This design comes from an exercise in tuning for small area, a short achievable clock period and few clock cycles per item on the open sky130 flow, not from production work. RTL that was checked went through simulation tests only; none was proved equivalent to the original. Some runs may be left out. An edit can pass the tests and still lose a function that they never use. For runs 2 to 8, only the layout was checked, not whether the RTL still works.

**design/flow/design.v**
```verilog
module aes_sbox(
    input [7:0]in_byte,
    output reg [7:0]out_byte
);
always@(*) begin
  case(in_byte)
          8'h00: out_byte = 8'h63;  8'h01: out_byte = 8'h7c;
        8'h02: out_byte = 8'h77;  8'h03: out_byte = 8'h7b;
        8'h04: out_byte = 8'hf2;  8'h05: out_byte = 8'h6b;
        8'h06: out_byte = 8'h6f;  8'h07: out_byte = 8'hc5;
        8'h08: out_byte = 8'h30;  8'h09: out_byte = 8'h01;
        8'h0a: out_byte = 8'h67;  8'h0b: out_byte = 8'h2b;
        8'h0c: out_byte = 8'hfe;  8'h0d: out_byte = 8'hd7;
        8'h0e: out_byte = 8'hab;  8'h0f: out_byte = 8'h76;
        8'h10: out_byte = 8'hca;  8'h11: out_byte = 8'h82;
        8'h12: out_byte = 8'hc9;  8'h13: out_byte = 8'h7d;
        8'h14: out_byte = 8'hfa;  8'h15: out_byte = 8'h59;
        8'h16: out_byte = 8'h47;  8'h17: out_byte = 8'hf0;
        8'h18: out_byte = 8'had;  8'h19: out_byte = 8'hd4;
        8'h1a: out_byte = 8'ha2;  8'h1b: out_byte = 8'haf;
        8'h1c: out_byte = 8'h9c;  8'h1d: out_byte = 8'ha4;
        8'h1e: out_byte = 8'h72;  8'h1f: out_byte = 8'hc0;
        8'h20: out_byte = 8'hb7;  8'h21: out_byte = 8'hfd;
        8'h22: out_byte = 8'h93;  8'h23: out_byte = 8'h26;
        8'h24: out_byte = 8'h36;  8'h25: out_byte = 8'h3f;
        8'h26: out_byte = 8'hf7;  8'h27: out_byte = 8'hcc;
        8'h28: out_byte = 8'h34;  8'h29: out_byte = 8'ha5;
        8'h2a: out_byte = 8'he5;  8'h2b: out_byte = 8'hf1;
        8'h2c: out_byte = 8'h71;  8'h2d: out_byte = 8'hd8;
        8'h2e: out_byte = 8'h31;  8'h2f: out_byte = 8'h15;
        8'h30: out_byte = 8'h04;  8'h31: out_byte = 8'hc7;
        8'h32: out_byte = 8'h23;  8'h33: out_byte = 8'hc3;
        8'h34: out_byte = 8'h18;  8'h35: out_byte = 8'h96;
        8'h36: out_byte = 8'h05;  8'h37: out_byte = 8'h9a;
        8'h38: out_byte = 8'h07;  8'h39: out_byte = 8'h12;
        8'h3a: out_byte = 8'h80;  8'h3b: out_byte = 8'he2;
        8'h3c: out_byte = 8'heb;  8'h3d: out_byte = 8'h27;
        8'h3e: out_byte = 8'hb2;  8'h3f: out_byte = 8'h75;
        8'h40: out_byte = 8'h09;  8'h41: out_byte = 8'h83;
        8'h42: out_byte = 8'h2c;  8'h43: out_byte = 8'h1a;
        8'h44: out_byte = 8'h1b;  8'h45: out_byte = 8'h6e;
        8'h46: out_byte = 8'h5a;  8'h47: out_byte = 8'ha0;
        8'h48: out_byte = 8'h52;  8'h49: out_byte = 8'h3b;
        8'h4a: out_byte = 8'hd6;  8'h4b: out_byte = 8'hb3;
        8'h4c: out_byte = 8'h29;  8'h4d: out_byte = 8'he3;
        8'h4e: out_byte = 8'h2f;  8'h4f: out_byte = 8'h84;
        8'h50: out_byte = 8'h53;  8'h51: out_byte = 8'hd1;
        8'h52: out_byte = 8'h00;  8'h53: out_byte = 8'hed;
        8'h54: out_byte = 8'h20;  8'h55: out_byte = 8'hfc;
        8'h56: out_byte = 8'hb1;  8'h57: out_byte = 8'h5b;
        8'h58: out_byte = 8'h6a;  8'h59: out_byte = 8'hcb;
        8'h5a: out_byte = 8'hbe;  8'h5b: out_byte = 8'h39;
        8'h5c: out_byte = 8'h4a;  8'h5d: out_byte = 8'h4c;
        8'h5e: out_byte = 8'h58;  8'h5f: out_byte = 8'hcf;
        8'h60: out_byte = 8'hd0;  8'h61: out_byte = 8'hef;
        8'h62: out_byte = 8'haa;  8'h63: out_byte = 8'hfb;
        8'h64: out_byte = 8'h43;  8'h65: out_byte = 8'h4d;
        8'h66: out_byte = 8'h33;  8'h67: out_byte = 8'h85;
        8'h68: out_byte = 8'h45;  8'h69: out_byte = 8'hf9;
        8'h6a: out_byte = 8'h02;  8'h6b: out_byte = 8'h7f;
        8'h6c: out_byte = 8'h50;  8'h6d: out_byte = 8'h3c;
        8'h6e: out_byte = 8'h9f;  8'h6f: out_byte = 8'ha8;
        8'h70: out_byte = 8'h51;  8'h71: out_byte = 8'ha3;
        8'h72: out_byte = 8'h40;  8'h73: out_byte = 8'h8f;
        8'h74: out_byte = 8'h92;  8'h75: out_byte = 8'h9d;
        8'h76: out_byte = 8'h38;  8'h77: out_byte = 8'hf5;
        8'h78: out_byte = 8'hbc;  8'h79: out_byte = 8'hb6;
        8'h7a: out_byte = 8'hda;  8'h7b: out_byte = 8'h21;
        8'h7c: out_byte = 8'h10;  8'h7d: out_byte = 8'hff;
        8'h7e: out_byte = 8'hf3;  8'h7f: out_byte = 8'hd2;
        8'h80: out_byte = 8'hcd;  8'h81: out_byte = 8'h0c;
        8'h82: out_byte = 8'h13;  8'h83: out_byte = 8'hec;
        8'h84: out_byte = 8'h5f;  8'h85: out_byte = 8'h97;
        8'h86: out_byte = 8'h44;  8'h87: out_byte = 8'h17;
        8'h88: out_byte = 8'hc4;  8'h89: out_byte = 8'ha7;
        8'h8a: out_byte = 8'h7e;  8'h8b: out_byte = 8'h3d;
        8'h8c: out_byte = 8'h64;  8'h8d: out_byte = 8'h5d;
        8'h8e: out_byte = 8'h19;  8'h8f: out_byte = 8'h73;
        8'h90: out_byte = 8'h60;  8'h91: out_byte = 8'h81;
        8'h92: out_byte = 8'h4f;  8'h93: out_byte = 8'hdc;
        8'h94: out_byte = 8'h22;  8'h95: out_byte = 8'h2a;
        8'h96: out_byte = 8'h90;  8'h97: out_byte = 8'h88;
        8'h98: out_byte = 8'h46;  8'h99: out_byte = 8'hee;
        8'h9a: out_byte = 8'hb8;  8'h9b: out_byte = 8'h14;
        8'h9c: out_byte = 8'hde;  8'h9d: out_byte = 8'h5e;
        8'h9e: out_byte = 8'h0b;  8'h9f: out_byte = 8'hdb;
        8'ha0: out_byte = 8'he0;  8'ha1: out_byte = 8'h32;
        8'ha2: out_byte = 8'h3a;  8'ha3: out_byte = 8'h0a;
        8'ha4: out_byte = 8'h49;  8'ha5: out_byte = 8'h06;
        8'ha6: out_byte = 8'h24;  8'ha7: out_byte = 8'h5c;
        8'ha8: out_byte = 8'hc2;  8'ha9: out_byte = 8'hd3;
        8'haa: out_byte = 8'hac;  8'hab: out_byte = 8'h62;
        8'hac: out_byte = 8'h91;  8'had: out_byte = 8'h95;
        8'hae: out_byte = 8'he4;  8'haf: out_byte = 8'h79;
        8'hb0: out_byte = 8'he7;  8'hb1: out_byte = 8'hc8;
        8'hb2: out_byte = 8'h37;  8'hb3: out_byte = 8'h6d;
        8'hb4: out_byte = 8'h8d;  8'hb5: out_byte = 8'hd5;
        8'hb6: out_byte = 8'h4e;  8'hb7: out_byte = 8'ha9;
        8'hb8: out_byte = 8'h6c;  8'hb9: out_byte = 8'h56;
        8'hba: out_byte = 8'hf4;  8'hbb: out_byte = 8'hea;
        8'hbc: out_byte = 8'h65;  8'hbd: out_byte = 8'h7a;
        8'hbe: out_byte = 8'hae;  8'hbf: out_byte = 8'h08;
        8'hc0: out_byte = 8'hba;  8'hc1: out_byte = 8'h78;
        8'hc2: out_byte = 8'h25;  8'hc3: out_byte = 8'h2e;
        8'hc4: out_byte = 8'h1c;  8'hc5: out_byte = 8'ha6;
        8'hc6: out_byte = 8'hb4;  8'hc7: out_byte = 8'hc6;
        8'hc8: out_byte = 8'he8;  8'hc9: out_byte = 8'hdd;
        8'hca: out_byte = 8'h74;  8'hcb: out_byte = 8'h1f;
        8'hcc: out_byte = 8'h4b;  8'hcd: out_byte = 8'hbd;
        8'hce: out_byte = 8'h8b;  8'hcf: out_byte = 8'h8a;
        8'hd0: out_byte = 8'h70;  8'hd1: out_byte = 8'h3e;
        8'hd2: out_byte = 8'hb5;  8'hd3: out_byte = 8'h66;
        8'hd4: out_byte = 8'h48;  8'hd5: out_byte = 8'h03;
        8'hd6: out_byte = 8'hf6;  8'hd7: out_byte = 8'h0e;
        8'hd8: out_byte = 8'h61;  8'hd9: out_byte = 8'h35;
        8'hda: out_byte = 8'h57;  8'hdb: out_byte = 8'hb9;
        8'hdc: out_byte = 8'h86;  8'hdd: out_byte = 8'hc1;
        8'hde: out_byte = 8'h1d;  8'hdf: out_byte = 8'h9e;
        8'he0: out_byte = 8'he1;  8'he1: out_byte = 8'hf8;
        8'he2: out_byte = 8'h98;  8'he3: out_byte = 8'h11;
        8'he4: out_byte = 8'h69;  8'he5: out_byte = 8'hd9;
        8'he6: out_byte = 8'h8e;  8'he7: out_byte = 8'h94;
        8'he8: out_byte = 8'h9b;  8'he9: out_byte = 8'h1e;
        8'hea: out_byte = 8'h87;  8'heb: out_byte = 8'he9;
        8'hec: out_byte = 8'hce;  8'hed: out_byte = 8'h55;
        8'hee: out_byte = 8'h28;  8'hef: out_byte = 8'hdf;
        8'hf0: out_byte = 8'h8c;  8'hf1: out_byte = 8'ha1;
        8'hf2: out_byte = 8'h89;  8'hf3: out_byte = 8'h0d;
        8'hf4: out_byte = 8'hbf;  8'hf5: out_byte = 8'he6;
        8'hf6: out_byte = 8'h42;  8'hf7: out_byte = 8'h68;
        8'hf8: out_byte = 8'h41;  8'hf9: out_byte = 8'h99;
        8'hfa: out_byte = 8'h2d;  8'hfb: out_byte = 8'h0f;
        8'hfc: out_byte = 8'hb0;  8'hfd: out_byte = 8'h54;
        8'hfe: out_byte = 8'hbb;  8'hff: out_byte = 8'h16;
        default: out_byte = 8'h00;
    endcase
end
endmodule
module subbytes(
    input [127:0]in_state,
    output [127:0]out_state
);
aes_sbox sbox0 (.in_byte(in_state[127:120]), .out_byte(out_state[127:120]));
aes_sbox sbox1 (.in_byte(in_state[119:112]), .out_byte(out_state[119:112]));
aes_sbox sbox2 (.in_byte(in_state[111:104]), .out_byte(out_state[111:104]));
aes_sbox sbox3 (.in_byte(in_state[103:96]), .out_byte(out_state[103:96]));
aes_sbox sbox4 (.in_byte(in_state[95:88]), .out_byte(out_state[95:88]));
aes_sbox sbox5 (.in_byte(in_state[87:80]), .out_byte(out_state[87:80]));
aes_sbox sbox6 (.in_byte(in_state[79:72]), .out_byte(out_state[79:72]));
aes_sbox sbox7 (.in_byte(in_state[71:64]), .out_byte(out_state[71:64]));
aes_sbox sbox8 (.in_byte(in_state[63:56]), .out_byte(out_state[63:56]));
aes_sbox sbox9 (.in_byte(in_state[55:48]), .out_byte(out_state[55:48]));
aes_sbox sbox10 (.in_byte(in_state[47:40]), .out_byte(out_state[47:40]));
aes_sbox sbox11 (.in_byte(in_state[39:32]), .out_byte(out_state[39:32]));
aes_sbox sbox12 (.in_byte(in_state[31:24]), .out_byte(out_state[31:24]));
aes_sbox sbox13 (.in_byte(in_state[23:16]), .out_byte(out_state[23:16]));
aes_sbox sbox14 (.in_byte(in_state[15:8]), .out_byte(out_state[15:8]));
aes_sbox sbox15 (.in_byte(in_state[7:0]), .out_byte(out_state[7:0]));
endmodule
module shiftrows(
    input [127:0]in_state,
    output [127:0]out_state
);
assign out_state[127:120] = in_state[127:120];
assign out_state[95:88]   = in_state[95:88];
assign out_state[63:56]   = in_state[63:56];
assign out_state[31:24]   = in_state[31:24];
assign out_state[119:112] = in_state[87:80];
assign out_state[87:80]   = in_state[55:48];   
assign out_state[55:48]   = in_state[23:16];  
assign out_state[23:16]   = in_state[119:112];
assign out_state[111:104] = in_state[47:40];
assign out_state[79:72]   = in_state[15:8];
assign out_state[47:40]   = in_state[111:104];
assign out_state[15:8]    = in_state[79:72];
assign out_state[103:96] = in_state[7:0];
assign out_state[71:64]   = in_state[103:96];
assign out_state[39:32]   = in_state[71:64];
assign out_state[7:0]     = in_state[39:32];
endmodule
module mixcolumns(
    input [127:0]in_state,
    output [127:0]out_state
);
function [7:0]xtime;
input [7:0]b;
begin
    xtime = (b[7] == 1'b0)? (b<<1) : ((b<<1)^8'h1b);
end
endfunction
genvar i;
generate
    for(i=0; i<4; i=i+1) begin : MC 
    wire [7:0]s0 = in_state[127 - i*32 -: 8];
    wire [7:0]s1 = in_state[119 - i*32 -: 8];
    wire [7:0]s2 = in_state[111 - i*32 -: 8];
    wire [7:0]s3 = in_state[103 - i*32 -: 8];
    wire [7:0]m0 = xtime(s0) ^ (xtime(s1)^s1) ^ s2 ^ s3;
    wire [7:0]m1 = s0 ^ xtime(s1) ^ (xtime(s2) ^ s2) ^ s3;
    wire [7:0]m2 = s0 ^ s1 ^ xtime(s2) ^ (xtime(s3) ^ s3);
    wire [7:0]m3 = (xtime(s0) ^ s0) ^ s1 ^ s2 ^ xtime(s3);
    assign out_state[127 - i*32 -: 8] = m0;
    assign out_state[119 - i*32 -: 8] = m1;
    assign out_state[111 - i*32 -: 8] = m2;
    assign out_state[103 - i*32 -: 8] = m3;
    end
endgenerate
endmodule
module addroundkey(
    input [127:0]in_state,
    input [127:0]round_key,
    output [127:0]out_state
);
assign out_state = in_state ^ round_key;
endmodule
module aes_datapath(
    input [127:0]state_in,
    input [127:0]round_key,
    input final_round,
    output [127:0]state_out
);
wire [127:0]subbytes_out;
wire [127:0]shiftrows_out;
wire [127:0]mixcolumns_out;
wire [127:0]addroundkey_in;
subbytes u_subbytes(
    .in_state(state_in),
    .out_state(subbytes_out)
);
shiftrows u_shiftrows(
    .in_state(subbytes_out),
    .out_state(shiftrows_out)
);
mixcolumns u_mixcolumns(
    .in_state(shiftrows_out),
    .out_state(mixcolumns_out)
);
assign addroundkey_in = final_round ? shiftrows_out : mixcolumns_out;
addroundkey u_addroundkey(
    .in_state(addroundkey_in),
    .round_key(round_key),
    .out_state(state_out)
);
endmodule
module key_expansion (
    input         clk,
    input         rst_n,
    input         en,
    input  [3:0]  round,
    input  [127:0] cipher_key,
    output [127:0] round_key
);
    reg [127:0] key_reg;
    wire [127:0] prev_key;
    assign prev_key = (round == 0) ? cipher_key : key_reg;
    wire [31:0] w0, w1, w2, w3;
    assign w0 = prev_key[127:96];
    assign w1 = prev_key[95:64];
    assign w2 = prev_key[63:32];
    assign w3 = prev_key[31:0];
    wire [31:0] rotword;
    assign rotword = {w3[23:0], w3[31:24]};
    wire [31:0] subword;
    wire [7:0] sb0, sb1, sb2, sb3;
    aes_sbox u_s0(.in_byte(rotword[31:24]), .out_byte(sb0));
    aes_sbox u_s1(.in_byte(rotword[23:16]), .out_byte(sb1));
    aes_sbox u_s2(.in_byte(rotword[15:8 ]), .out_byte(sb2));
    aes_sbox u_s3(.in_byte(rotword[7 :0 ]), .out_byte(sb3));
    assign subword = {sb0, sb1, sb2, sb3};
    function [7:0] get_rcon;
        input [3:0] r;
        case(r)
            0: get_rcon = 8'h01; 1: get_rcon = 8'h02; 2: get_rcon = 8'h04;
            3: get_rcon = 8'h08; 4: get_rcon = 8'h10; 5: get_rcon = 8'h20;
            6: get_rcon = 8'h40; 7: get_rcon = 8'h80; 8: get_rcon = 8'h1b;
            9: get_rcon = 8'h36; default: get_rcon = 8'h00;
        endcase
    endfunction
    wire [31:0] rcon_word;
    assign rcon_word = {get_rcon(round), 24'h0};
    wire [31:0] g_out;
    assign g_out = subword ^ rcon_word;
    wire [31:0] w4, w5, w6, w7;
    assign w4 = w0 ^ g_out;
    assign w5 = w1 ^ w4;
    assign w6 = w2 ^ w5;
    assign w7 = w3 ^ w6;
    wire [127:0] next_key;
    assign next_key = {w4, w5, w6, w7};
    assign round_key = key_reg; 
    always @(posedge clk or negedge rst_n) begin
        if (!rst_n) 
            key_reg <= 128'b0;
        else if (en) 
            key_reg <= next_key;
    end
endmodule
module state_reg (
    input         clk,         
    input         rst_n,       
    input         en,          
    input  [127:0] d,          
    output reg [127:0] q       
);
    always @(posedge clk or negedge rst_n) begin
        if (!rst_n)
            q <= 128'b0;       
        else if (en)
            q <= d;            
    end
endmodule
module aes_controller (
    input        clk,
    input        rst_n,
    input        start,
    output reg [3:0] round,
    output reg   state_en,
    output reg   final_round,
    output reg   done
);
    localparam IDLE   = 2'b00;
    localparam INIT   = 2'b01;
    localparam ROUND  = 2'b10;
    localparam FINISH = 2'b11;
    reg [1:0] state, next_state;
    always @(posedge clk or negedge rst_n) begin
        if (!rst_n) state <= IDLE;
        else        state <= next_state;
    end
    always @(posedge clk or negedge rst_n) begin
        if (!rst_n)
            round <= 4'd0;
        else begin
            if (state == INIT)
                round <= 4'd1;           
            else if (state == ROUND && round < 4'd10)
                round <= round + 1'b1;   
            else if (state == IDLE)
                round <= 4'd0;
        end
    end
    always @(*) begin
        next_state  = state;
        state_en    = 1'b0;
        final_round = 1'b0;
        done        = 1'b0;
        case (state)
            IDLE: begin
                if (start) next_state = INIT;
            end
            INIT: begin
                state_en   = 1'b1;
                next_state = ROUND;
            end
            ROUND: begin
                state_en = 1'b1;
                if (round == 4'd10) begin
                    final_round = 1'b1;    
                    next_state  = FINISH;  
                end
            end
            FINISH: begin
                done = 1'b1;
                next_state = IDLE;
            end
        endcase
    end
endmodule
module aes_top (
    input         clk,
    input         rst_n,
    input         start,
    input  [127:0] plaintext,
    input  [127:0] cipher_key,
    output [127:0] ciphertext,
    output        done
);
    wire [127:0] state_q;         
    wire [127:0] next_state;      
    wire [127:0] round_key;       
    wire [127:0] initial_state;   
    wire [3:0]   round;           
    wire         state_en;        
    wire         final_round;     
    assign initial_state = plaintext ^ cipher_key;
    state_reg u_state_reg (
        .clk   (clk),
        .rst_n (rst_n),
        .en    (state_en),
        .d     ( (round == 4'd0) ? initial_state : next_state ),
        .q     (state_q)
    );
    aes_datapath u_datapath (
        .state_in   (state_q),
        .round_key  (round_key),
        .final_round(final_round),
        .state_out  (next_state)
    );
    key_expansion u_key_expansion (
        .clk        (clk),
        .rst_n      (rst_n),
        .en         (state_en),      
        .round      (round),
        .cipher_key (cipher_key),
        .round_key  (round_key)
    );
    aes_controller u_controller (
        .clk        (clk),
        .rst_n      (rst_n),
        .start      (start),
        .round      (round),
        .state_en   (state_en),
        .final_round(final_round),
        .done       (done)
    );
    assign ciphertext = state_q;
endmodule
```
**design/flow/run.sh**
```bash
#!/bin/bash
# synth_recipe.tcl (not shown) runs the flow's synth.tcl, then flattens the netlist and writes it again
# the make line also repeats each setting of config.mk as NAME=value (left out here)
make -C /OpenROAD-flow-scripts/flow DESIGN_CONFIG=/design/flow/config.mk WORK_HOME=/design/flow/orfs CLKGATE_MAP_FILE= SYNTH_SCRIPT=/design/flow/synth_recipe.tcl finish
```
**design/flow/config.mk**
```make
export PLATFORM = sky130hd
export DESIGN_NAME = aes_top
export DESIGN_NICKNAME = aes_top
export VERILOG_FILES = /design/flow/design.v
export SDC_FILE = /design/flow/constraint.sdc
export NUM_CORES = 8
export LEC_CHECK = 0
export ABC_AREA = 1
export CAP_MARGIN = 20
export CORE_MARGIN = 2
export CORE_UTILIZATION = 40
export SLEW_MARGIN = 20
```
**design/flow/constraint.sdc**
```tcl
create_clock -name core_clock -period 7.0 [get_ports {clk}]
set_input_delay 1.4000 -clock core_clock [delete_from_list [all_inputs] [get_ports {clk}]]
set_output_delay 1.4000 -clock core_clock [all_outputs]
set_load 0.01 [all_outputs]
```
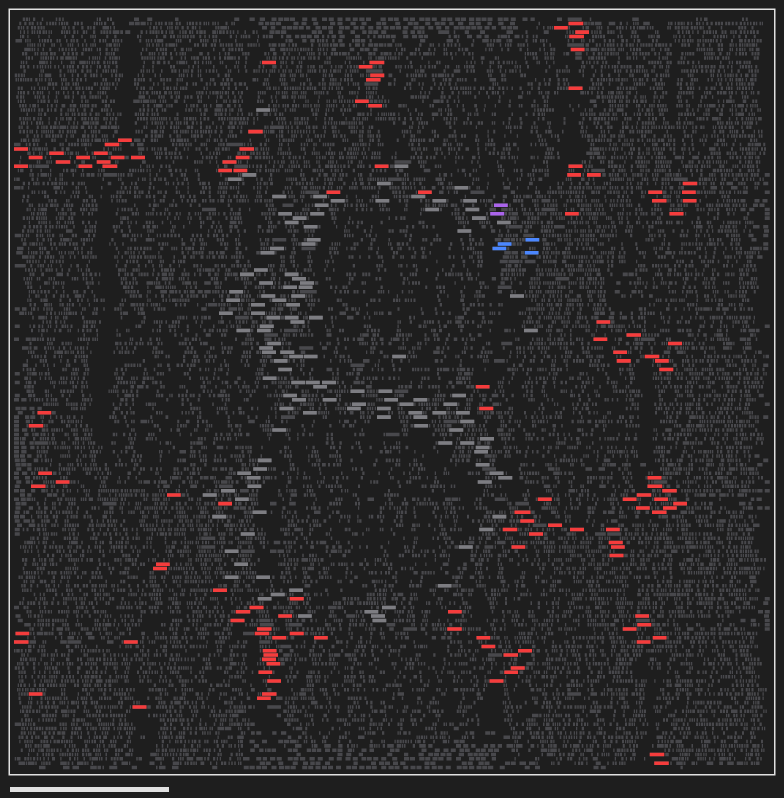
run_1/registers.png
Scale bar: 100 µm. Other sequential cells in the stronger gray, the rest of the logic in the fainter gray.
`u_controller.state`: marked purple, flops 2. `u_state_reg.q`: marked red, flops 128, where all over the die. `u_controller.round`: marked blue, flops 4.
Another 128 sequential cells are not colored.

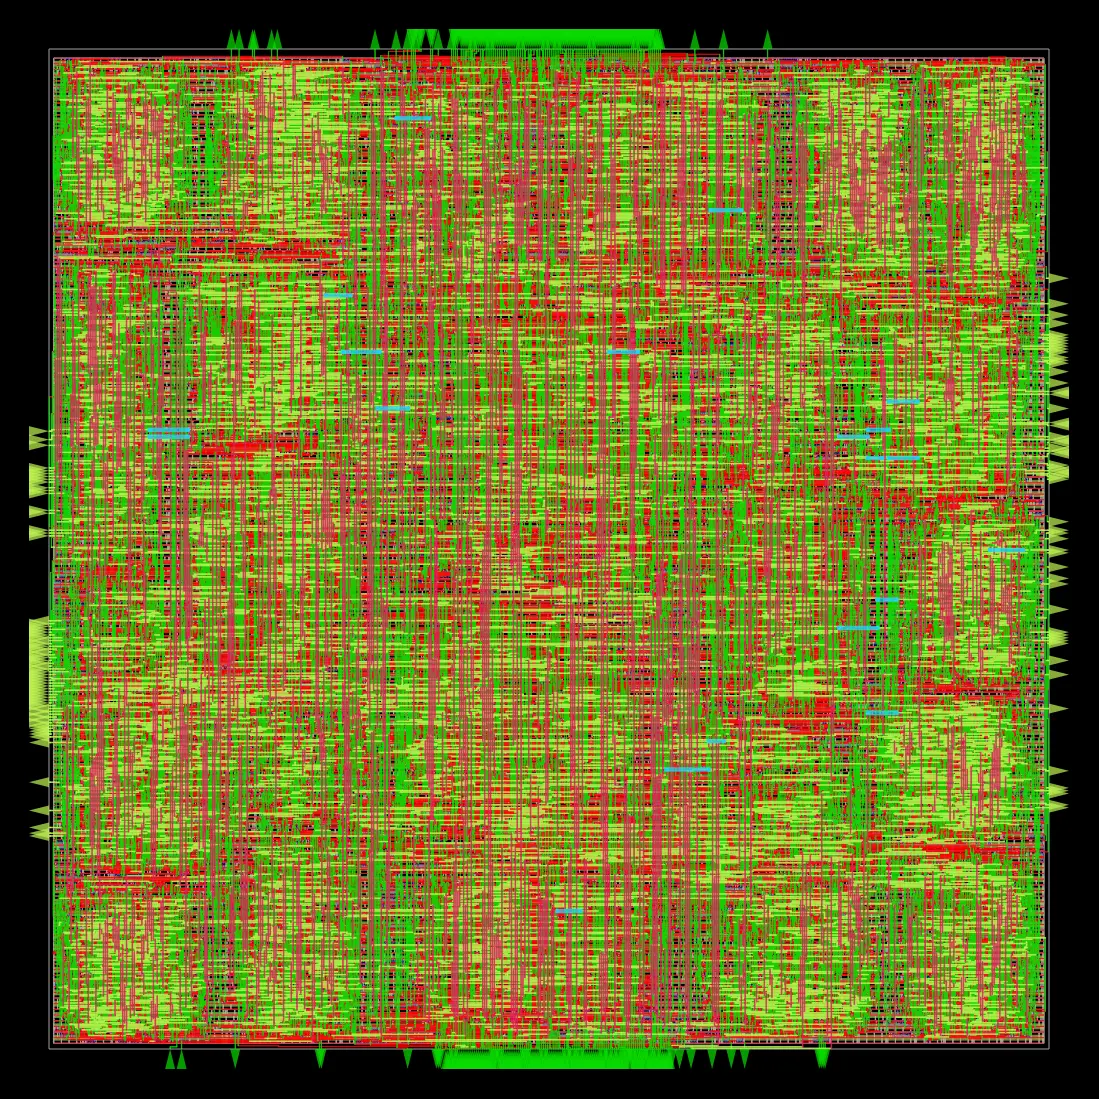
run_1/final_routing.png
DR top layer: met5
total wire length: 603000 µm

==> flow_metrics.env, run 1 <==
export IMPL_status="finished clean"
export IMPL_post_cts_buffers=0
export IMPL_die_height_um=480
export IMPL_synth_seq_cells=262
export IMPL_met2_length_um=239000
export IMPL_dp_hpwl_um=455000
export IMPL_final_common_cell="nand2_1"
export IMPL_setup_slack_ps=1420
export IMPL_drive_gt1_share_pct=3.39
export IMPL_antenna_cells=23
export IMPL_dpl_cell_area_mm2=0.0959
export IMPL_fin_area_mm2=0.0975
export IMPL_place_ws_ps=1550
export IMPL_arrival_ps=6150
export IMPL_yosys_cell_count_top_type="nand2_1"
export IMPL_grt_max_degree=131
export IMPL_holdWs_ps=489
export IMPL_cp_slowest_cell="dfrtp_1"
export IMPL_criticalPathCategory="register to register"
export IMPL_maxSlewViolCount=0
export IMPL_slew_headroom_pct=15.3
export IMPL_area_delta_synth_final_pct=7.37
export IMPL_use_met3_pct=14.6
export IMPL_multi_input_area_share_pct=76.6
export IMPL_skew_ps=39.4
export IMPL_drcViolationCount=0
export IMPL_cts_hold_buf=0
export IMPL_cts_sinks=262
export IMPL_setup_tns_ps=0
export IMPL_post_route_util_pct=43.3
export IMPL_reg2regPathDepth=21
export IMPL_grt_pass1_wl_um=865000
export IMPL_root_buffer="clkbuf_16"
export IMPL_yosys_warnings=5
export IMPL_met3_length_um=84100
export IMPL_tap_cells=2992
export IMPL_htree_num_levels=2
export IMPL_synth_area_per_cell_um2=4.81
export IMPL_fillCellCount=26300
export IMPL_insertion_delay_ps=720
export IMPL_antenna_found_initial=40
export IMPL_finalHoldViolations=0
export IMPL_grt_overflow_total=0
export IMPL_synth_top_area_share_pct=32.1
export IMPL_track_usage_pct=49.7
export IMPL_die_w_um=480
export IMPL_min_period_ps=5580
export IMPL_synth_mux_area_share_pct=0
export IMPL_crit_path_max_incr_delay_ps=790
export IMPL_cts_made_buffers=45
export IMPL_synth_compound_area_share_pct=8.80
export IMPL_hold_path_cell_count=2
export IMPL_path_clk_slew_ps=60
export IMPL_rrSetupSlack_ps=1420
export IMPL_gr_usage_met2_pct=71.2
export IMPL_crit_end="u_state_reg.q[46]"
export IMPL_layout_common_cells="nand2_1 (7761), nand3_1 (5379), inv_1 (1086), nor2_1 (978), a21oi_1 (676)"
export IMPL_ff_latch_area_mm2=0.00660
export IMPL_sh_seq_area_pct=6.77
export IMPL_num_io_pins=388
export IMPL_vias_per_cell=6.43
export IMPL_busiest_layer="met2"
export IMPL_inv_count=1168
export IMPL_drt_iter0_drc=26500
export IMPL_worst_path_max_fanout=11
export IMPL_maxCapViolations=0
export IMPL_wl_per_cell_um=28.0
export IMPL_dr_pass1_iters=12
export IMPL_ctsResizeCount=0
export IMPL_multi_input_gates=16300
export IMPL_final_clk_cell_share_pct=1.57
export IMPL_min_path_type="register to register"
export IMPL_r2r_start="u_state_reg.q[104]"
export IMPL_design_seq_count=262
export IMPL_synth_top_family_by_area="simple AND/OR/NAND/NOR gates"
export IMPL_placement_rows=174
export IMPL_synth_net_count=19400
export IMPL_use_met1_pct=61.9
export IMPL_rsz0062_at_grt="no"
export IMPL_syn_inst=18900
export IMPL_vias=138000
export IMPL_grt_pass1_vias=123000
export IMPL_num_clock_buffers=56
export IMPL_finalCritPeriodShare_pct=79.7
export IMPL_gp_congestion=1.10
export IMPL_fmax_mhz=179
export IMPL_crit_top_cell="nand2_1"
export IMPL_clockBufferDepth=3
export IMPL_buf_share_pct=6.62
export IMPL_nNetsFinal=19000
export IMPL_signal_buffers=708
export IMPL_synth_top_area_cell="nand2_1"
export IMPL_ant_nets=0
export IMPL_cts_tree="done"
export IMPL_io_buffers=387
export IMPL_required_ps=7570
export IMPL_netlist_cell_type_count=50
export IMPL_crit_cells=21
export IMPL_min_to="u_key_expansion.key_reg[70]"
export IMPL_met1_length_um=220000
export IMPL_design_die_area_mm2=0.231
export IMPL_layoutNonFillerInstCount=21500
export IMPL_yosys_area_share_simple_pct=67.8
export IMPL_worst_pin_slew_ps=1270
export IMPL_worstSetupStartpointType="register"
export IMPL_synth_xor_area_share_pct=1.61
export IMPL_synth_edf_count=0
export IMPL_worstSetupEndpointType="register"
Testbench counts for the RTL of run 1, summed over its fixed seeds: cycles 6,656, blocks 512.
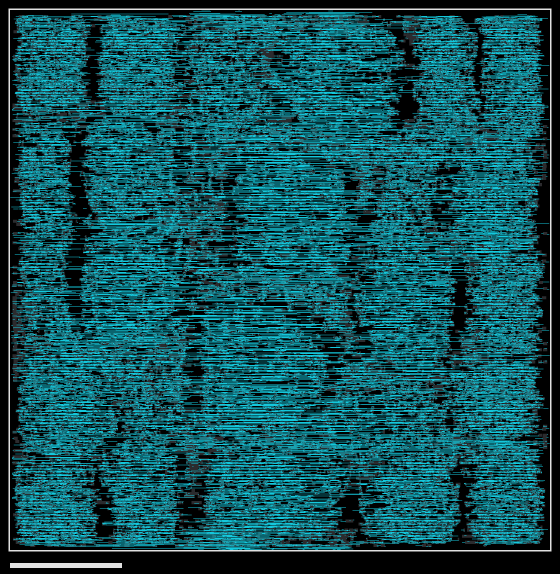
run_1/met1.png
Scale bar: 100 µm.
The wires run mostly horizontal. The layer carries 220 mm of wire. 17668 nets have wire on it. The layer holds 37% of the routed length.

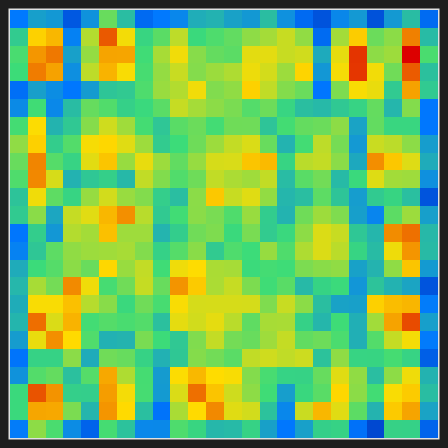
run_1/wire_density.png
The die is cut into 24 by 24 equal tiles; dark blue is low, red is high, scaled to the fullest tile. Values are wire area over tile area, all layers added.
The fullest tile reaches 0.87. The mean over all tiles is 0.48. 64% of the tiles are over half the peak.

==> run 2: too many edits to list; what changed since run 1 <==
design/flow/design.v: 417 -> 1663 lines; modules unchanged: 0
  aes_sbox: edited, 138 -> 141 lines
  aes_sbox_n: new, 141 lines
  subbytes: edited, 21 -> 18 lines
  shiftrows_addkey: new, 134 lines
  mixcolumns: edited, 28 -> 456 lines
  g_xor2: new, 1 lines
  g_xnor2: new, 1 lines
  g_nand2: new, 1 lines
  g_nor2: new, 1 lines
  g_nand2b: new, 1 lines
  g_mux2i: new, 1 lines
  mux128_n: new, 135 lines
  aes_addkey: new, 272 lines
  aes_datapath: edited, 29 -> 11 lines
  key_expansion: edited, 53 -> 280 lines
  key_sbox: new, 6 lines
  aes_controller: edited, 57 -> 27 lines
  aes_top: edited, 49 -> 36 lines
  removed: shiftrows, addroundkey, state_reg
==> module shiftrows_addkey as of run 2 <==
module shiftrows_addkey(
    input [127:0] r,
    input [127:0] k,
    output [127:0] y
);
  g_xor2 uf1 (.a(r[120]), .b(k[120]), .y(y[120]));
  g_xor2 uf2 (.a(r[121]), .b(k[121]), .y(y[121]));
  g_xor2 uf3 (.a(r[122]), .b(k[122]), .y(y[122]));
  g_xor2 uf4 (.a(r[123]), .b(k[123]), .y(y[123]));
  g_xor2 uf5 (.a(r[124]), .b(k[124]), .y(y[124]));
  g_xor2 uf6 (.a(r[125]), .b(k[125]), .y(y[125]));
  g_xor2 uf7 (.a(r[126]), .b(k[126]), .y(y[126]));
  g_xor2 uf8 (.a(r[127]), .b(k[127]), .y(y[127]));
  g_xor2 uf9 (.a(r[80]), .b(k[112]), .y(y[112]));
  g_xor2 uf10 (.a(r[81]), .b(k[113]), .y(y[113]));
  g_xor2 uf11 (.a(r[82]), .b(k[114]), .y(y[114]));
  g_xor2 uf12 (.a(r[83]), .b(k[115]), .y(y[115]));
  g_xor2 uf13 (.a(r[84]), .b(k[116]), .y(y[116]));
  g_xor2 uf14 (.a(r[85]), .b(k[117]), .y(y[117]));
  g_xor2 uf15 (.a(r[86]), .b(k[118]), .y(y[118]));
  g_xor2 uf16 (.a(r[87]), .b(k[119]), .y(y[119]));
  g_xor2 uf17 (.a(r[40]), .b(k[104]), .y(y[104]));
  g_xor2 uf18 (.a(r[41]), .b(k[105]), .y(y[105]));
  g_xor2 uf19 (.a(r[42]), .b(k[106]), .y(y[106]));
  g_xor2 uf20 (.a(r[43]), .b(k[107]), .y(y[107]));
  g_xor2 uf21 (.a(r[44]), .b(k[108]), .y(y[108]));
  g_xor2 uf22 (.a(r[45]), .b(k[109]), .y(y[109]));
  g_xor2 uf23 (.a(r[46]), .b(k[110]), .y(y[110]));
  g_xor2 uf24 (.a(r[47]), .b(k[111]), .y(y[111]));
  g_xor2 uf25 (.a(r[0]), .b(k[96]), .y(y[96]));
  g_xor2 uf26 (.a(r[1]), .b(k[97]), .y(y[97]));
  g_xor2 uf27 (.a(r[2]), .b(k[98]), .y(y[98]));
  g_xor2 uf28 (.a(r[3]), .b(k[99]), .y(y[99]));
  g_xor2 uf29 (.a(r[4]), .b(k[100]), .y(y[100]));
  g_xor2 uf30 (.a(r[5]), .b(k[101]), .y(y[101]));
  g_xor2 uf31 (.a(r[6]), .b(k[102]), .y(y[102]));
  g_xor2 uf32 (.a(r[7]), .b(k[103]), .y(y[103]));
  g_xor2 uf33 (.a(r[88]), .b(k[88]), .y(y[88]));
  g_xor2 uf34 (.a(r[89]), .b(k[89]), .y(y[89]));
  g_xor2 uf35 (.a(r[90]), .b(k[90]), .y(y[90]));
  g_xor2 uf36 (.a(r[91]), .b(k[91]), .y(y[91]));
  g_xor2 uf37 (.a(r[92]), .b(k[92]), .y(y[92]));
  g_xor2 uf38 (.a(r[93]), .b(k[93]), .y(y[93]));
  g_xor2 uf39 (.a(r[94]), .b(k[94]), .y(y[94]));
  g_xor2 uf40 (.a(r[95]), .b(k[95]), .y(y[95]));
  g_xor2 uf41 (.a(r[48]), .b(k[80]), .y(y[80]));
  g_xor2 uf42 (.a(r[49]), .b(k[81]), .y(y[81]));
  g_xor2 uf43 (.a(r[50]), .b(k[82]), .y(y[82]));
  g_xor2 uf44 (.a(r[51]), .b(k[83]), .y(y[83]));
  g_xor2 uf45 (.a(r[52]), .b(k[84]), .y(y[84]));
  g_xor2 uf46 (.a(r[53]), .b(k[85]), .y(y[85]));
  g_xor2 uf47 (.a(r[54]), .b(k[86]), .y(y[86]));
  g_xor2 uf48 (.a(r[55]), .b(k[87]), .y(y[87]));
  g_xor2 uf49 (.a(r[8]), .b(k[72]), .y(y[72]));
  g_xor2 uf50 (.a(r[9]), .b(k[73]), .y(y[73]));
  g_xor2 uf51 (.a(r[10]), .b(k[74]), .y(y[74]));
  g_xor2 uf52 (.a(r[11]), .b(k[75]), .y(y[75]));
  g_xor2 uf53 (.a(r[12]), .b(k[76]), .y(y[76]));
  g_xor2 uf54 (.a(r[13]), .b(k[77]), .y(y[77]));
  g_xor2 uf55 (.a(r[14]), .b(k[78]), .y(y[78]));
  g_xor2 uf56 (.a(r[15]), .b(k[79]), .y(y[79]));
  g_xor2 uf57 (.a(r[96]), .b(k[64]), .y(y[64]));
  g_xor2 uf58 (.a(r[97]), .b(k[65]), .y(y[65]));
  g_xor2 uf59 (.a(r[98]), .b(k[66]), .y(y[66]));
  g_xor2 uf60 (.a(r[99]), .b(k[67]), .y(y[67]));
  g_xor2 uf61 (.a(r[100]), .b(k[68]), .y(y[68]));
  g_xor2 uf62 (.a(r[101]), .b(k[69]), .y(y[69]));
  g_xor2 uf63 (.a(r[102]), .b(k[70]), .y(y[70]));
  g_xor2 uf64 (.a(r[103]), .b(k[71]), .y(y[71]));
  g_xor2 uf65 (.a(r[56]), .b(k[56]), .y(y[56]));
  g_xor2 uf66 (.a(r[57]), .b(k[57]), .y(y[57]));
  g_xor2 uf67 (.a(r[58]), .b(k[58]), .y(y[58]));
  g_xor2 uf68 (.a(r[59]), .b(k[59]), .y(y[59]));
  g_xor2 uf69 (.a(r[60]), .b(k[60]), .y(y[60]));
  g_xor2 uf70 (.a(r[61]), .b(k[61]), .y(y[61]));
  g_xor2 uf71 (.a(r[62]), .b(k[62]), .y(y[62]));
  g_xor2 uf72 (.a(r[63]), .b(k[63]), .y(y[63]));
  g_xor2 uf73 (.a(r[16]), .b(k[48]), .y(y[48]));
  g_xor2 uf74 (.a(r[17]), .b(k[49]), .y(y[49]));
  g_xor2 uf75 (.a(r[18]), .b(k[50]), .y(y[50]));
  g_xor2 uf76 (.a(r[19]), .b(k[51]), .y(y[51]));
  g_xor2 uf77 (.a(r[20]), .b(k[52]), .y(y[52]));
  g_xor2 uf78 (.a(r[21]), .b(k[53]), .y(y[53]));
  g_xor2 uf79 (.a(r[22]), .b(k[54]), .y(y[54]));
  g_xor2 uf80 (.a(r[23]), .b(k[55]), .y(y[55]));
  g_xor2 uf81 (.a(r[104]), .b(k[40]), .y(y[40]));
  g_xor2 uf82 (.a(r[105]), .b(k[41]), .y(y[41]));
  g_xor2 uf83 (.a(r[106]), .b(k[42]), .y(y[42]));
  g_xor2 uf84 (.a(r[107]), .b(k[43]), .y(y[43]));
  g_xor2 uf85 (.a(r[108]), .b(k[44]), .y(y[44]));
  g_xor2 uf86 (.a(r[109]), .b(k[45]), .y(y[45]));
  g_xor2 uf87 (.a(r[110]), .b(k[46]), .y(y[46]));
  g_xor2 uf88 (.a(r[111]), .b(k[47]), .y(y[47]));
  g_xor2 uf89 (.a(r[64]), .b(k[32]), .y(y[32]));
  g_xor2 uf90 (.a(r[65]), .b(k[33]), .y(y[33]));
  g_xor2 uf91 (.a(r[66]), .b(k[34]), .y(y[34]));
  g_xor2 uf92 (.a(r[67]), .b(k[35]), .y(y[35]));
  g_xor2 uf93 (.a(r[68]), .b(k[36]), .y(y[36]));
  g_xor2 uf94 (.a(r[69]), .b(k[37]), .y(y[37]));
  g_xor2 uf95 (.a(r[70]), .b(k[38]), .y(y[38]));
  g_xor2 uf96 (.a(r[71]), .b(k[39]), .y(y[39]));
  g_xor2 uf97 (.a(r[24]), .b(k[24]), .y(y[24]));
  g_xor2 uf98 (.a(r[25]), .b(k[25]), .y(y[25]));
  g_xor2 uf99 (.a(r[26]), .b(k[26]), .y(y[26]));
  g_xor2 uf100 (.a(r[27]), .b(k[27]), .y(y[27]));
  g_xor2 uf101 (.a(r[28]), .b(k[28]), .y(y[28]));
  g_xor2 uf102 (.a(r[29]), .b(k[29]), .y(y[29]));
  g_xor2 uf103 (.a(r[30]), .b(k[30]), .y(y[30]));
  g_xor2 uf104 (.a(r[31]), .b(k[31]), .y(y[31]));
  g_xor2 uf105 (.a(r[112]), .b(k[16]), .y(y[16]));
  g_xor2 uf106 (.a(r[113]), .b(k[17]), .y(y[17]));
  g_xor2 uf107 (.a(r[114]), .b(k[18]), .y(y[18]));
  g_xor2 uf108 (.a(r[115]), .b(k[19]), .y(y[19]));
  g_xor2 uf109 (.a(r[116]), .b(k[20]), .y(y[20]));
  g_xor2 uf110 (.a(r[117]), .b(k[21]), .y(y[21]));
  g_xor2 uf111 (.a(r[118]), .b(k[22]), .y(y[22]));
  g_xor2 uf112 (.a(r[119]), .b(k[23]), .y(y[23]));
  g_xor2 uf113 (.a(r[72]), .b(k[8]), .y(y[8]));
  g_xor2 uf114 (.a(r[73]), .b(k[9]), .y(y[9]));
  g_xor2 uf115 (.a(r[74]), .b(k[10]), .y(y[10]));
  g_xor2 uf116 (.a(r[75]), .b(k[11]), .y(y[11]));
  g_xor2 uf117 (.a(r[76]), .b(k[12]), .y(y[12]));
  g_xor2 uf118 (.a(r[77]), .b(k[13]), .y(y[13]));
  g_xor2 uf119 (.a(r[78]), .b(k[14]), .y(y[14]));
  g_xor2 uf120 (.a(r[79]), .b(k[15]), .y(y[15]));
  g_xor2 uf121 (.a(r[32]), .b(k[0]), .y(y[0]));
  g_xor2 uf122 (.a(r[33]), .b(k[1]), .y(y[1]));
  g_xor2 uf123 (.a(r[34]), .b(k[2]), .y(y[2]));
  g_xor2 uf124 (.a(r[35]), .b(k[3]), .y(y[3]));
  g_xor2 uf125 (.a(r[36]), .b(k[4]), .y(y[4]));
  g_xor2 uf126 (.a(r[37]), .b(k[5]), .y(y[5]));
  g_xor2 uf127 (.a(r[38]), .b(k[6]), .y(y[6]));
  g_xor2 uf128 (.a(r[39]), .b(k[7]), .y(y[7]));
endmodule
==> module g_nand2b as of run 2 <==
module g_nand2b(input a, input b, output y); assign y = ~(a & ~b); endmodule
==> module subbytes as of run 2 <==
module subbytes(input [127:0] in_state, output [127:0] out_state);
  aes_sbox s0 (.a(in_state[127:120]), .y(out_state[127:120]));
  aes_sbox s1 (.a(in_state[119:112]), .y(out_state[119:112]));
  aes_sbox s2 (.a(in_state[111:104]), .y(out_state[111:104]));
  aes_sbox s3 (.a(in_state[103:96]), .y(out_state[103:96]));
  aes_sbox s4 (.a(in_state[95:88]), .y(out_state[95:88]));
  aes_sbox s5 (.a(in_state[87:80]), .y(out_state[87:80]));
  aes_sbox s6 (.a(in_state[79:72]), .y(out_state[79:72]));
  aes_sbox s7 (.a(in_state[71:64]), .y(out_state[71:64]));
  aes_sbox s8 (.a(in_state[63:56]), .y(out_state[63:56]));
  aes_sbox s9 (.a(in_state[55:48]), .y(out_state[55:48]));
  aes_sbox s10 (.a(in_state[47:40]), .y(out_state[47:40]));
  aes_sbox s11 (.a(in_state[39:32]), .y(out_state[39:32]));
  aes_sbox s12 (.a(in_state[31:24]), .y(out_state[31:24]));
  aes_sbox s13 (.a(in_state[23:16]), .y(out_state[23:16]));
  aes_sbox s14 (.a(in_state[15:8]), .y(out_state[15:8]));
  aes_sbox s15 (.a(in_state[7:0]), .y(out_state[7:0]));
endmodule
==> module g_mux2i as of run 2 <==
module g_mux2i (input a, input b, input s, output y); assign y = ~(s ? b : a); endmodule
==> module g_nand2 as of run 2 <==
module g_nand2 (input a, input b, output y); assign y = ~(a & b);  endmodule
==> module g_xor2 as of run 2 <==
module g_xor2  (input a, input b, output y); assign y = a ^ b;     endmodule
==> module g_nor2 as of run 2 <==
module g_nor2  (input a, input b, output y); assign y = ~(a | b);  endmodule
==> module key_sbox as of run 2 <==
module key_sbox(input [31:0] w_n, output [31:0] s);
    aes_sbox_n u0 (.a(w_n[23:16]), .y(s[31:24]));
    aes_sbox_n u1 (.a(w_n[15:8]),  .y(s[23:16]));
    aes_sbox_n u2 (.a(w_n[7:0]),   .y(s[15:8]));
    aes_sbox_n u3 (.a(w_n[31:24]), .y(s[7:0]));
endmodule
==> module aes_controller as of run 2 <==
module aes_controller(
    input      [3:0] cnt,
    input            start,
    output     [3:0] cnt_next,
    output           idle,
    output           done,
    output reg [7:0] rc
);
    assign idle = (cnt == 4'd0);
    assign done = (cnt == 4'd10);
    assign cnt_next = idle ? {3'b000, start} : (done ? 4'd0 : cnt + 4'd1);
    always @(*) begin
        case (cnt)
            4'd1:    rc = 8'h01;
            4'd2:    rc = 8'h02;
            4'd3:    rc = 8'h04;
            4'd4:    rc = 8'h08;
            4'd5:    rc = 8'h10;
            4'd6:    rc = 8'h20;
            4'd7:    rc = 8'h40;
            4'd8:    rc = 8'h80;
            4'd9:    rc = 8'h1b;
            4'd10:   rc = 8'h36;
            default: rc = 8'h00;
        endcase
    end
endmodule
==> module g_xnor2 as of run 2 <==
module g_xnor2 (input a, input b, output y); assign y = ~(a ^ b);  endmodule
==> module aes_top as of run 2 <==
module aes_top (
    input          clk,
    input          rst_n,
    input          start,
    input  [127:0] plaintext,
    input  [127:0] cipher_key,
    output [127:0] ciphertext,
    output         done
);
    reg  [3:0]   cnt;
    reg  [127:0] r_q;       
    reg  [127:0] kn_q;      
    reg  [31:0]  s_q;       
    wire [3:0]   cnt_next;
    wire         idle;
    wire [7:0]   rc;
    wire [127:0] k_next, kp_n, x, sb;
    wire [31:0]  s_d;
    aes_controller u_ctrl (.cnt(cnt), .start(start), .cnt_next(cnt_next),
                           .idle(idle), .done(done), .rc(rc));
    key_expansion u_kx (.k_n(kn_q), .s(s_q), .rc(rc), .k_next(k_next));
    mux128_n      u_km (.s(idle), .a(k_next), .b(cipher_key), .y_n(kp_n));
    key_sbox      u_ks (.w_n(kp_n[31:0]), .s(s_d));
    aes_datapath  u_dp (.idle(idle), .r(r_q), .plaintext(plaintext), .kp_n(kp_n), .x(x));
    subbytes      u_sb (.in_state(x), .out_state(sb));
    shiftrows_addkey u_ct (.r(r_q), .k(k_next), .y(ciphertext));
    always @(posedge clk) begin
        r_q  <= sb;
        kn_q <= kp_n;
        s_q  <= s_d;
    end
    always @(posedge clk or negedge rst_n) begin
        if (!rst_n) cnt <= 4'd0;
        else        cnt <= cnt_next;
    end
endmodule
==> module aes_datapath as of run 2 <==
module aes_datapath(
    input          idle,
    input  [127:0] r,
    input  [127:0] plaintext,
    input  [127:0] kp_n,
    output [127:0] x
);
    wire [127:0] mc;
    mixcolumns u_mc (.in_state(r), .out_state(mc));
    aes_addkey u_ak (.idle(idle), .mc(mc), .plaintext(plaintext), .kp_n(kp_n), .x(x));
endmodule
--- a/design/flow/config.mk
+++ b/design/flow/config.mk
@@ -6,7 +6,9 @@
 export NUM_CORES = 8
 export LEC_CHECK = 0
-export ABC_AREA = 1
+export ABC_AREA = 0
 export CAP_MARGIN = 20
 export CORE_MARGIN = 2
 export CORE_UTILIZATION = 40
 export SLEW_MARGIN = 20
+export SYNTH_HIERARCHICAL = 1
+export SYNTH_MINIMUM_KEEP_SIZE = 0
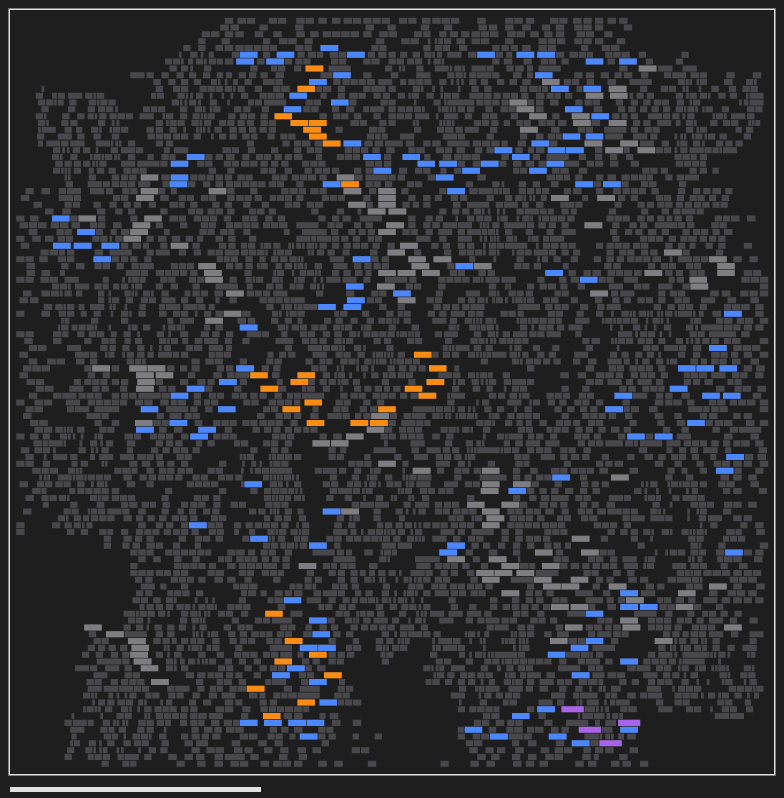
run_2/registers.png
Scale bar: 100 µm. Other sequential cells in the stronger gray, the rest of the logic in the fainter gray.
`s_q`: marked orange, flops 32, where a column down the middle. `kn_q`: marked blue, flops 128, where all over the die. `cnt`: marked purple, flops 4, where bottom right.
Another 128 sequential cells are not colored.

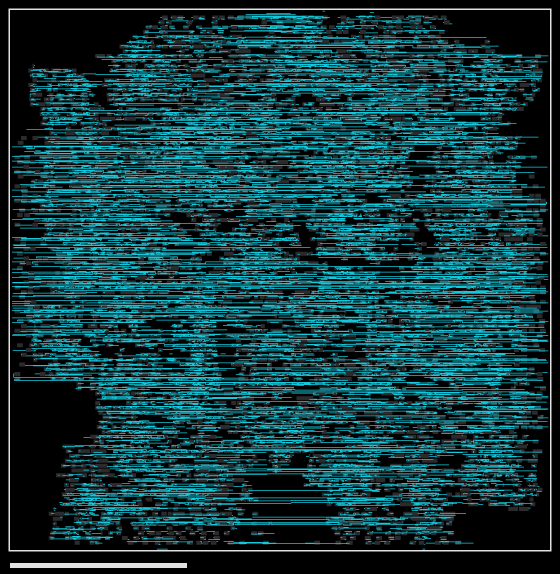
run_2/met1.png
Scale bar: 100 µm.
The wires run mostly horizontal. 4791 nets have wire on it. The layer carries 62.2 mm of wire. The longest straight run is 165 µm. The layer holds 46% of the routed length.

==> run 2 against run 1 <==
Effect of this change: non-clock buffer count fell by 36; utilization grew 9.0 points; critical path type unchanged; die area fell by 60%; worst hold slack improved by 140 ps; still clean on timing, DRC and antenna; via count fell by 79%; highest routed layer unchanged; sequential cell count increased by 30; wire length decreased by 78%; critical path depth is 3 higher.
==> flow_metrics.env, run 2 <==
export IMPL_htree_num_levels=2
export IMPL_area_delta_synth_final_pct=29.9
export IMPL_num_clock_buffers=56
export IMPL_largest_class="multi-input gates"
export IMPL_min_path_type="register to register"
export IMPL_min_period_ps=6580
export IMPL_multiInputGateArea_mm2=0.0322
export IMPL_async_reset_ff_share_pct=1.37
export IMPL_worst_pin_slew_ps=983
export IMPL_startpoint="cnt[0]"
export IMPL_arrival_ps=7080
export IMPL_num_io_pins=388
export IMPL_synth_fa_ha_area_share_pct=0.207
export IMPL_reg2regPathDepth=24
export IMPL_signal_buffers=672
export IMPL_dpl_cell_area_mm2=0.0455
export IMPL_fillCellCount=8475
export IMPL_yosys_warnings=8
export IMPL_crit_end="r_q[116]"
export IMPL_cp_slowest_cell="xor2_1"
export IMPL_post_route_util_pct=52.3
export IMPL_layoutNonFillerInstCount=6018
export IMPL_setup_slack_ps=422
export IMPL_holdWs_ps=625
export IMPL_fin_area_mm2=0.0470
export IMPL_ctsResizeCount=0
export IMPL_sh_seq_area_pct=12.5
export IMPL_synth_seq_cells=292
export IMPL_io_buffers=387
export IMPL_fmax_mhz=152
export IMPL_initial_core_util_pct=40.3
export IMPL_status="finished clean"
export IMPL_top_layer="met5"
export IMPL_crit_path_max_incr_delay_ps=450
export IMPL_place_ws_ps=209
export IMPL_layout_common_cells="xor2_1 (2088), nand2_1 (613), xnor2_1 (515), clkdlybuf4s50_1 (387), dfxtp_1 (288)"
export IMPL_tap_cells=1176
export IMPL_r2r_end="r_q[116]"
export IMPL_rsz0062_at_grt="yes"
export IMPL_netlist_cell_type_count=27
export IMPL_setup_tns_ps=0
export IMPL_placement_rows=110
export IMPL_core_area_mm2=0.0899
export IMPL_die_w_um=305
export IMPL_maxCapViolations=0
export IMPL_r2r_start="cnt[0]"
export IMPL_drcViolationCount=0
export IMPL_worst_path_max_fanout=52
export IMPL_required_ps=7500
export IMPL_vias=28500
export IMPL_design_seq_count=292
export IMPL_multi_input_gates=3800
export IMPL_criticalPathCategory="register to register"
export IMPL_inv_count=5
export IMPL_grt_max_degree=53
export IMPL_netlist_area_mm2=0.0362
export IMPL_skew_ps=29.4
export IMPL_synth_net_count=4364
export IMPL_worstSetupStartpointType="register"
export IMPL_cts_tree="done"
export IMPL_antenna_cells=0
export IMPL_netlist_top_cells_count="xor2_1 (2232), nand2_1 (633), xnor2_1 (600)"
export IMPL_synth_mux_area_share_pct=7.11
export IMPL_nNetsFinal=5077
export IMPL_worstSetupEndpointType="register"
export IMPL_grt_pass1_wl_um=195000
export IMPL_hold_path_cell_count=1
export IMPL_final_clk_cell_share_pct=2.94
export IMPL_met3_length_um=6250
export IMPL_yosysSeqAreaShare_pct=16.2
export IMPL_dr_pass1_iters=6
export IMPL_buf_share_pct=13.0
export IMPL_insertion_delay_ps=590
export IMPL_min_to="cnt[0]"
export IMPL_synth_xor_area_share_pct=68.5
export IMPL_cp_buffers_inverters=3
export IMPL_antenna_found_initial=3
export IMPL_crit_family="XOR/XNOR gates"
export IMPL_finalHoldViolations=0
export IMPL_yosys_cell_count_top_type="xor2_1"
export IMPL_cts_sinks=292
export IMPL_rrSetupSlack_ps=420
export IMPL_synth_edf_count=0
export IMPL_post_cts_buffers=0
export IMPL_synth_top_area_cell="xor2_1"
export IMPL_yosys_most_used_dff="dfxtp_1"
export IMPL_cts_made_buffers=41
export IMPL_grt_pass1_vias=29100
export IMPL_gr_usage_met2_pct=46.9
export IMPL_ant_nets=0
export IMPL_synth_area_per_cell_um2=8.83
export IMPL_design_die_area_mm2=0.0929
export IMPL_multi_input_area_share_pct=68.4
export IMPL_grt_overflow_total=0
export IMPL_busiest_layer="met2"
export IMPL_clockBufferDepth=3
export IMPL_drive_gt1_share_pct=12.7
export IMPL_root_buffer="clkbuf_16"
export IMPL_cts_hold_buf=0
export IMPL_dp_hpwl_um=118000
export IMPL_slew_headroom_pct=34.2
export IMPL_drt_iter0_drc=1754
export IMPL_synth_area_leaders="xor2_1 (54%), dfxtp_1 (16%), xnor2_1 (15%)"
export IMPL_die_height_um=305
export IMPL_dp_cells=5945
export IMPL_holdCritStartpoint="cnt[0]"
export IMPL_final_setup_viol_count=0
export IMPL_final_common_cell="xor2_1"
export IMPL_path_clk_slew_ps=60
export IMPL_synth_top_area_share_pct=54.0
export IMPL_synth_top_family_by_area="XOR/XNOR gates"
export IMPL_vias_per_cell=4.73
export IMPL_crit_top_cell="xor2_1"
export IMPL_maxSlewViolCount=0
export IMPL_syn_inst=4099
export IMPL_yosys_area_share_simple_pct=7.62
export IMPL_cp_cell_sequence="inv_2 -> ha_4 -> nand2b_4 -> nor2_4 -> buf_12 -> mux2i_1 -> xor2_1 -> xor2_2 -> xor2_2 -> xor2_1 -> nand2_1 -> xor2_2 -> xor2_1 -> xor2_2 -> xor2_1 -> nand2b_1 -> xnor2_2 -> xor2_1 -> nand2_1 -> xor2_2 -> xnor2_2 -> xor2_1 -> xor2_1 -> buf_4"
export IMPL_use_met1_pct=38.9
export IMPL_synth_compound_area_share_pct=0.218
export IMPL_use_met3_pct=3.05
export IMPL_crit_cells=24
export IMPL_ff_latch_area_mm2=0.00587
export IMPL_wirelength_um=135000
export IMPL_finalCritPeriodShare_pct=94.0
export IMPL_gp_congestion=0.982
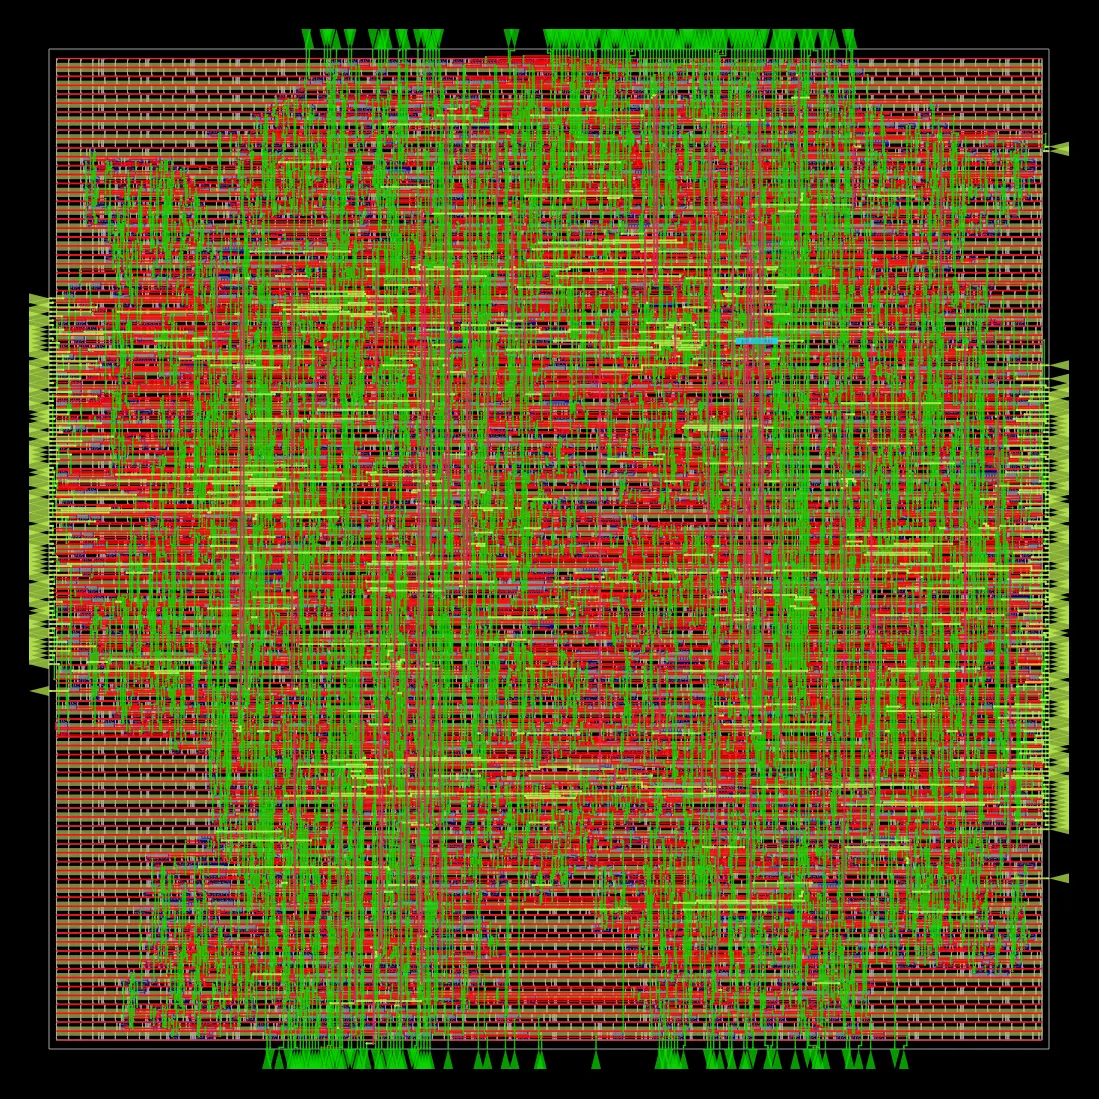
run_2/final_routing.png
Tot GR Track Use: 28.5%
met1 wire length: 62200 µm
met2 WL: 62000 µm
drt wl/cell: 22.5 µm

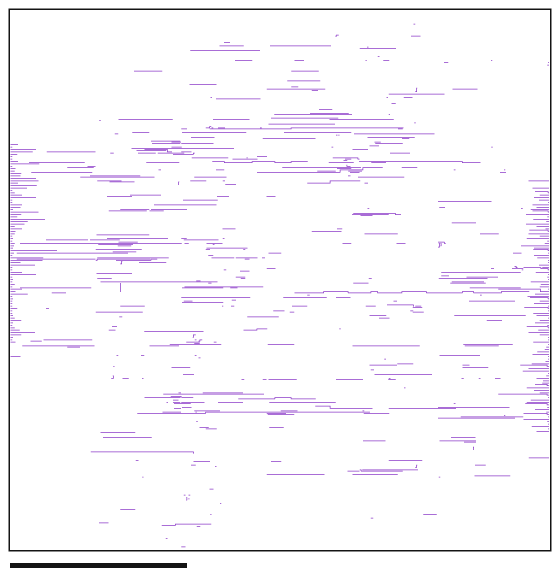
run_2/met3.png
Scale bar: 100 µm.
The longest straight run is 92.7 µm. The layer holds 4.6% of the routed length. 451 nets have wire on it. The layer carries 6250 µm of wire.

--- run 3 (diff from run 2) ---
--- a/design/flow/design.v
+++ b/design/flow/design.v
@@ -1602,11 +1602,13 @@
     input      [3:0] cnt,
+    input            idle,
+    input            done,
     input            start,
     output     [3:0] cnt_next,
-    output           idle,
-    output           done,
+    output           idle_next,
+    output           done_next,
     output reg [7:0] rc
 );
-    assign idle = (cnt == 4'd0);
-    assign done = (cnt == 4'd10);
-    assign cnt_next = idle ? {3'b000, start} : (done ? 4'd0 : cnt + 4'd1);
+    assign cnt_next  = idle ? {3'b000, start} : (done ? 4'd0 : cnt + 4'd1);
+    assign idle_next = (cnt_next == 4'd0);
+    assign done_next = (cnt_next == 4'd10);
     always @(*) begin
@@ -1637,2 +1639,4 @@
     reg  [3:0]   cnt;
+    reg          idle;      
+    reg          done_q;    
     reg  [127:0] r_q;       
@@ -1641,3 +1645,3 @@
     wire [3:0]   cnt_next;
-    wire         idle;
+    wire         idle_next, done_next;
     wire [7:0]   rc;
@@ -1645,4 +1649,6 @@
     wire [31:0]  s_d;
-    aes_controller u_ctrl (.cnt(cnt), .start(start), .cnt_next(cnt_next),
-                           .idle(idle), .done(done), .rc(rc));
+    aes_controller u_ctrl (.cnt(cnt), .idle(idle), .done(done_q), .start(start),
+                           .cnt_next(cnt_next), .idle_next(idle_next),
+                           .done_next(done_next), .rc(rc));
+    assign done = done_q;
     key_expansion u_kx (.k_n(kn_q), .s(s_q), .rc(rc), .k_next(k_next));
@@ -1659,4 +1665,11 @@
     always @(posedge clk or negedge rst_n) begin
-        if (!rst_n) cnt <= 4'd0;
-        else        cnt <= cnt_next;
+        if (!rst_n) begin
+            cnt    <= 4'd0;
+            idle   <= 1'b1;
+            done_q <= 1'b0;
+        end else begin
+            cnt    <= cnt_next;
+            idle   <= idle_next;
+            done_q <= done_next;
+        end
     end
--- a/design/flow/config.mk
+++ b/design/flow/config.mk
@@ -11,2 +11,3 @@
 export CORE_UTILIZATION = 40
+export SETUP_SLACK_MARGIN = 2.0
 export SLEW_MARGIN = 20
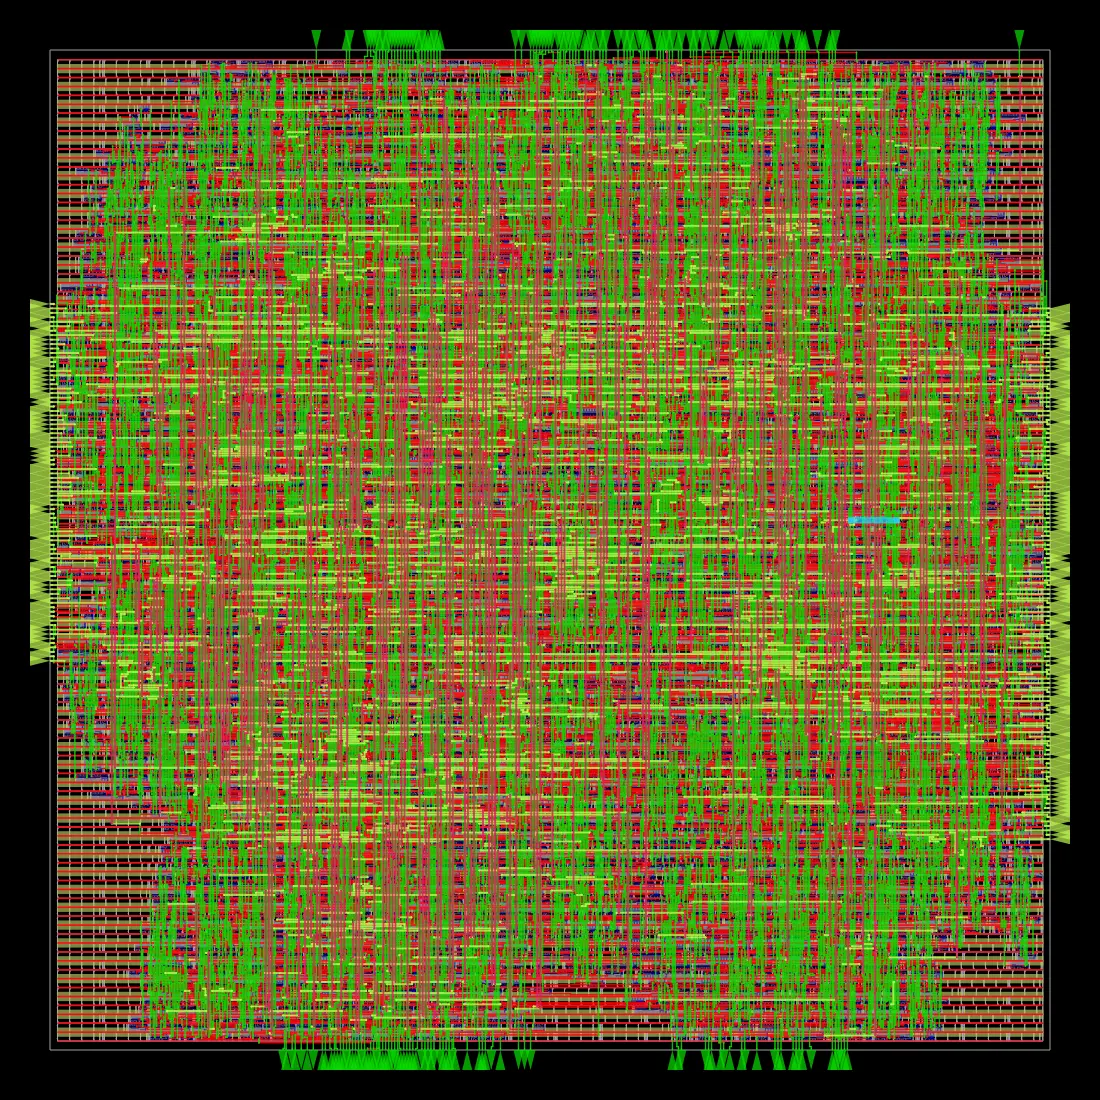
run_3/final_routing.png
met1 wire length: 71500 µm
Tot GR Track Use: 35.8%
total wire length: 206000 µm
drt wl/cell: 28.8 µm

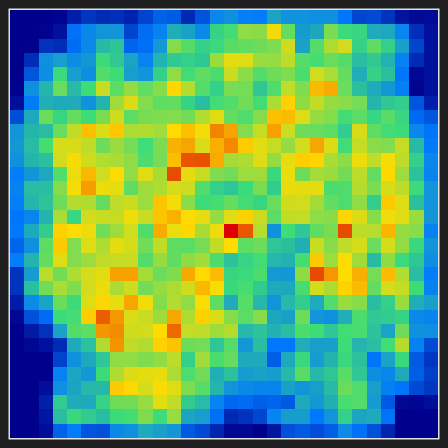
run_3/wire_density.png
The die is cut into 30 by 30 equal tiles; dark blue is low, red is high, scaled to the fullest tile. Values are wire area over tile area, all layers added.
The fullest tile reaches 0.81. 53% of the tiles are over half the peak. 4.9% of the tiles are nearly empty. The mean over all tiles is 0.39.

==> run 3 against run 2 <==
Effect of this change: still clean on timing, DRC and antenna; register-to-register slack improved by 260 ps; die area about the same; via count rose by 33%; utilization rose by 31 points.
==> flow_metrics.env, run 3 <==
export IMPL_place_ws_ps=224
export IMPL_synth_area_leaders="xor2_1 (54%), dfxtp_1 (16%), xnor2_1 (15%)"
export IMPL_finalHoldViolations=0
export IMPL_grt_max_degree=19
export IMPL_async_reset_ff_share_pct=2.04
export IMPL_worst_path_max_fanout=4
export IMPL_synth_top_family_by_area="XOR/XNOR gates"
export IMPL_syn_inst=4094
export IMPL_multiInputGateArea_mm2=0.0491
export IMPL_post_cts_buffers=827
export IMPL_insertion_delay_ps=610
export IMPL_maxCapViolations=0
export IMPL_final_clk_cell_share_pct=1.93
export IMPL_layout_common_cells="xor2_1 (1175), buf_4 (1048), xor2_2 (644), xor2_4 (413), nand2_1 (382)"
export IMPL_use_met3_pct=5.53
export IMPL_multi_input_area_share_pct=65.7
export IMPL_io_buffers=387
export IMPL_r2r_end="r_q[1]"
export IMPL_gp_congestion=0.966
export IMPL_synth_seq_cells=294
export IMPL_die_height_um=305
export IMPL_startpoint="r_q[37]"
export IMPL_antenna_found_initial=3
export IMPL_synth_edf_count=0
export IMPL_netlist_area_mm2=0.0362
export IMPL_multi_input_gates=3796
export IMPL_die_w_um=305
export IMPL_dpl_cell_area_mm2=0.0464
export IMPL_min_path_type="register to register"
export IMPL_final_setup_viol_count=0
export IMPL_dp_cells=5942
export IMPL_met3_length_um=16700
export IMPL_signal_buffers=1794
export IMPL_nNetsFinal=6196
export IMPL_final_common_cell="xor2_1"
export IMPL_yosys_warnings=8
export IMPL_vias_per_cell=5.31
export IMPL_htree_num_levels=2
export IMPL_cts_hold_buf=0
export IMPL_top_layer="met5"
export IMPL_area_delta_synth_final_pct=107
export IMPL_gr_usage_met2_pct=58.6
export IMPL_largest_class="multi-input gates"
export IMPL_holdWs_ps=603
export IMPL_vias=37900
export IMPL_skew_ps=24.5
export IMPL_met2_length_um=95700
export IMPL_busiest_layer="met2"
export IMPL_netlist_top_cells_count="xor2_1 (2232), nand2_1 (634), xnor2_1 (600)"
export IMPL_cp_buffers_inverters=3
export IMPL_use_met1_pct=44.0
export IMPL_maxSlewViolCount=0
export IMPL_placement_rows=110
export IMPL_worstSetupEndpointType="register"
export IMPL_cp_cell_sequence="xor2_1 -> xor2_1 -> mux2i_1 -> xor2_2 -> xor2_2 -> buf_6 -> xor2_2 -> xor2_1 -> nand2_1 -> xor2_1 -> xor2_1 -> xor2_2 -> xor2_2 -> xnor2_2 -> xnor2_2 -> xor2_2 -> xor2_1 -> nand2_2 -> xor2_4 -> buf_6 -> xnor2_1 -> xnor2_1 -> buf_4"
export IMPL_drt_iter0_drc=3271
export IMPL_slew_headroom_pct=39.2
export IMPL_synth_compound_area_share_pct=0.104
export IMPL_synth_area_per_cell_um2=8.85
export IMPL_dp_hpwl_um=120000
export IMPL_fin_area_mm2=0.0748
export IMPL_grt_pass1_wl_um=244000
export IMPL_num_io_pins=388
export IMPL_crit_end="r_q[1]"
export IMPL_yosysSeqAreaShare_pct=16.3
export IMPL_design_die_area_mm2=0.0930
export IMPL_crit_path_max_incr_delay_ps=630
export IMPL_synth_net_count=4359
export IMPL_yosys_area_share_simple_pct=7.67
export IMPL_crit_family="XOR/XNOR gates"
export IMPL_cts_made_buffers=41
export IMPL_buf_share_pct=22.3
export IMPL_netlist_cell_type_count=24
export IMPL_yosys_most_used_dff="dfxtp_1"
export IMPL_inv_count=4
export IMPL_required_ps=7550
export IMPL_clockBufferDepth=3
export IMPL_cp_slowest_cell="dfxtp_1"
export IMPL_ant_nets=0
export IMPL_cts_sinks=294
export IMPL_min_period_ps=6320
export IMPL_cts_tree="done"
export IMPL_fillCellCount=4146
export IMPL_sh_seq_area_pct=8.12
export IMPL_synth_fa_ha_area_share_pct=0.207
export IMPL_num_clock_buffers=50
export IMPL_setup_tns_ps=0
export IMPL_post_route_util_pct=83.2
export IMPL_crit_cells=23
export IMPL_setup_slack_ps=680
export IMPL_criticalPathCategory="register to register"
export IMPL_status="finished clean"
export IMPL_drcViolationCount=0
export IMPL_synth_top_area_share_pct=54.0
export IMPL_worst_pin_slew_ps=906
export IMPL_min_to="cnt[2]"
export IMPL_yosys_cell_count_top_type="xor2_1"
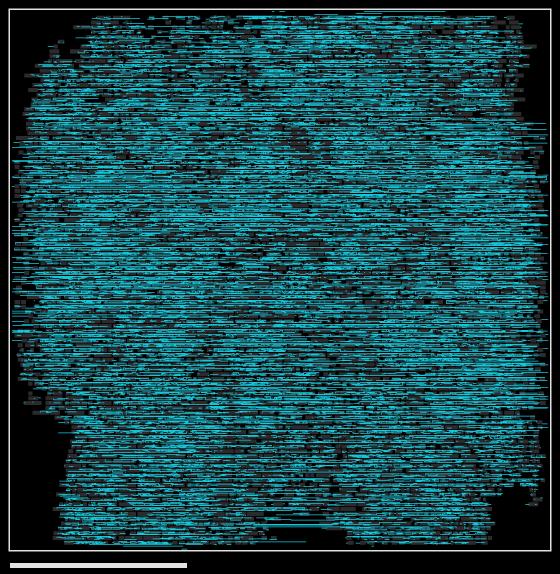
run_3/met1.png
Scale bar: 100 µm.
The layer holds 35% of the routed length. The layer carries 71.5 mm of wire. The longest straight run is 121 µm. The wires run mostly horizontal.

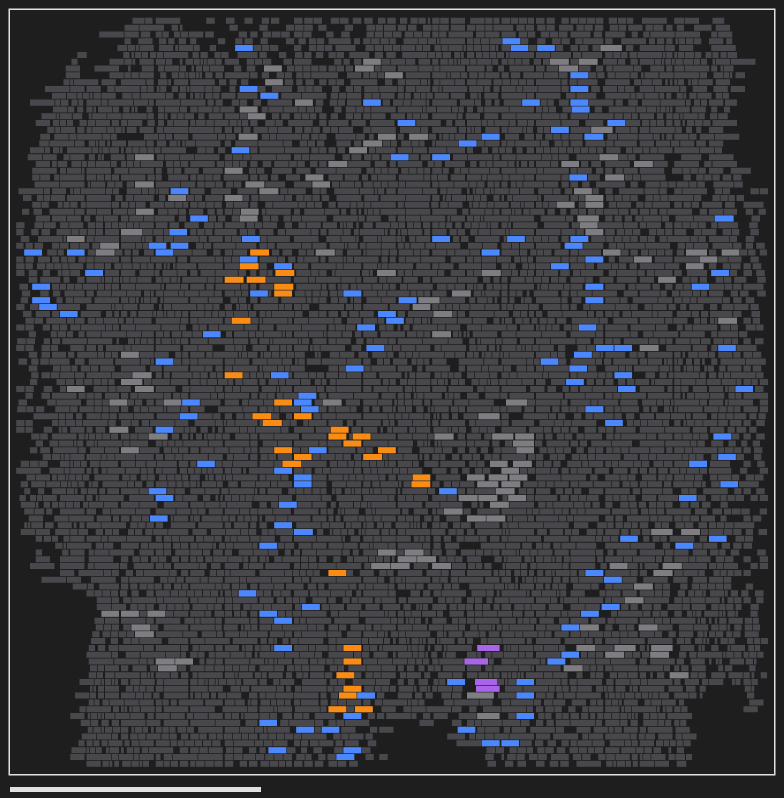
run_3/registers.png
Scale bar: 100 µm. Other sequential cells in the stronger gray, the rest of the logic in the fainter gray.
`kn_q`: marked blue, flops 128, where all over the die. `cnt`: marked purple, flops 4. `s_q`: marked orange, flops 32.
Another 130 sequential cells are not colored.

--- run 4 (diff from run 3) ---
--- a/design/flow/config.mk
+++ b/design/flow/config.mk
@@ -11,3 +11,2 @@
 export CORE_UTILIZATION = 40
-export SETUP_SLACK_MARGIN = 2.0
 export SLEW_MARGIN = 20
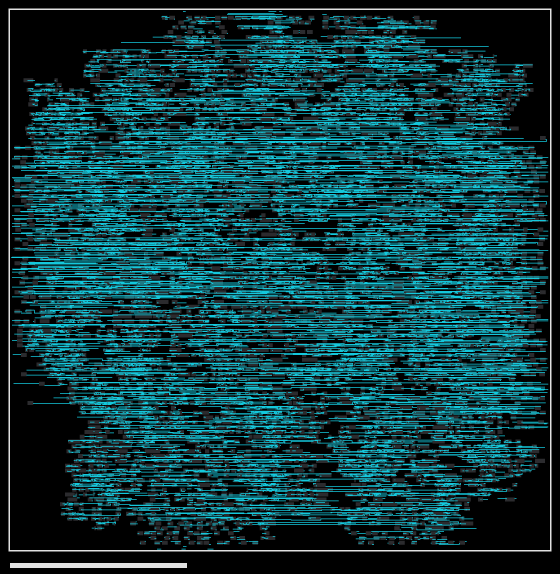
run_4/met1.png
Scale bar: 100 µm.
The layer carries 63.0 mm of wire. The wires run mostly horizontal. 4779 nets have wire on it.

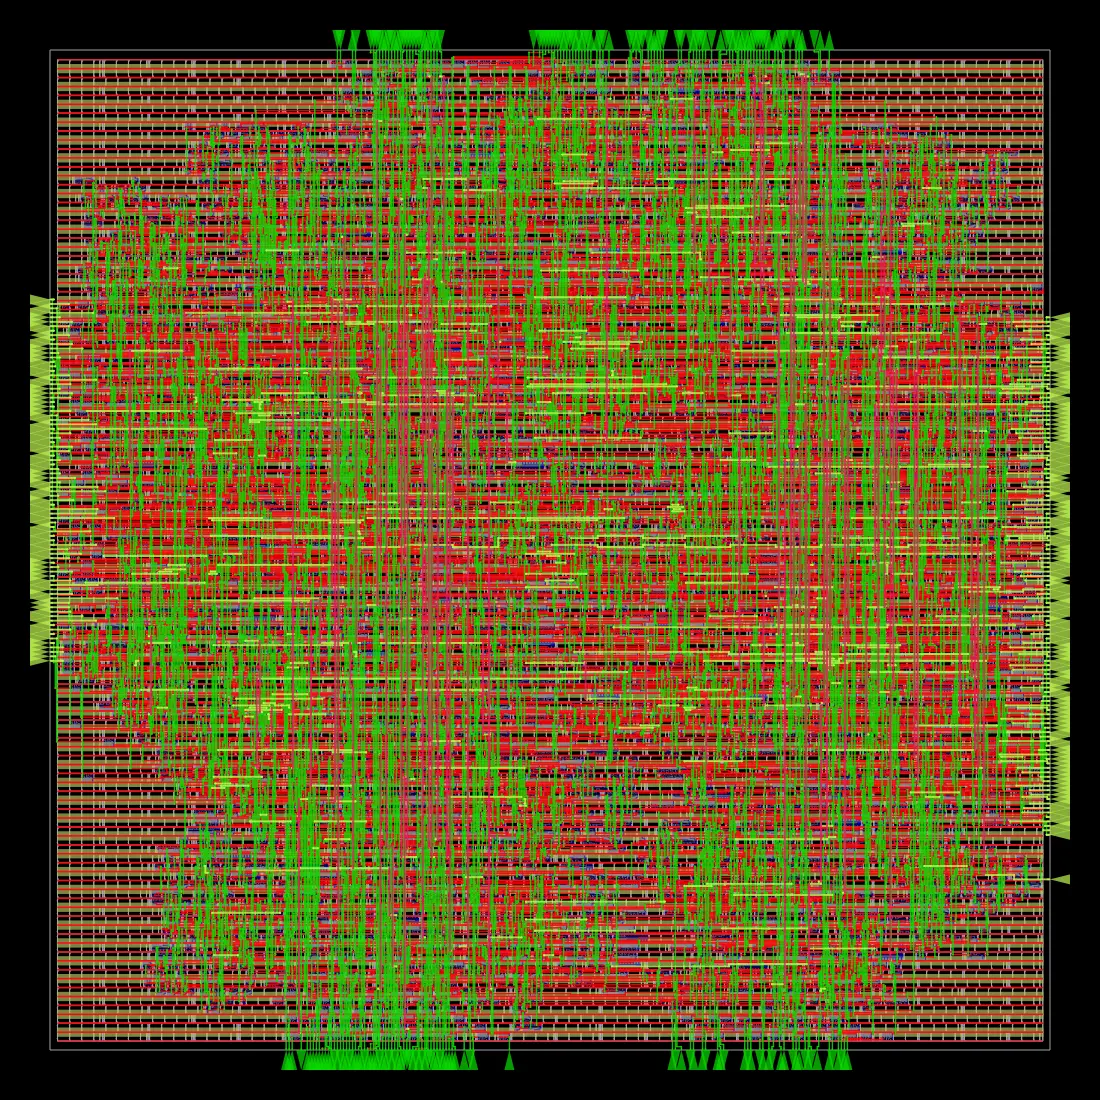
run_4/final_routing.png
drt wl/cell: 22.6 µm
total wire length: 136000 µm
routed length on met3: 5930 µm
met2 WL: 59700 µm

==> run 4 against run 3 <==
Effect of this change: synthesized cell count stayed put; first-iteration DRC count is 43% lower; clock skew is 12 ps higher; worst hold slack worse by 5.3 ps; critical path type unchanged; largest cell class unchanged.
==> flow_metrics.env, run 4 <==
export IMPL_cp_cell_sequence="inv_1 -> ha_1 -> a22o_1 -> xnor2_1 -> xnor2_2 -> xor2_1 -> mux2i_1 -> buf_4 -> xor2_2 -> xor2_2 -> xor2_1 -> nand2_1 -> xor2_2 -> xor2_1 -> xor2_2 -> xor2_1 -> nand2b_1 -> xnor2_2 -> xor2_1 -> xor2_1 -> nand2_2 -> xnor2_4 -> xor2_1 -> xor2_1"
export IMPL_dr_pass1_iters=5
export IMPL_synth_top_area_cell="xor2_1"
export IMPL_insertion_delay_ps=610
export IMPL_synth_compound_area_share_pct=0.104
export IMPL_clockBufferDepth=3
export IMPL_yosys_cell_count_top_type="xor2_1"
export IMPL_grt_pass1_vias=29500
export IMPL_synth_area_leaders="xor2_1 (54%), dfxtp_1 (16%), xnor2_1 (15%)"
export IMPL_cp_slowest_cell="dfrtp_1"
export IMPL_htree_num_levels=2
export IMPL_cp_buffers_inverters=2
export IMPL_crit_cells=24
export IMPL_vias_per_cell=4.75
export IMPL_setup_tns_ps=0
export IMPL_tap_cells=1176
export IMPL_holdCritStartpoint="done_q"
export IMPL_num_clock_buffers=51
export IMPL_drt_iter0_drc=1870
export IMPL_fin_area_mm2=0.0476
export IMPL_crit_end="s_q[2]"
export IMPL_antenna_found_initial=1
export IMPL_ant_nets=0
export IMPL_multi_input_area_share_pct=68.4
export IMPL_drive_gt1_share_pct=13.9
export IMPL_worstSetupEndpointType="register"
export IMPL_skew_ps=36.7
export IMPL_place_ws_ps=241
export IMPL_holdWs_ps=598
export IMPL_grt_pass1_wl_um=196000
export IMPL_grt_max_degree=53
export IMPL_min_period_ps=6580
export IMPL_yosys_most_used_dff="dfxtp_1"
export IMPL_final_clk_cell_share_pct=3.21
export IMPL_track_usage_pct=28.7
export IMPL_post_route_util_pct=53.0
export IMPL_worst_path_max_fanout=5
export IMPL_cts_tree="done"
export IMPL_synth_seq_cells=294
export IMPL_signal_buffers=676
export IMPL_core_area_mm2=0.0899
export IMPL_min_to="cnt[2]"
export IMPL_gr_usage_met2_pct=45.0
export IMPL_busiest_layer="met2"
export IMPL_dpl_cell_area_mm2=0.0460
export IMPL_drcViolationCount=0
export IMPL_multiInputGateArea_mm2=0.0326
export IMPL_path_clk_slew_ps=70
export IMPL_yosysSeqAreaShare_pct=16.3
export IMPL_cts_sinks=294
export IMPL_nNetsFinal=5079
export IMPL_final_common_cell="xor2_1"
export IMPL_largest_class="multi-input gates"
export IMPL_top_layer="met4"
export IMPL_num_io_pins=388
export IMPL_netlist_cell_type_count=24
export IMPL_synth_mux_area_share_pct=7.15
export IMPL_rrSetupSlack_ps=420
export IMPL_cts_hold_buf=0
export IMPL_dp_hpwl_um=119000
export IMPL_worst_pin_slew_ps=948
export IMPL_synth_net_count=4359
export IMPL_fmax_mhz=152
export IMPL_area_delta_synth_final_pct=31.5
export IMPL_inv_count=4
export IMPL_worstSetupStartpointType="register"
export IMPL_r2r_start="cnt[0]"
export IMPL_min_path_type="register to register"
export IMPL_io_buffers=387
export IMPL_design_die_area_mm2=0.0930
export IMPL_netlist_area_mm2=0.0362
export IMPL_buf_share_pct=12.9
export IMPL_ff_latch_area_mm2=0.00592
export IMPL_post_cts_buffers=0
export IMPL_antenna_cells=1
export IMPL_startpoint="cnt[0]"
export IMPL_use_met3_pct=2.79
export IMPL_design_seq_count=294
export IMPL_finalCritPeriodShare_pct=94.0
export IMPL_yosys_warnings=8
export IMPL_layoutNonFillerInstCount=6024
export IMPL_synth_top_family_by_area="XOR/XNOR gates"
export IMPL_multi_input_gates=3796
export IMPL_placement_rows=110
export IMPL_reg2regPathDepth=24
export IMPL_final_setup_viol_count=0
export IMPL_maxSlewViolCount=0
export IMPL_yosys_area_share_simple_pct=7.67
export IMPL_crit_path_max_incr_delay_ps=430
export IMPL_cts_made_buffers=42
export IMPL_slew_headroom_pct=36.6
export IMPL_grt_overflow_total=0
export IMPL_arrival_ps=7100
export IMPL_dp_cells=5946
export IMPL_synth_edf_count=0
export IMPL_setup_slack_ps=422
export IMPL_sh_seq_area_pct=12.4
export IMPL_hold_path_cell_count=1
export IMPL_synth_fa_ha_area_share_pct=0.207
export IMPL_synth_top_area_share_pct=54.0
export IMPL_fillCellCount=8409
export IMPL_async_reset_ff_share_pct=2.04
export IMPL_synth_area_per_cell_um2=8.85
export IMPL_netlist_top_cells_count="xor2_1 (2232), nand2_1 (634), xnor2_1 (600)"
export IMPL_criticalPathCategory="register to register"
export IMPL_root_buffer="clkbuf_16"
export IMPL_met1_length_um=63000
export IMPL_ctsResizeCount=0
export IMPL_required_ps=7520
export IMPL_initial_core_util_pct=40.3
export IMPL_status="finished clean"
export IMPL_die_w_um=305
export IMPL_r2r_end="s_q[2]"
export IMPL_die_height_um=305
export IMPL_maxCapViolations=0
export IMPL_rsz0062_at_grt="no"
export IMPL_vias=28600
export IMPL_synth_xor_area_share_pct=68.5
export IMPL_layout_common_cells="xor2_1 (2045), nand2_1 (614), xnor2_1 (504), clkdlybuf4s50_1 (387), dfxtp_1 (288)"
export IMPL_crit_top_cell="xor2_1"
export IMPL_gp_congestion=0.982
export IMPL_syn_inst=4094
export IMPL_crit_family="XOR/XNOR gates"
export IMPL_use_met1_pct=39.1
export IMPL_finalHoldViolations=0
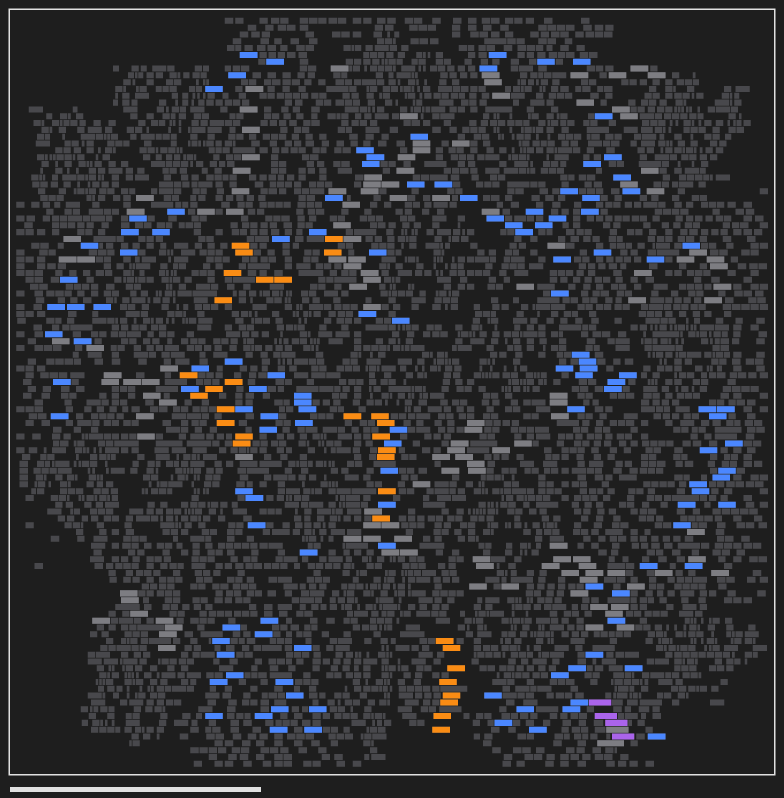
run_4/registers.png
Scale bar: 100 µm. Other sequential cells in the stronger gray, the rest of the logic in the fainter gray.
`kn_q`: marked blue, flops 128, where all over the die. `s_q`: marked orange, flops 32. `cnt`: marked purple, flops 4, where bottom right.
Another 130 sequential cells are not colored.

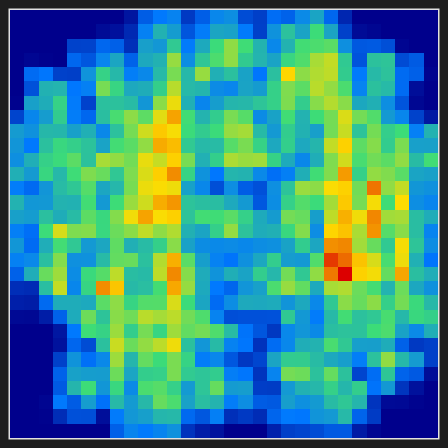
run_4/wire_density.png
The die is cut into 30 by 30 equal tiles; dark blue is low, red is high, scaled to the fullest tile. Values are wire area over tile area, all layers added.
The densest ninth of the die: right middle. The mean over all tiles is 0.24. 28% of the tiles are over half the peak. 10% of the tiles are nearly empty. The fullest tile reaches 0.62.

--- run 5 (diff from run 4) ---
--- a/design/flow/design.v
+++ b/design/flow/design.v
@@ -1601,29 +1601,13 @@
 module aes_controller(
-    input      [3:0] cnt,
-    input            idle,
-    input            done,
-    input            start,
-    output     [3:0] cnt_next,
-    output           idle_next,
-    output           done_next,
-    output reg [7:0] rc
+    input        idle,
+    input        done,
+    input        start,
+    input  [7:0] rc,
+    output       idle_next,
+    output       done_next,
+    output [7:0] rc_next
 );
-    assign cnt_next  = idle ? {3'b000, start} : (done ? 4'd0 : cnt + 4'd1);
-    assign idle_next = (cnt_next == 4'd0);
-    assign done_next = (cnt_next == 4'd10);
-    always @(*) begin
-        case (cnt)
-            4'd1:    rc = 8'h01;
-            4'd2:    rc = 8'h02;
-            4'd3:    rc = 8'h04;
-            4'd4:    rc = 8'h08;
-            4'd5:    rc = 8'h10;
-            4'd6:    rc = 8'h20;
-            4'd7:    rc = 8'h40;
-            4'd8:    rc = 8'h80;
-            4'd9:    rc = 8'h1b;
-            4'd10:   rc = 8'h36;
-            default: rc = 8'h00;
-        endcase
-    end
+    assign idle_next = idle ? ~start : done;
+    assign done_next = ~idle & (rc == 8'h1b);
+    assign rc_next   = idle ? 8'h01 : {rc[6:0], 1'b0} ^ (rc[7] ? 8'h1b : 8'h00);
 endmodule
@@ -1638,5 +1622,5 @@
 );
-    reg  [3:0]   cnt;
     reg          idle;      
     reg          done_q;    
+    reg  [7:0]   rc;        
     reg  [127:0] r_q;       
@@ -1644,10 +1628,9 @@
     reg  [31:0]  s_q;       
-    wire [3:0]   cnt_next;
     wire         idle_next, done_next;
-    wire [7:0]   rc;
+    wire [7:0]   rc_next;
     wire [127:0] k_next, kp_n, x, sb;
     wire [31:0]  s_d;
-    aes_controller u_ctrl (.cnt(cnt), .idle(idle), .done(done_q), .start(start),
-                           .cnt_next(cnt_next), .idle_next(idle_next),
-                           .done_next(done_next), .rc(rc));
+    aes_controller u_ctrl (.idle(idle), .done(done_q), .start(start), .rc(rc),
+                           .idle_next(idle_next), .done_next(done_next),
+                           .rc_next(rc_next));
     assign done = done_q;
@@ -1663,2 +1646,3 @@
         s_q  <= s_d;
+        rc   <= rc_next;
     end
@@ -1666,3 +1650,2 @@
         if (!rst_n) begin
-            cnt    <= 4'd0;
             idle   <= 1'b1;
@@ -1670,3 +1653,2 @@
         end else begin
-            cnt    <= cnt_next;
             idle   <= idle_next;
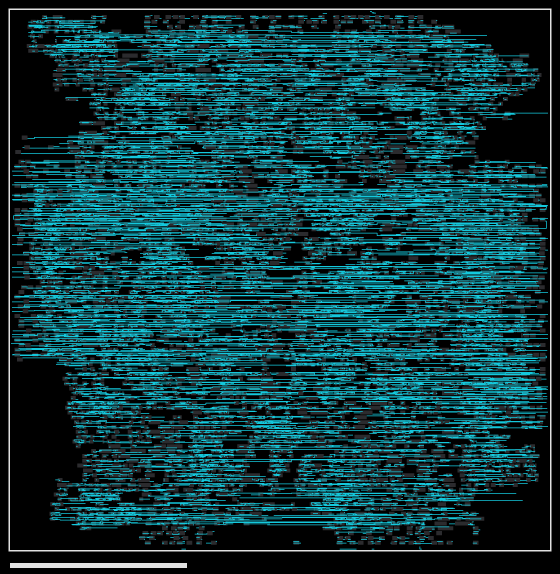
run_5/met1.png
Scale bar: 100 µm.
The longest straight run is 195 µm. 4781 nets have wire on it. The layer holds 46% of the routed length. The wires run mostly horizontal. The layer carries 61.7 mm of wire.

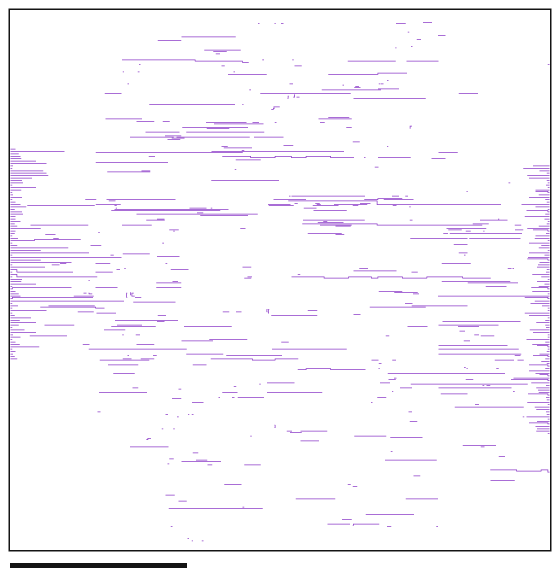
run_5/met3.png
Scale bar: 100 µm.
The layer carries 6340 µm of wire. 453 nets have wire on it.

==> run 5 against run 4 <==
Effect of this change: still clean on timing, DRC and antenna; register-to-register slack is essentially flat; sequential cell count grew 4; critical path depth shrank 3; utilization shrank 0.88 points; global-route usage shrank 0.64 points; setup slack lost 10 ps; fmax shrank 0.15%; first-iteration DRC count shrank 11%; worst hold slack lost 110 ps.
==> flow_metrics.env, run 5 <==
export IMPL_ff_latch_area_mm2=0.00598
export IMPL_place_ws_ps=218
export IMPL_arrival_ps=7070
export IMPL_hold_path_cell_count=2
export IMPL_num_io_pins=388
export IMPL_reg2regPathDepth=21
export IMPL_use_met3_pct=3.91
export IMPL_synth_xor_area_share_pct=68.7
export IMPL_multi_input_gates=3783
export IMPL_crit_top_cell="xor2_1"
export IMPL_drive_gt1_share_pct=12.2
export IMPL_nNetsFinal=5059
export IMPL_placement_rows=110
export IMPL_crit_cells=21
export IMPL_async_reset_ff_share_pct=0.671
export IMPL_slew_headroom_pct=22.5
export IMPL_synth_net_count=4342
export IMPL_netlist_cell_type_count=16
export IMPL_yosys_cell_count_top_type="xor2_1"
export IMPL_dp_cells=5935
export IMPL_busiest_layer="met2"
export IMPL_gp_congestion=0.975
export IMPL_status="finished clean"
export IMPL_synth_area_leaders="xor2_1 (54%), dfxtp_1 (16%), xnor2_1 (15%)"
export IMPL_track_usage_pct=28.0
export IMPL_r2r_end="r_q[90]"
export IMPL_r2r_start="r_q[103]"
export IMPL_ctsResizeCount=0
export IMPL_setup_slack_ps=412
export IMPL_min_period_ps=6590
export IMPL_crit_end="r_q[90]"
export IMPL_signal_buffers=677
export IMPL_netlist_area_mm2=0.0361
export IMPL_fin_area_mm2=0.0467
export IMPL_largest_class="multi-input gates"
export IMPL_required_ps=7480
export IMPL_gr_usage_met2_pct=44.3
export IMPL_worstSetupEndpointType="register"
export IMPL_holdWs_ps=489
export IMPL_root_buffer="clkbuf_16"
export IMPL_clockBufferDepth=3
export IMPL_finalCritPeriodShare_pct=94.1
export IMPL_sh_seq_area_pct=12.8
export IMPL_fmax_mhz=152
export IMPL_min_path_type="register to register"
export IMPL_yosysSeqAreaShare_pct=16.5
export IMPL_htree_num_levels=2
export IMPL_yosys_area_share_simple_pct=7.58
export IMPL_use_met1_pct=38.0
export IMPL_synth_area_per_cell_um2=8.85
export IMPL_antenna_cells=0
export IMPL_die_w_um=305
export IMPL_area_delta_synth_final_pct=29.4
export IMPL_maxSlewViolCount=0
export IMPL_fillCellCount=8606
export IMPL_grt_max_degree=38
export IMPL_dr_pass1_iters=7
export IMPL_met2_length_um=58700
export IMPL_dpl_cell_area_mm2=0.0454
export IMPL_syn_inst=4083
export IMPL_final_clk_cell_share_pct=2.92
export IMPL_synth_mux_area_share_pct=7.12
export IMPL_antenna_found_initial=6
export IMPL_synth_top_family_by_area="XOR/XNOR gates"
export IMPL_num_clock_buffers=56
export IMPL_ant_nets=0
export IMPL_design_seq_count=298
export IMPL_drt_iter0_drc=1670
export IMPL_cts_sinks=298
export IMPL_cp_buffers_inverters=0
export IMPL_post_cts_buffers=0
export IMPL_multi_input_area_share_pct=68.1
export IMPL_setup_tns_ps=0
export IMPL_rrSetupSlack_ps=410
export IMPL_drcViolationCount=0
export IMPL_synth_compound_area_share_pct=0
export IMPL_wirelength_um=133000
export IMPL_io_buffers=387
export IMPL_core_area_mm2=0.0897
export IMPL_tap_cells=1176
export IMPL_inv_count=1
export IMPL_crit_path_max_incr_delay_ps=690
export IMPL_cp_cell_sequence="xor2_1 -> xor2_1 -> xor2_1 -> mux2i_1 -> xor2_2 -> xor2_2 -> xor2_2 -> xor2_1 -> nand2_1 -> xor2_2 -> xor2_1 -> xor2_2 -> xor2_1 -> nand2_1 -> xnor2_2 -> xor2_1 -> nand2_1 -> xor2_1 -> xnor2_2 -> xor2_1 -> xor2_1"
export IMPL_grt_overflow_total=0
export IMPL_insertion_delay_ps=570
export IMPL_skew_ps=23.1
export IMPL_cts_hold_buf=0
export IMPL_vias=28300
export IMPL_netlist_top_cells_count="xor2_1 (2232), nand2_1 (632), xnor2_1 (603)"
export IMPL_initial_core_util_pct=40.3
export IMPL_maxCapViolations=0
export IMPL_cts_tree="done"
export IMPL_startpoint="r_q[103]"
export IMPL_grt_pass1_wl_um=191000
export IMPL_yosys_warnings=7
export IMPL_cts_made_buffers=39
export IMPL_post_route_util_pct=52.1
export IMPL_design_die_area_mm2=0.0927
export IMPL_synth_top_area_share_pct=54.1
export IMPL_worstSetupStartpointType="register"
export IMPL_crit_family="XOR/XNOR gates"
export IMPL_final_common_cell="xor2_1"
export IMPL_synth_seq_cells=298
export IMPL_die_height_um=305
export IMPL_dp_hpwl_um=116000
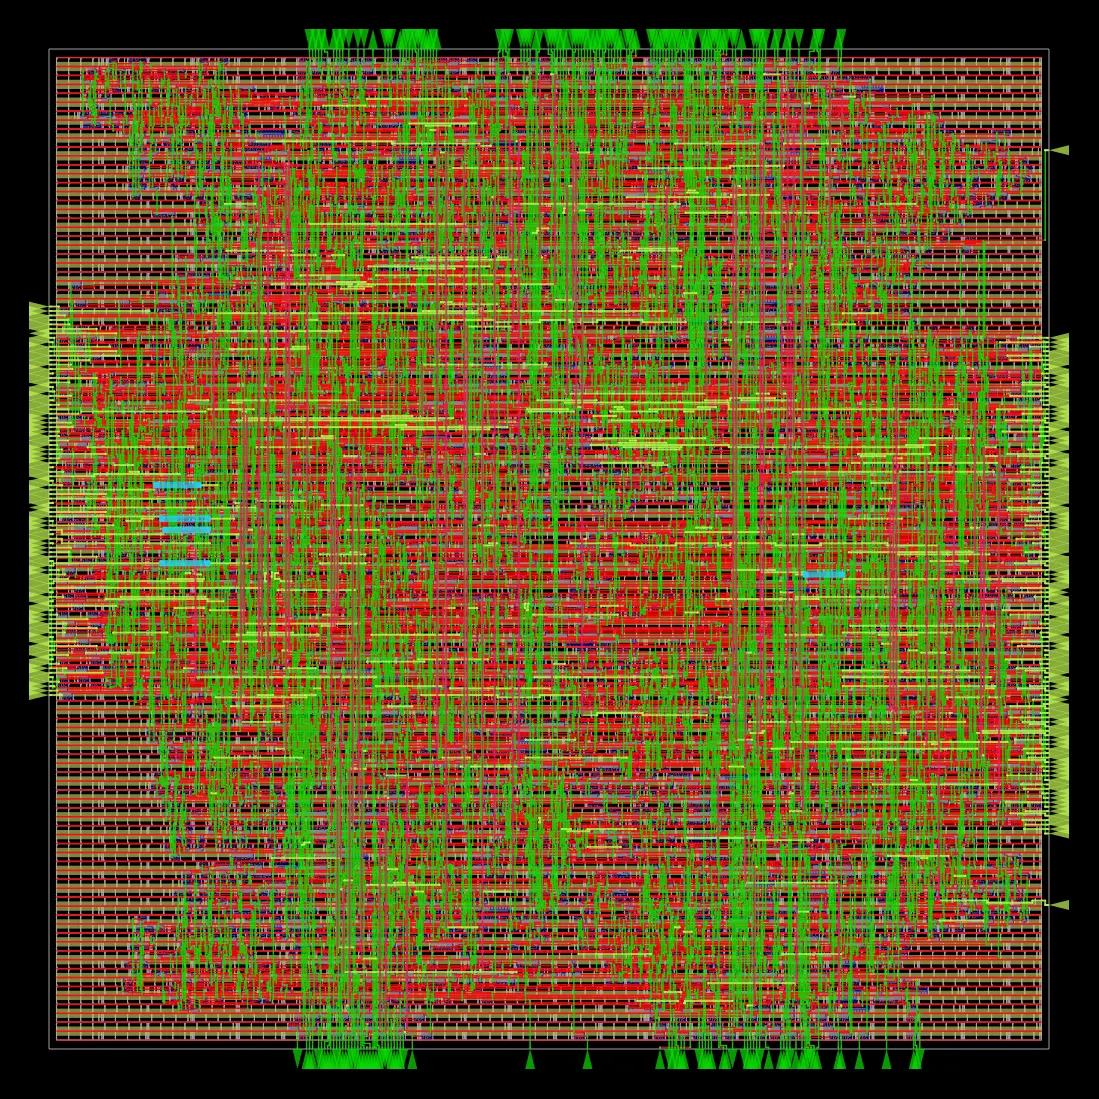
run_5/final_routing.png
routed length on met3: 6340 µm
drt wl/cell: 22.2 µm

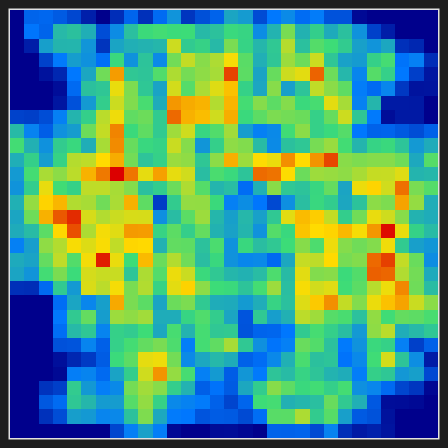
run_5/wire_density.png
The die is cut into 30 by 30 equal tiles; dark blue is low, red is high, scaled to the fullest tile. Values are wire area over tile area, all layers added.
The mean over all tiles is 0.23. 40% of the tiles are over half the peak. The fullest tile reaches 0.54. 8.0% of the tiles are nearly empty. The emptiest ninth of the die: bottom left.

--- run 6 (diff from run 5) ---
--- a/design/flow/config.mk
+++ b/design/flow/config.mk
@@ -10,3 +10,3 @@
 export CORE_MARGIN = 2
-export CORE_UTILIZATION = 40
+export CORE_UTILIZATION = 65
 export SLEW_MARGIN = 20
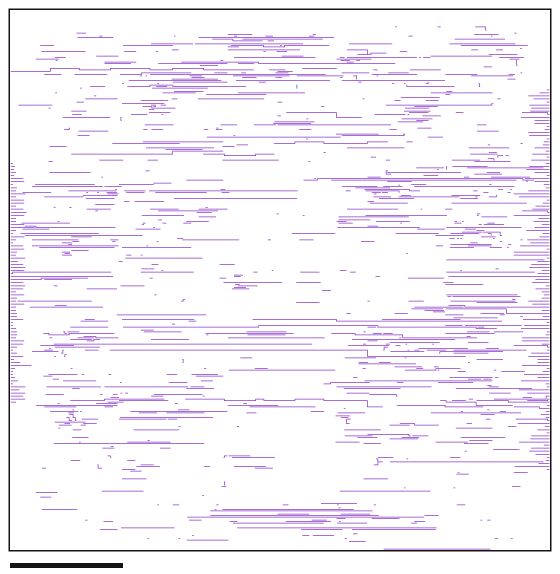
run_6/met3.png
Scale bar: 50 µm.
The layer holds 8.6% of the routed length. 736 nets have wire on it.

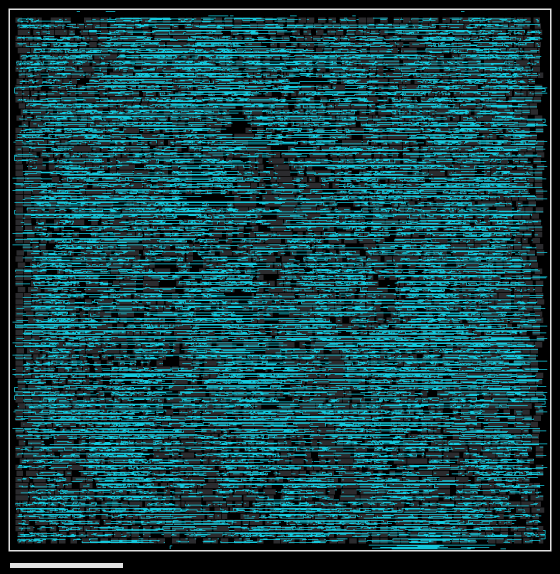
run_6/met1.png
Scale bar: 50 µm.
The wires run mostly horizontal. 4617 nets have wire on it.

==> run 6 against run 5 <==
Effect of this change: via count increased by 4.9%; sequential share of layout area increased by 0.42 points; register-to-register slack got worse by 170 ps; clock skew about the same; synthesized area unchanged; setup slack got worse by 170 ps; synthesized cell count unchanged; die area decreased by 38%; wire length decreased by 5.8%; clock-buffer cell count decreased by 6; critical endpoint is now r_q[106].
==> flow_metrics.env, run 6 <==
export IMPL_track_usage_pct=42.7
export IMPL_vias_per_cell=5.44
export IMPL_dp_hpwl_um=105000
export IMPL_num_clock_buffers=50
export IMPL_synth_edf_count=0
export IMPL_crit_top_cell="xor2_1"
export IMPL_multiInputGateArea_mm2=0.0318
export IMPL_design_seq_count=298
export IMPL_slew_headroom_pct=27.7
export IMPL_post_route_util_pct=82.3
export IMPL_synth_top_area_cell="xor2_1"
export IMPL_fin_area_mm2=0.0452
export IMPL_synth_compound_area_share_pct=0
export IMPL_ctsResizeCount=0
export IMPL_fmax_mhz=148
export IMPL_met3_length_um=10800
export IMPL_vias=29700
export IMPL_antenna_cells=0
export IMPL_root_buffer="clkbuf_16"
export IMPL_synth_net_count=4342
export IMPL_busiest_layer="met2"
export IMPL_yosys_area_share_simple_pct=7.58
export IMPL_r2r_end="r_q[106]"
export IMPL_synth_area_per_cell_um2=8.85
export IMPL_grt_pass1_wl_um=182000
export IMPL_rsz0062_at_grt="no"
export IMPL_status="finished clean"
export IMPL_hold_path_cell_count=1
export IMPL_dp_cells=5384
export IMPL_layout_common_cells="xor2_1 (2077), nand2_1 (613), xnor2_1 (547), clkdlybuf4s50_1 (387), dfxtp_1 (296)"
export IMPL_r2r_start="r_q[7]"
export IMPL_async_reset_ff_share_pct=0.671
export IMPL_insertion_delay_ps=570
export IMPL_use_met1_pct=55.1
export IMPL_startpoint="r_q[7]"
export IMPL_yosys_cell_count_top_type="xor2_1"
export IMPL_met2_length_um=54400
export IMPL_synth_top_family_by_area="XOR/XNOR gates"
export IMPL_use_met3_pct=7.47
export IMPL_multi_input_area_share_pct=70.3
export IMPL_cp_buffers_inverters=0
export IMPL_cts_tree="done"
export IMPL_netlist_cell_type_count=16
export IMPL_core_area_mm2=0.0550
export IMPL_die_w_um=240
export IMPL_dr_pass1_iters=5
export IMPL_drive_gt1_share_pct=9.82
export IMPL_holdWs_ps=509
export IMPL_multi_input_gates=3783
export IMPL_inv_count=1
export IMPL_min_path_type="register to register"
export IMPL_buf_share_pct=11.4
export IMPL_layoutNonFillerInstCount=5452
export IMPL_worstSetupEndpointType="register"
export IMPL_crit_path_max_incr_delay_ps=660
export IMPL_synth_mux_area_share_pct=7.12
export IMPL_htree_num_levels=2
export IMPL_final_common_cell="xor2_1"
export IMPL_synth_xor_area_share_pct=68.7
export IMPL_synth_area_leaders="xor2_1 (54%), dfxtp_1 (16%), xnor2_1 (15%)"
export IMPL_worst_path_max_fanout=5
export IMPL_yosys_most_used_dff="dfxtp_1"
export IMPL_synth_seq_cells=298
export IMPL_num_io_pins=388
export IMPL_crit_cells=21
export IMPL_initial_core_util_pct=65.7
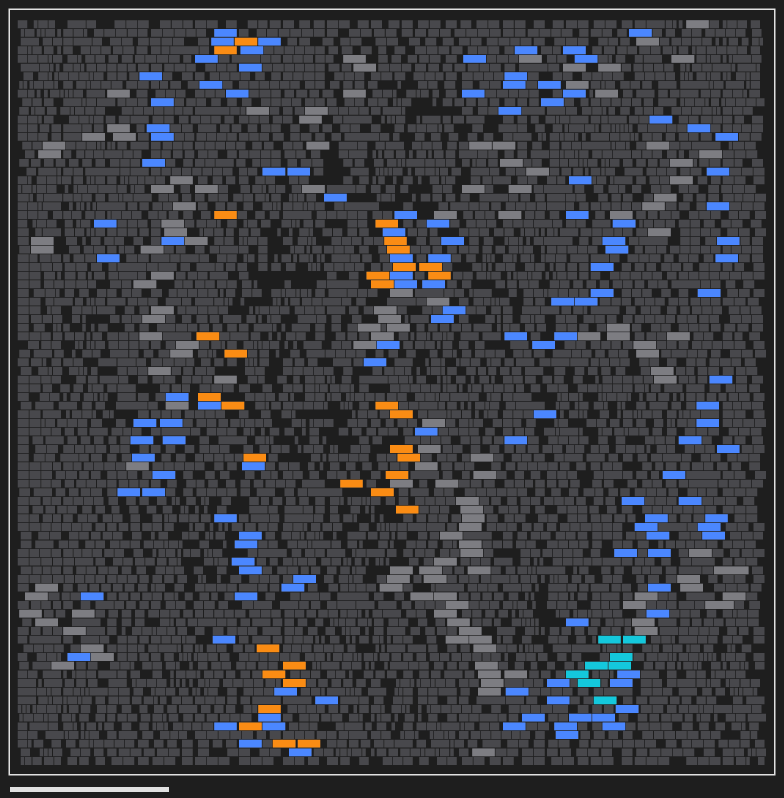
run_6/registers.png
Scale bar: 50 µm. Other sequential cells in the stronger gray, the rest of the logic in the fainter gray.
`s_q`: marked orange, flops 32, where a column down the middle. `kn_q`: marked blue, flops 128, where all over the die. `rc`: marked cyan, flops 8, where bottom right.
Another 130 sequential cells are not colored.

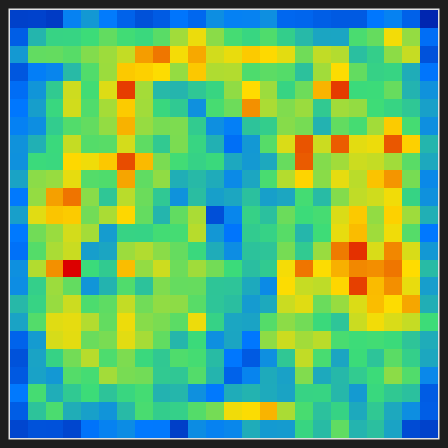
run_6/wire_density.png
The die is cut into 24 by 24 equal tiles; dark blue is low, red is high, scaled to the fullest tile. Values are wire area over tile area, all layers added.
The densest ninth of the die: right middle. 52% of the tiles are over half the peak. The mean over all tiles is 0.37. The fullest tile reaches 0.73.

--- run 7 (diff from run 6) ---
--- a/design/flow/config.mk
+++ b/design/flow/config.mk
@@ -8,6 +8,6 @@
 export ABC_AREA = 0
-export CAP_MARGIN = 20
+export CAP_MARGIN = 5
 export CORE_MARGIN = 2
-export CORE_UTILIZATION = 65
-export SLEW_MARGIN = 20
+export CORE_UTILIZATION = 40
+export SLEW_MARGIN = 5
 export SYNTH_HIERARCHICAL = 1
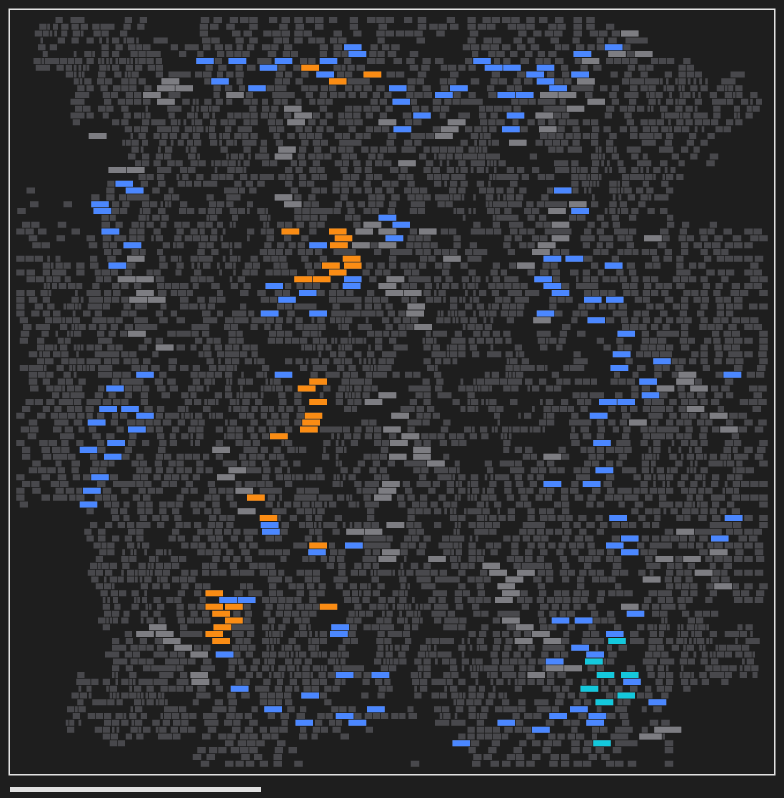
run_7/registers.png
Scale bar: 100 µm. Other sequential cells in the stronger gray, the rest of the logic in the fainter gray.
`s_q`: marked orange, flops 32. `rc`: marked cyan, flops 8, where bottom right. `kn_q`: marked blue, flops 128, where all over the die.
Another 130 sequential cells are not colored.

==> run 7 against run 6 <==
Effect of this change: sequential cell count unchanged; wire length increased by 6.1%; critical path depth unchanged; synthesized cell count unchanged.
==> flow_metrics.env, run 7 <==
export IMPL_fin_area_mm2=0.0467
export IMPL_met1_length_um=61700
export IMPL_synth_seq_cells=298
export IMPL_synth_top_area_share_pct=54.1
export IMPL_dr_pass1_iters=7
export IMPL_synth_compound_area_share_pct=0
export IMPL_netlist_top_cells_count="xor2_1 (2232), nand2_1 (632), xnor2_1 (603)"
export IMPL_die_w_um=305
export IMPL_maxSlewViolCount=0
export IMPL_yosys_cell_count_top_type="xor2_1"
export IMPL_cts_tree="done"
export IMPL_grt_pass1_wl_um=191000
export IMPL_multiInputGateArea_mm2=0.0318
export IMPL_yosys_area_share_simple_pct=7.58
export IMPL_async_reset_ff_share_pct=0.671
export IMPL_r2r_end="r_q[90]"
export IMPL_ant_nets=0
export IMPL_cp_buffers_inverters=0
export IMPL_buf_share_pct=13.1
export IMPL_cts_hold_buf=0
export IMPL_setup_tns_ps=0
export IMPL_dpl_cell_area_mm2=0.0454
export IMPL_netlist_area_mm2=0.0361
export IMPL_layout_common_cells="xor2_1 (2076), nand2_1 (613), xnor2_1 (547), clkdlybuf4s50_1 (387), dfxtp_1 (296)"
export IMPL_status="finished clean"
export IMPL_synth_area_per_cell_um2=8.85
export IMPL_sh_seq_area_pct=12.8
export IMPL_drcViolationCount=0
export IMPL_worst_pin_slew_ps=1160
export IMPL_cts_made_buffers=39
export IMPL_final_setup_viol_count=0
export IMPL_maxCapViolations=0
export IMPL_worstSetupEndpointType="register"
export IMPL_skew_ps=23.1
export IMPL_antenna_found_initial=6
export IMPL_post_route_util_pct=52.1
export IMPL_setup_slack_ps=412
export IMPL_antenna_cells=0
export IMPL_synth_area_leaders="xor2_1 (54%), dfxtp_1 (16%), xnor2_1 (15%)"
export IMPL_tap_cells=1176
export IMPL_root_buffer="clkbuf_16"
export IMPL_holdWs_ps=489
export IMPL_crit_family="XOR/XNOR gates"
export IMPL_crit_cells=21
export IMPL_synth_top_family_by_area="XOR/XNOR gates"
export IMPL_synth_xor_area_share_pct=68.7
export IMPL_met2_length_um=58700
export IMPL_slew_headroom_pct=22.5
export IMPL_arrival_ps=7070
export IMPL_yosys_warnings=7
export IMPL_htree_num_levels=2
export IMPL_use_met3_pct=3.91
export IMPL_fmax_mhz=152
export IMPL_cts_sinks=298
export IMPL_netlist_cell_type_count=16
export IMPL_yosysSeqAreaShare_pct=16.5
export IMPL_signal_buffers=677
export IMPL_crit_end="r_q[90]"
export IMPL_cp_cell_sequence="xor2_1 -> xor2_1 -> xor2_1 -> mux2i_1 -> xor2_2 -> xor2_2 -> xor2_2 -> xor2_1 -> nand2_1 -> xor2_2 -> xor2_1 -> xor2_2 -> xor2_1 -> nand2_1 -> xnor2_2 -> xor2_1 -> nand2_1 -> xor2_1 -> xnor2_2 -> xor2_1 -> xor2_1"
export IMPL_crit_path_max_incr_delay_ps=690
export IMPL_track_usage_pct=28.0
export IMPL_vias_per_cell=4.71
export IMPL_io_buffers=387
export IMPL_design_die_area_mm2=0.0927
export IMPL_finalHoldViolations=0
export IMPL_ctsResizeCount=0
export IMPL_rrSetupSlack_ps=410
export IMPL_layoutNonFillerInstCount=6005
export IMPL_dp_cells=5935
export IMPL_vias=28300
export IMPL_yosys_most_used_dff="dfxtp_1"
export IMPL_synth_edf_count=0
export IMPL_grt_max_degree=38
export IMPL_insertion_delay_ps=570
export IMPL_nNetsFinal=5059
export IMPL_num_clock_buffers=56
export IMPL_area_delta_synth_final_pct=29.4
export IMPL_design_seq_count=298
export IMPL_grt_overflow_total=0
export IMPL_min_to="idle"
export IMPL_hold_path_cell_count=2
export IMPL_use_met1_pct=38.0
export IMPL_synth_net_count=4342
export IMPL_die_height_um=305
export IMPL_wirelength_um=133000
export IMPL_wl_per_cell_um=22.2
export IMPL_post_cts_buffers=0
export IMPL_synth_top_area_cell="xor2_1"
export IMPL_drt_iter0_drc=1670
export IMPL_inv_count=1
export IMPL_busiest_layer="met2"
export IMPL_gr_usage_met2_pct=44.3
export IMPL_rsz0062_at_grt="no"
export IMPL_required_ps=7480
export IMPL_gp_congestion=0.975
export IMPL_final_clk_cell_share_pct=2.92
export IMPL_reg2regPathDepth=21
export IMPL_num_io_pins=388
export IMPL_r2r_start="r_q[103]"
export IMPL_path_clk_slew_ps=60
export IMPL_finalCritPeriodShare_pct=94.1
export IMPL_dp_hpwl_um=116000
export IMPL_top_layer="met5"
export IMPL_clockBufferDepth=3
export IMPL_min_path_type="register to register"
export IMPL_min_period_ps=6590
export IMPL_place_ws_ps=218
export IMPL_holdCritStartpoint="done_q"
export IMPL_multi_input_gates=3783
export IMPL_synth_fa_ha_area_share_pct=0
export IMPL_multi_input_area_share_pct=68.1
export IMPL_crit_top_cell="xor2_1"
export IMPL_met3_length_um=6340
export IMPL_core_area_mm2=0.0897
export IMPL_placement_rows=110
export IMPL_final_common_cell="xor2_1"
--- run 8 (diff from run 7) ---
--- a/design/flow/config.mk
+++ b/design/flow/config.mk
@@ -8,6 +8,7 @@
 export ABC_AREA = 0
-export CAP_MARGIN = 5
+export CAP_MARGIN = 20
 export CORE_MARGIN = 2
 export CORE_UTILIZATION = 40
-export SLEW_MARGIN = 5
+export CTS_BUF_LIST = sky130_fd_sc_hd__clkbuf_4 sky130_fd_sc_hd__clkbuf_8
+export SLEW_MARGIN = 20
 export SYNTH_HIERARCHICAL = 1
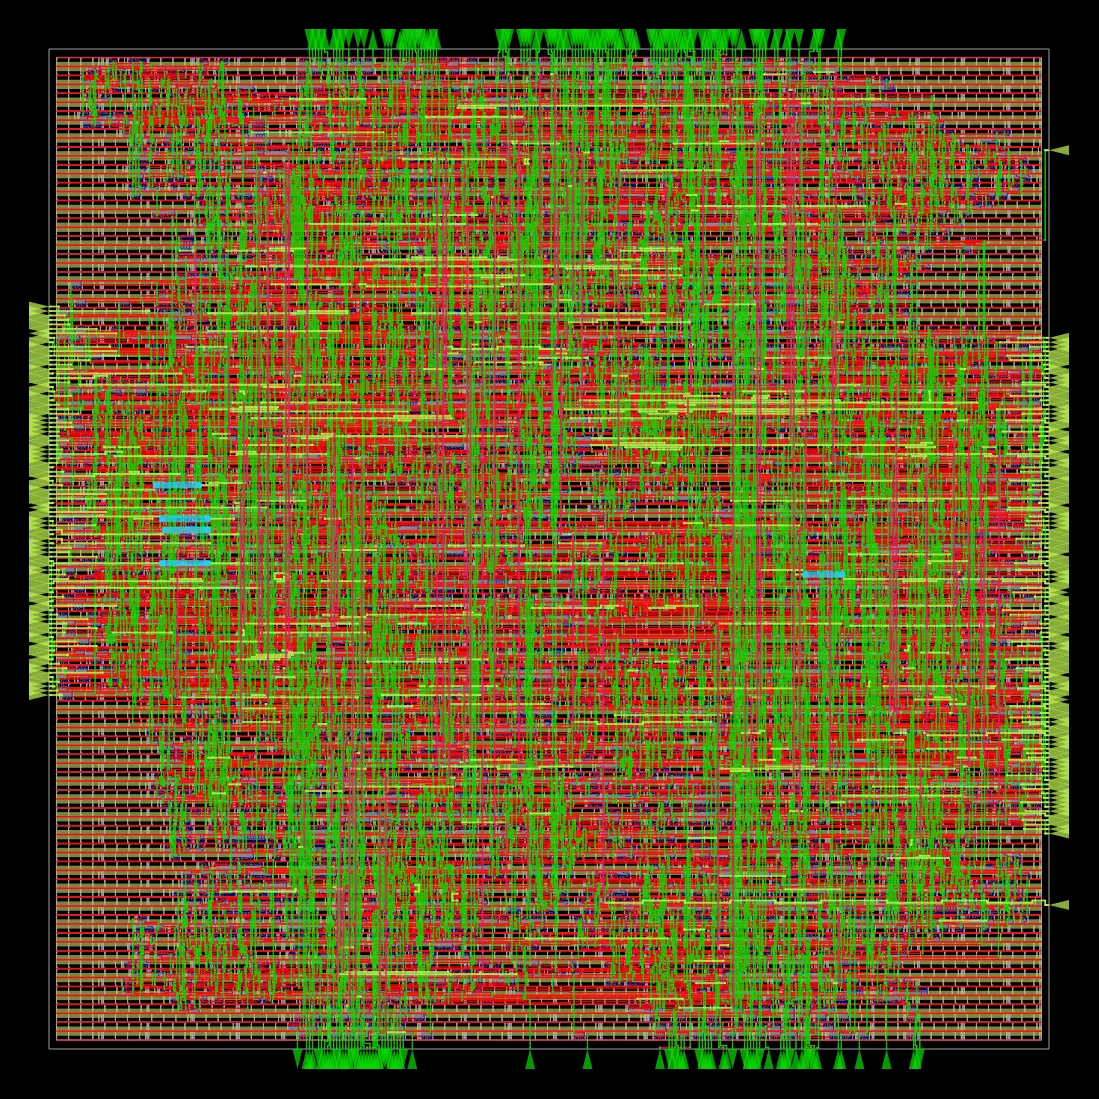
run_8/final_routing.png
routed length on met3: 6360 µm
via count of the routed design: 28200
total wire length: 133000 µm
met1 wire length: 61600 µm

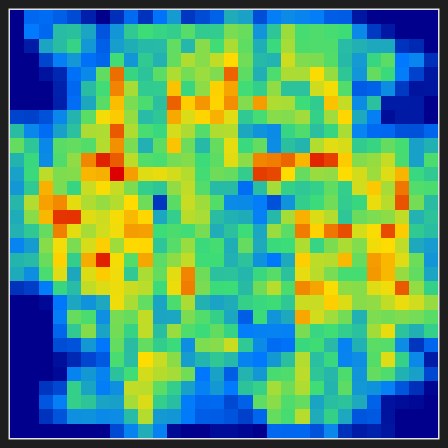
run_8/wire_density.png
The die is cut into 30 by 30 equal tiles; dark blue is low, red is high, scaled to the fullest tile. Values are wire area over tile area, all layers added.
The mean over all tiles is 0.23. The emptiest ninth of the die: bottom left. 7.8% of the tiles are nearly empty. The fullest tile reaches 0.52. 45% of the tiles are over half the peak.

==> run 8 against run 7 <==
Effect of this change: still clean; clock skew grew 19 ps; via count decreased by 0.15%; cell count grew 0.65%; sequential share of layout area about the same; fmax fell by 0.25%; largest cell class unchanged; highest routed layer unchanged.
==> flow_metrics.env, run 8 <==
export IMPL_slew_headroom_pct=22.8
export IMPL_placement_rows=110
export IMPL_buf_share_pct=13.0
export IMPL_core_area_mm2=0.0897
export IMPL_yosys_warnings=7
export IMPL_use_met3_pct=4.23
export IMPL_reg2regPathDepth=21
export IMPL_num_clock_buffers=88
export IMPL_crit_cells=21
export IMPL_post_route_util_pct=52.2
export IMPL_inv_count=1
export IMPL_ctsResizeCount=0
export IMPL_drive_gt1_share_pct=13.0
export IMPL_place_ws_ps=218
export IMPL_crit_family="XOR/XNOR gates"
export IMPL_wl_per_cell_um=22.0
export IMPL_layoutNonFillerInstCount=6044
export IMPL_finalCritPeriodShare_pct=94.3
export IMPL_gp_congestion=0.975
export IMPL_rrSetupSlack_ps=400
export IMPL_worstSetupStartpointType="register"
export IMPL_cts_tree="done"
export IMPL_startpoint="r_q[103]"
export IMPL_worst_pin_slew_ps=1150
export IMPL_drt_iter0_drc=1663
export IMPL_final_clk_cell_share_pct=3.09
export IMPL_crit_top_cell="xor2_1"
export IMPL_skew_ps=42.6
export IMPL_synth_compound_area_share_pct=0
export IMPL_fin_area_mm2=0.0468
export IMPL_ff_latch_area_mm2=0.00598
export IMPL_insertion_delay_ps=680
export IMPL_min_to="idle"
export IMPL_tap_cells=1176
export IMPL_dpl_cell_area_mm2=0.0454
export IMPL_dp_cells=5935
export IMPL_r2r_end="r_q[66]"
export IMPL_rsz0062_at_grt="no"
export IMPL_hold_path_cell_count=2
export IMPL_gr_usage_met2_pct=44.4
export IMPL_synth_top_family_by_area="XOR/XNOR gates"
export IMPL_holdCritStartpoint="done_q"
export IMPL_async_reset_ff_share_pct=0.671
export IMPL_required_ps=7580
export IMPL_min_period_ps=6600
export IMPL_design_seq_count=298
export IMPL_initial_core_util_pct=40.3
export IMPL_maxSlewViolCount=0
export IMPL_antenna_found_initial=7
export IMPL_multi_input_area_share_pct=68.0
export IMPL_final_setup_viol_count=0
export IMPL_root_buffer="clkbuf_8"
export IMPL_synth_area_per_cell_um2=8.85
export IMPL_num_io_pins=388
export IMPL_die_w_um=305
export IMPL_fmax_mhz=151
export IMPL_synth_xor_area_share_pct=68.7
export IMPL_track_usage_pct=28.1
export IMPL_r2r_start="r_q[103]"
export IMPL_criticalPathCategory="register to register"
export IMPL_die_height_um=305
export IMPL_grt_max_degree=38
export IMPL_ant_nets=0
export IMPL_cp_buffers_inverters=0
export IMPL_htree_num_levels=2
export IMPL_synth_net_count=4342
export IMPL_worst_path_max_fanout=5
export IMPL_top_layer="met5"
export IMPL_grt_overflow_total=0
export IMPL_synth_mux_area_share_pct=7.12
export IMPL_multi_input_gates=3783
export IMPL_cp_slowest_cell="dfxtp_1"
export IMPL_status="finished clean"
export IMPL_cts_hold_buf=0
export IMPL_finalHoldViolations=0
export IMPL_antenna_cells=1
export IMPL_synth_top_area_share_pct=54.1
export IMPL_worstSetupEndpointType="register"
export IMPL_synth_top_area_cell="xor2_1"
export IMPL_layout_common_cells="xor2_1 (2076), nand2_1 (613), xnor2_1 (547), clkdlybuf4s50_1 (387), dfxtp_1 (296)"
export IMPL_largest_class="multi-input gates"
export IMPL_netlist_area_mm2=0.0361
export IMPL_design_die_area_mm2=0.0927
export IMPL_busiest_layer="met2"
export IMPL_maxCapViolations=0
export IMPL_path_clk_slew_ps=60
export IMPL_multiInputGateArea_mm2=0.0318
export IMPL_yosysSeqAreaShare_pct=16.5
export IMPL_nNetsFinal=5078
export IMPL_vias_per_cell=4.67
export IMPL_fillCellCount=8599
export IMPL_cts_made_buffers=58
export IMPL_io_buffers=387
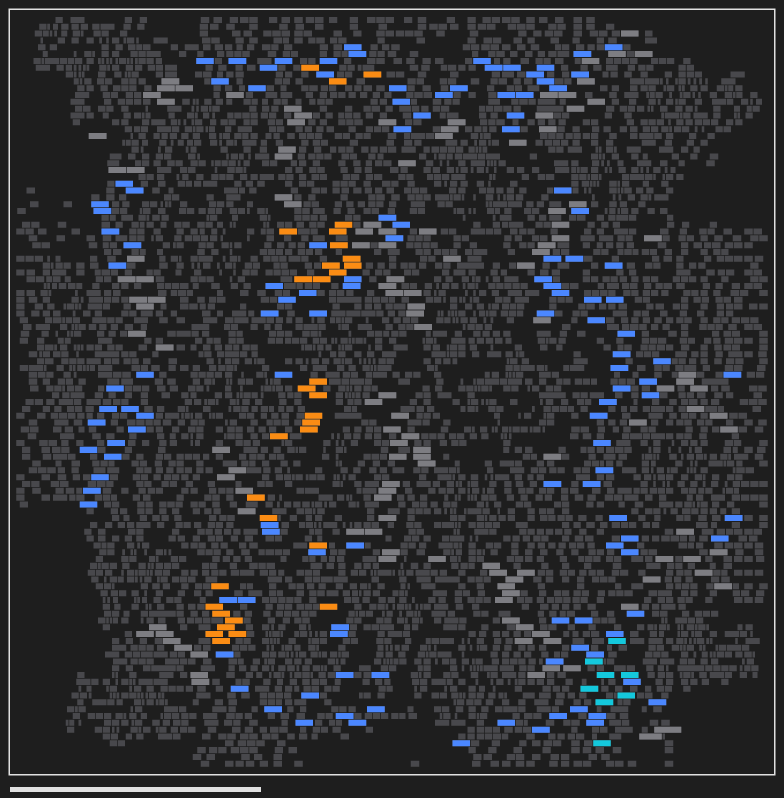
run_8/registers.png
Scale bar: 100 µm. Other sequential cells in the stronger gray, the rest of the logic in the fainter gray.
`rc`: marked cyan, flops 8, where bottom right. `kn_q`: marked blue, flops 128, where all over the die. `s_q`: marked orange, flops 32.
Another 130 sequential cells are not colored.

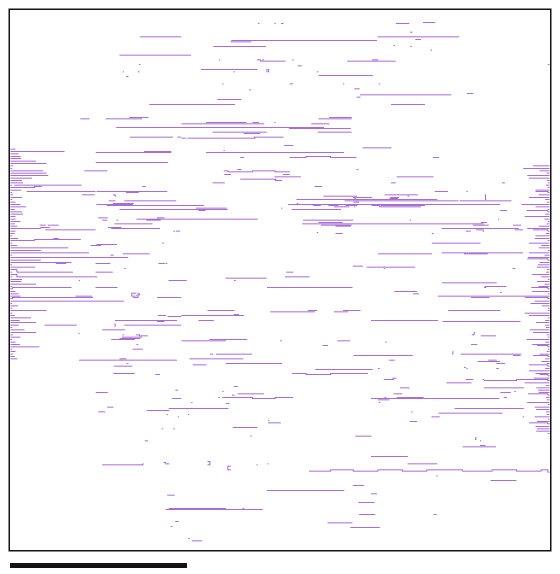
run_8/met3.png
Scale bar: 100 µm.
The layer carries 6360 µm of wire. The wires run mostly horizontal. The layer holds 4.8% of the routed length. 420 nets have wire on it. The longest straight run is 119 µm.

==> port drivers added, routing unchanged <==
No port has a modelled driver above. Below, the same layouts with a new extraction and two added sets of constraints.
Step 1 assumes that a clkbuf_16 drives the clock port and a buf_2 every other input.
Step 2 times the ports against the registers' clock, not the clock port: input delays grow and output delays shrink by t, the midpoint of the rising clock arrivals with the driver on.
Slacks: no drivers / after step 1 / after step 2; pairs: no drivers / after step 1.
run | shift t [ns] | setup slack, ns | slew at the worst register clock pin (ns) | cell pins on the clock port's net
run 1 | 0.800 | 1.420 / 1.420 / 1.306 | 0.07 / 0.07 | 1
run 2 | 0.641 | 0.422 / 0.422 / 0.120 | 0.06 / 0.06 | 1
run 3 | 0.675 | 0.680 / 0.680 / 0.194 | 0.07 / 0.07 | 1
run 4 | 0.660 | 0.422 / 0.422 / 0.082 | 0.07 / 0.07 | 1
run 5 | 0.627 | 0.412 / 0.412 / 0.108 | 0.07 / 0.07 | 1
run 6 | 0.615 | 0.246 / 0.246 / 0.056 | 0.06 / 0.06 | 1
run 7 | 0.627 | 0.412 / 0.412 / 0.108 | 0.07 / 0.07 | 1
run 8 | 0.726 | 0.396 / 0.396 / 0.103 | 0.07 / 0.07 | 1
After both steps every run listed still meets setup and hold. The setup slack of run 3, which loses most, moves by 0.000 ns with the drivers and by -0.486 ns with both steps.
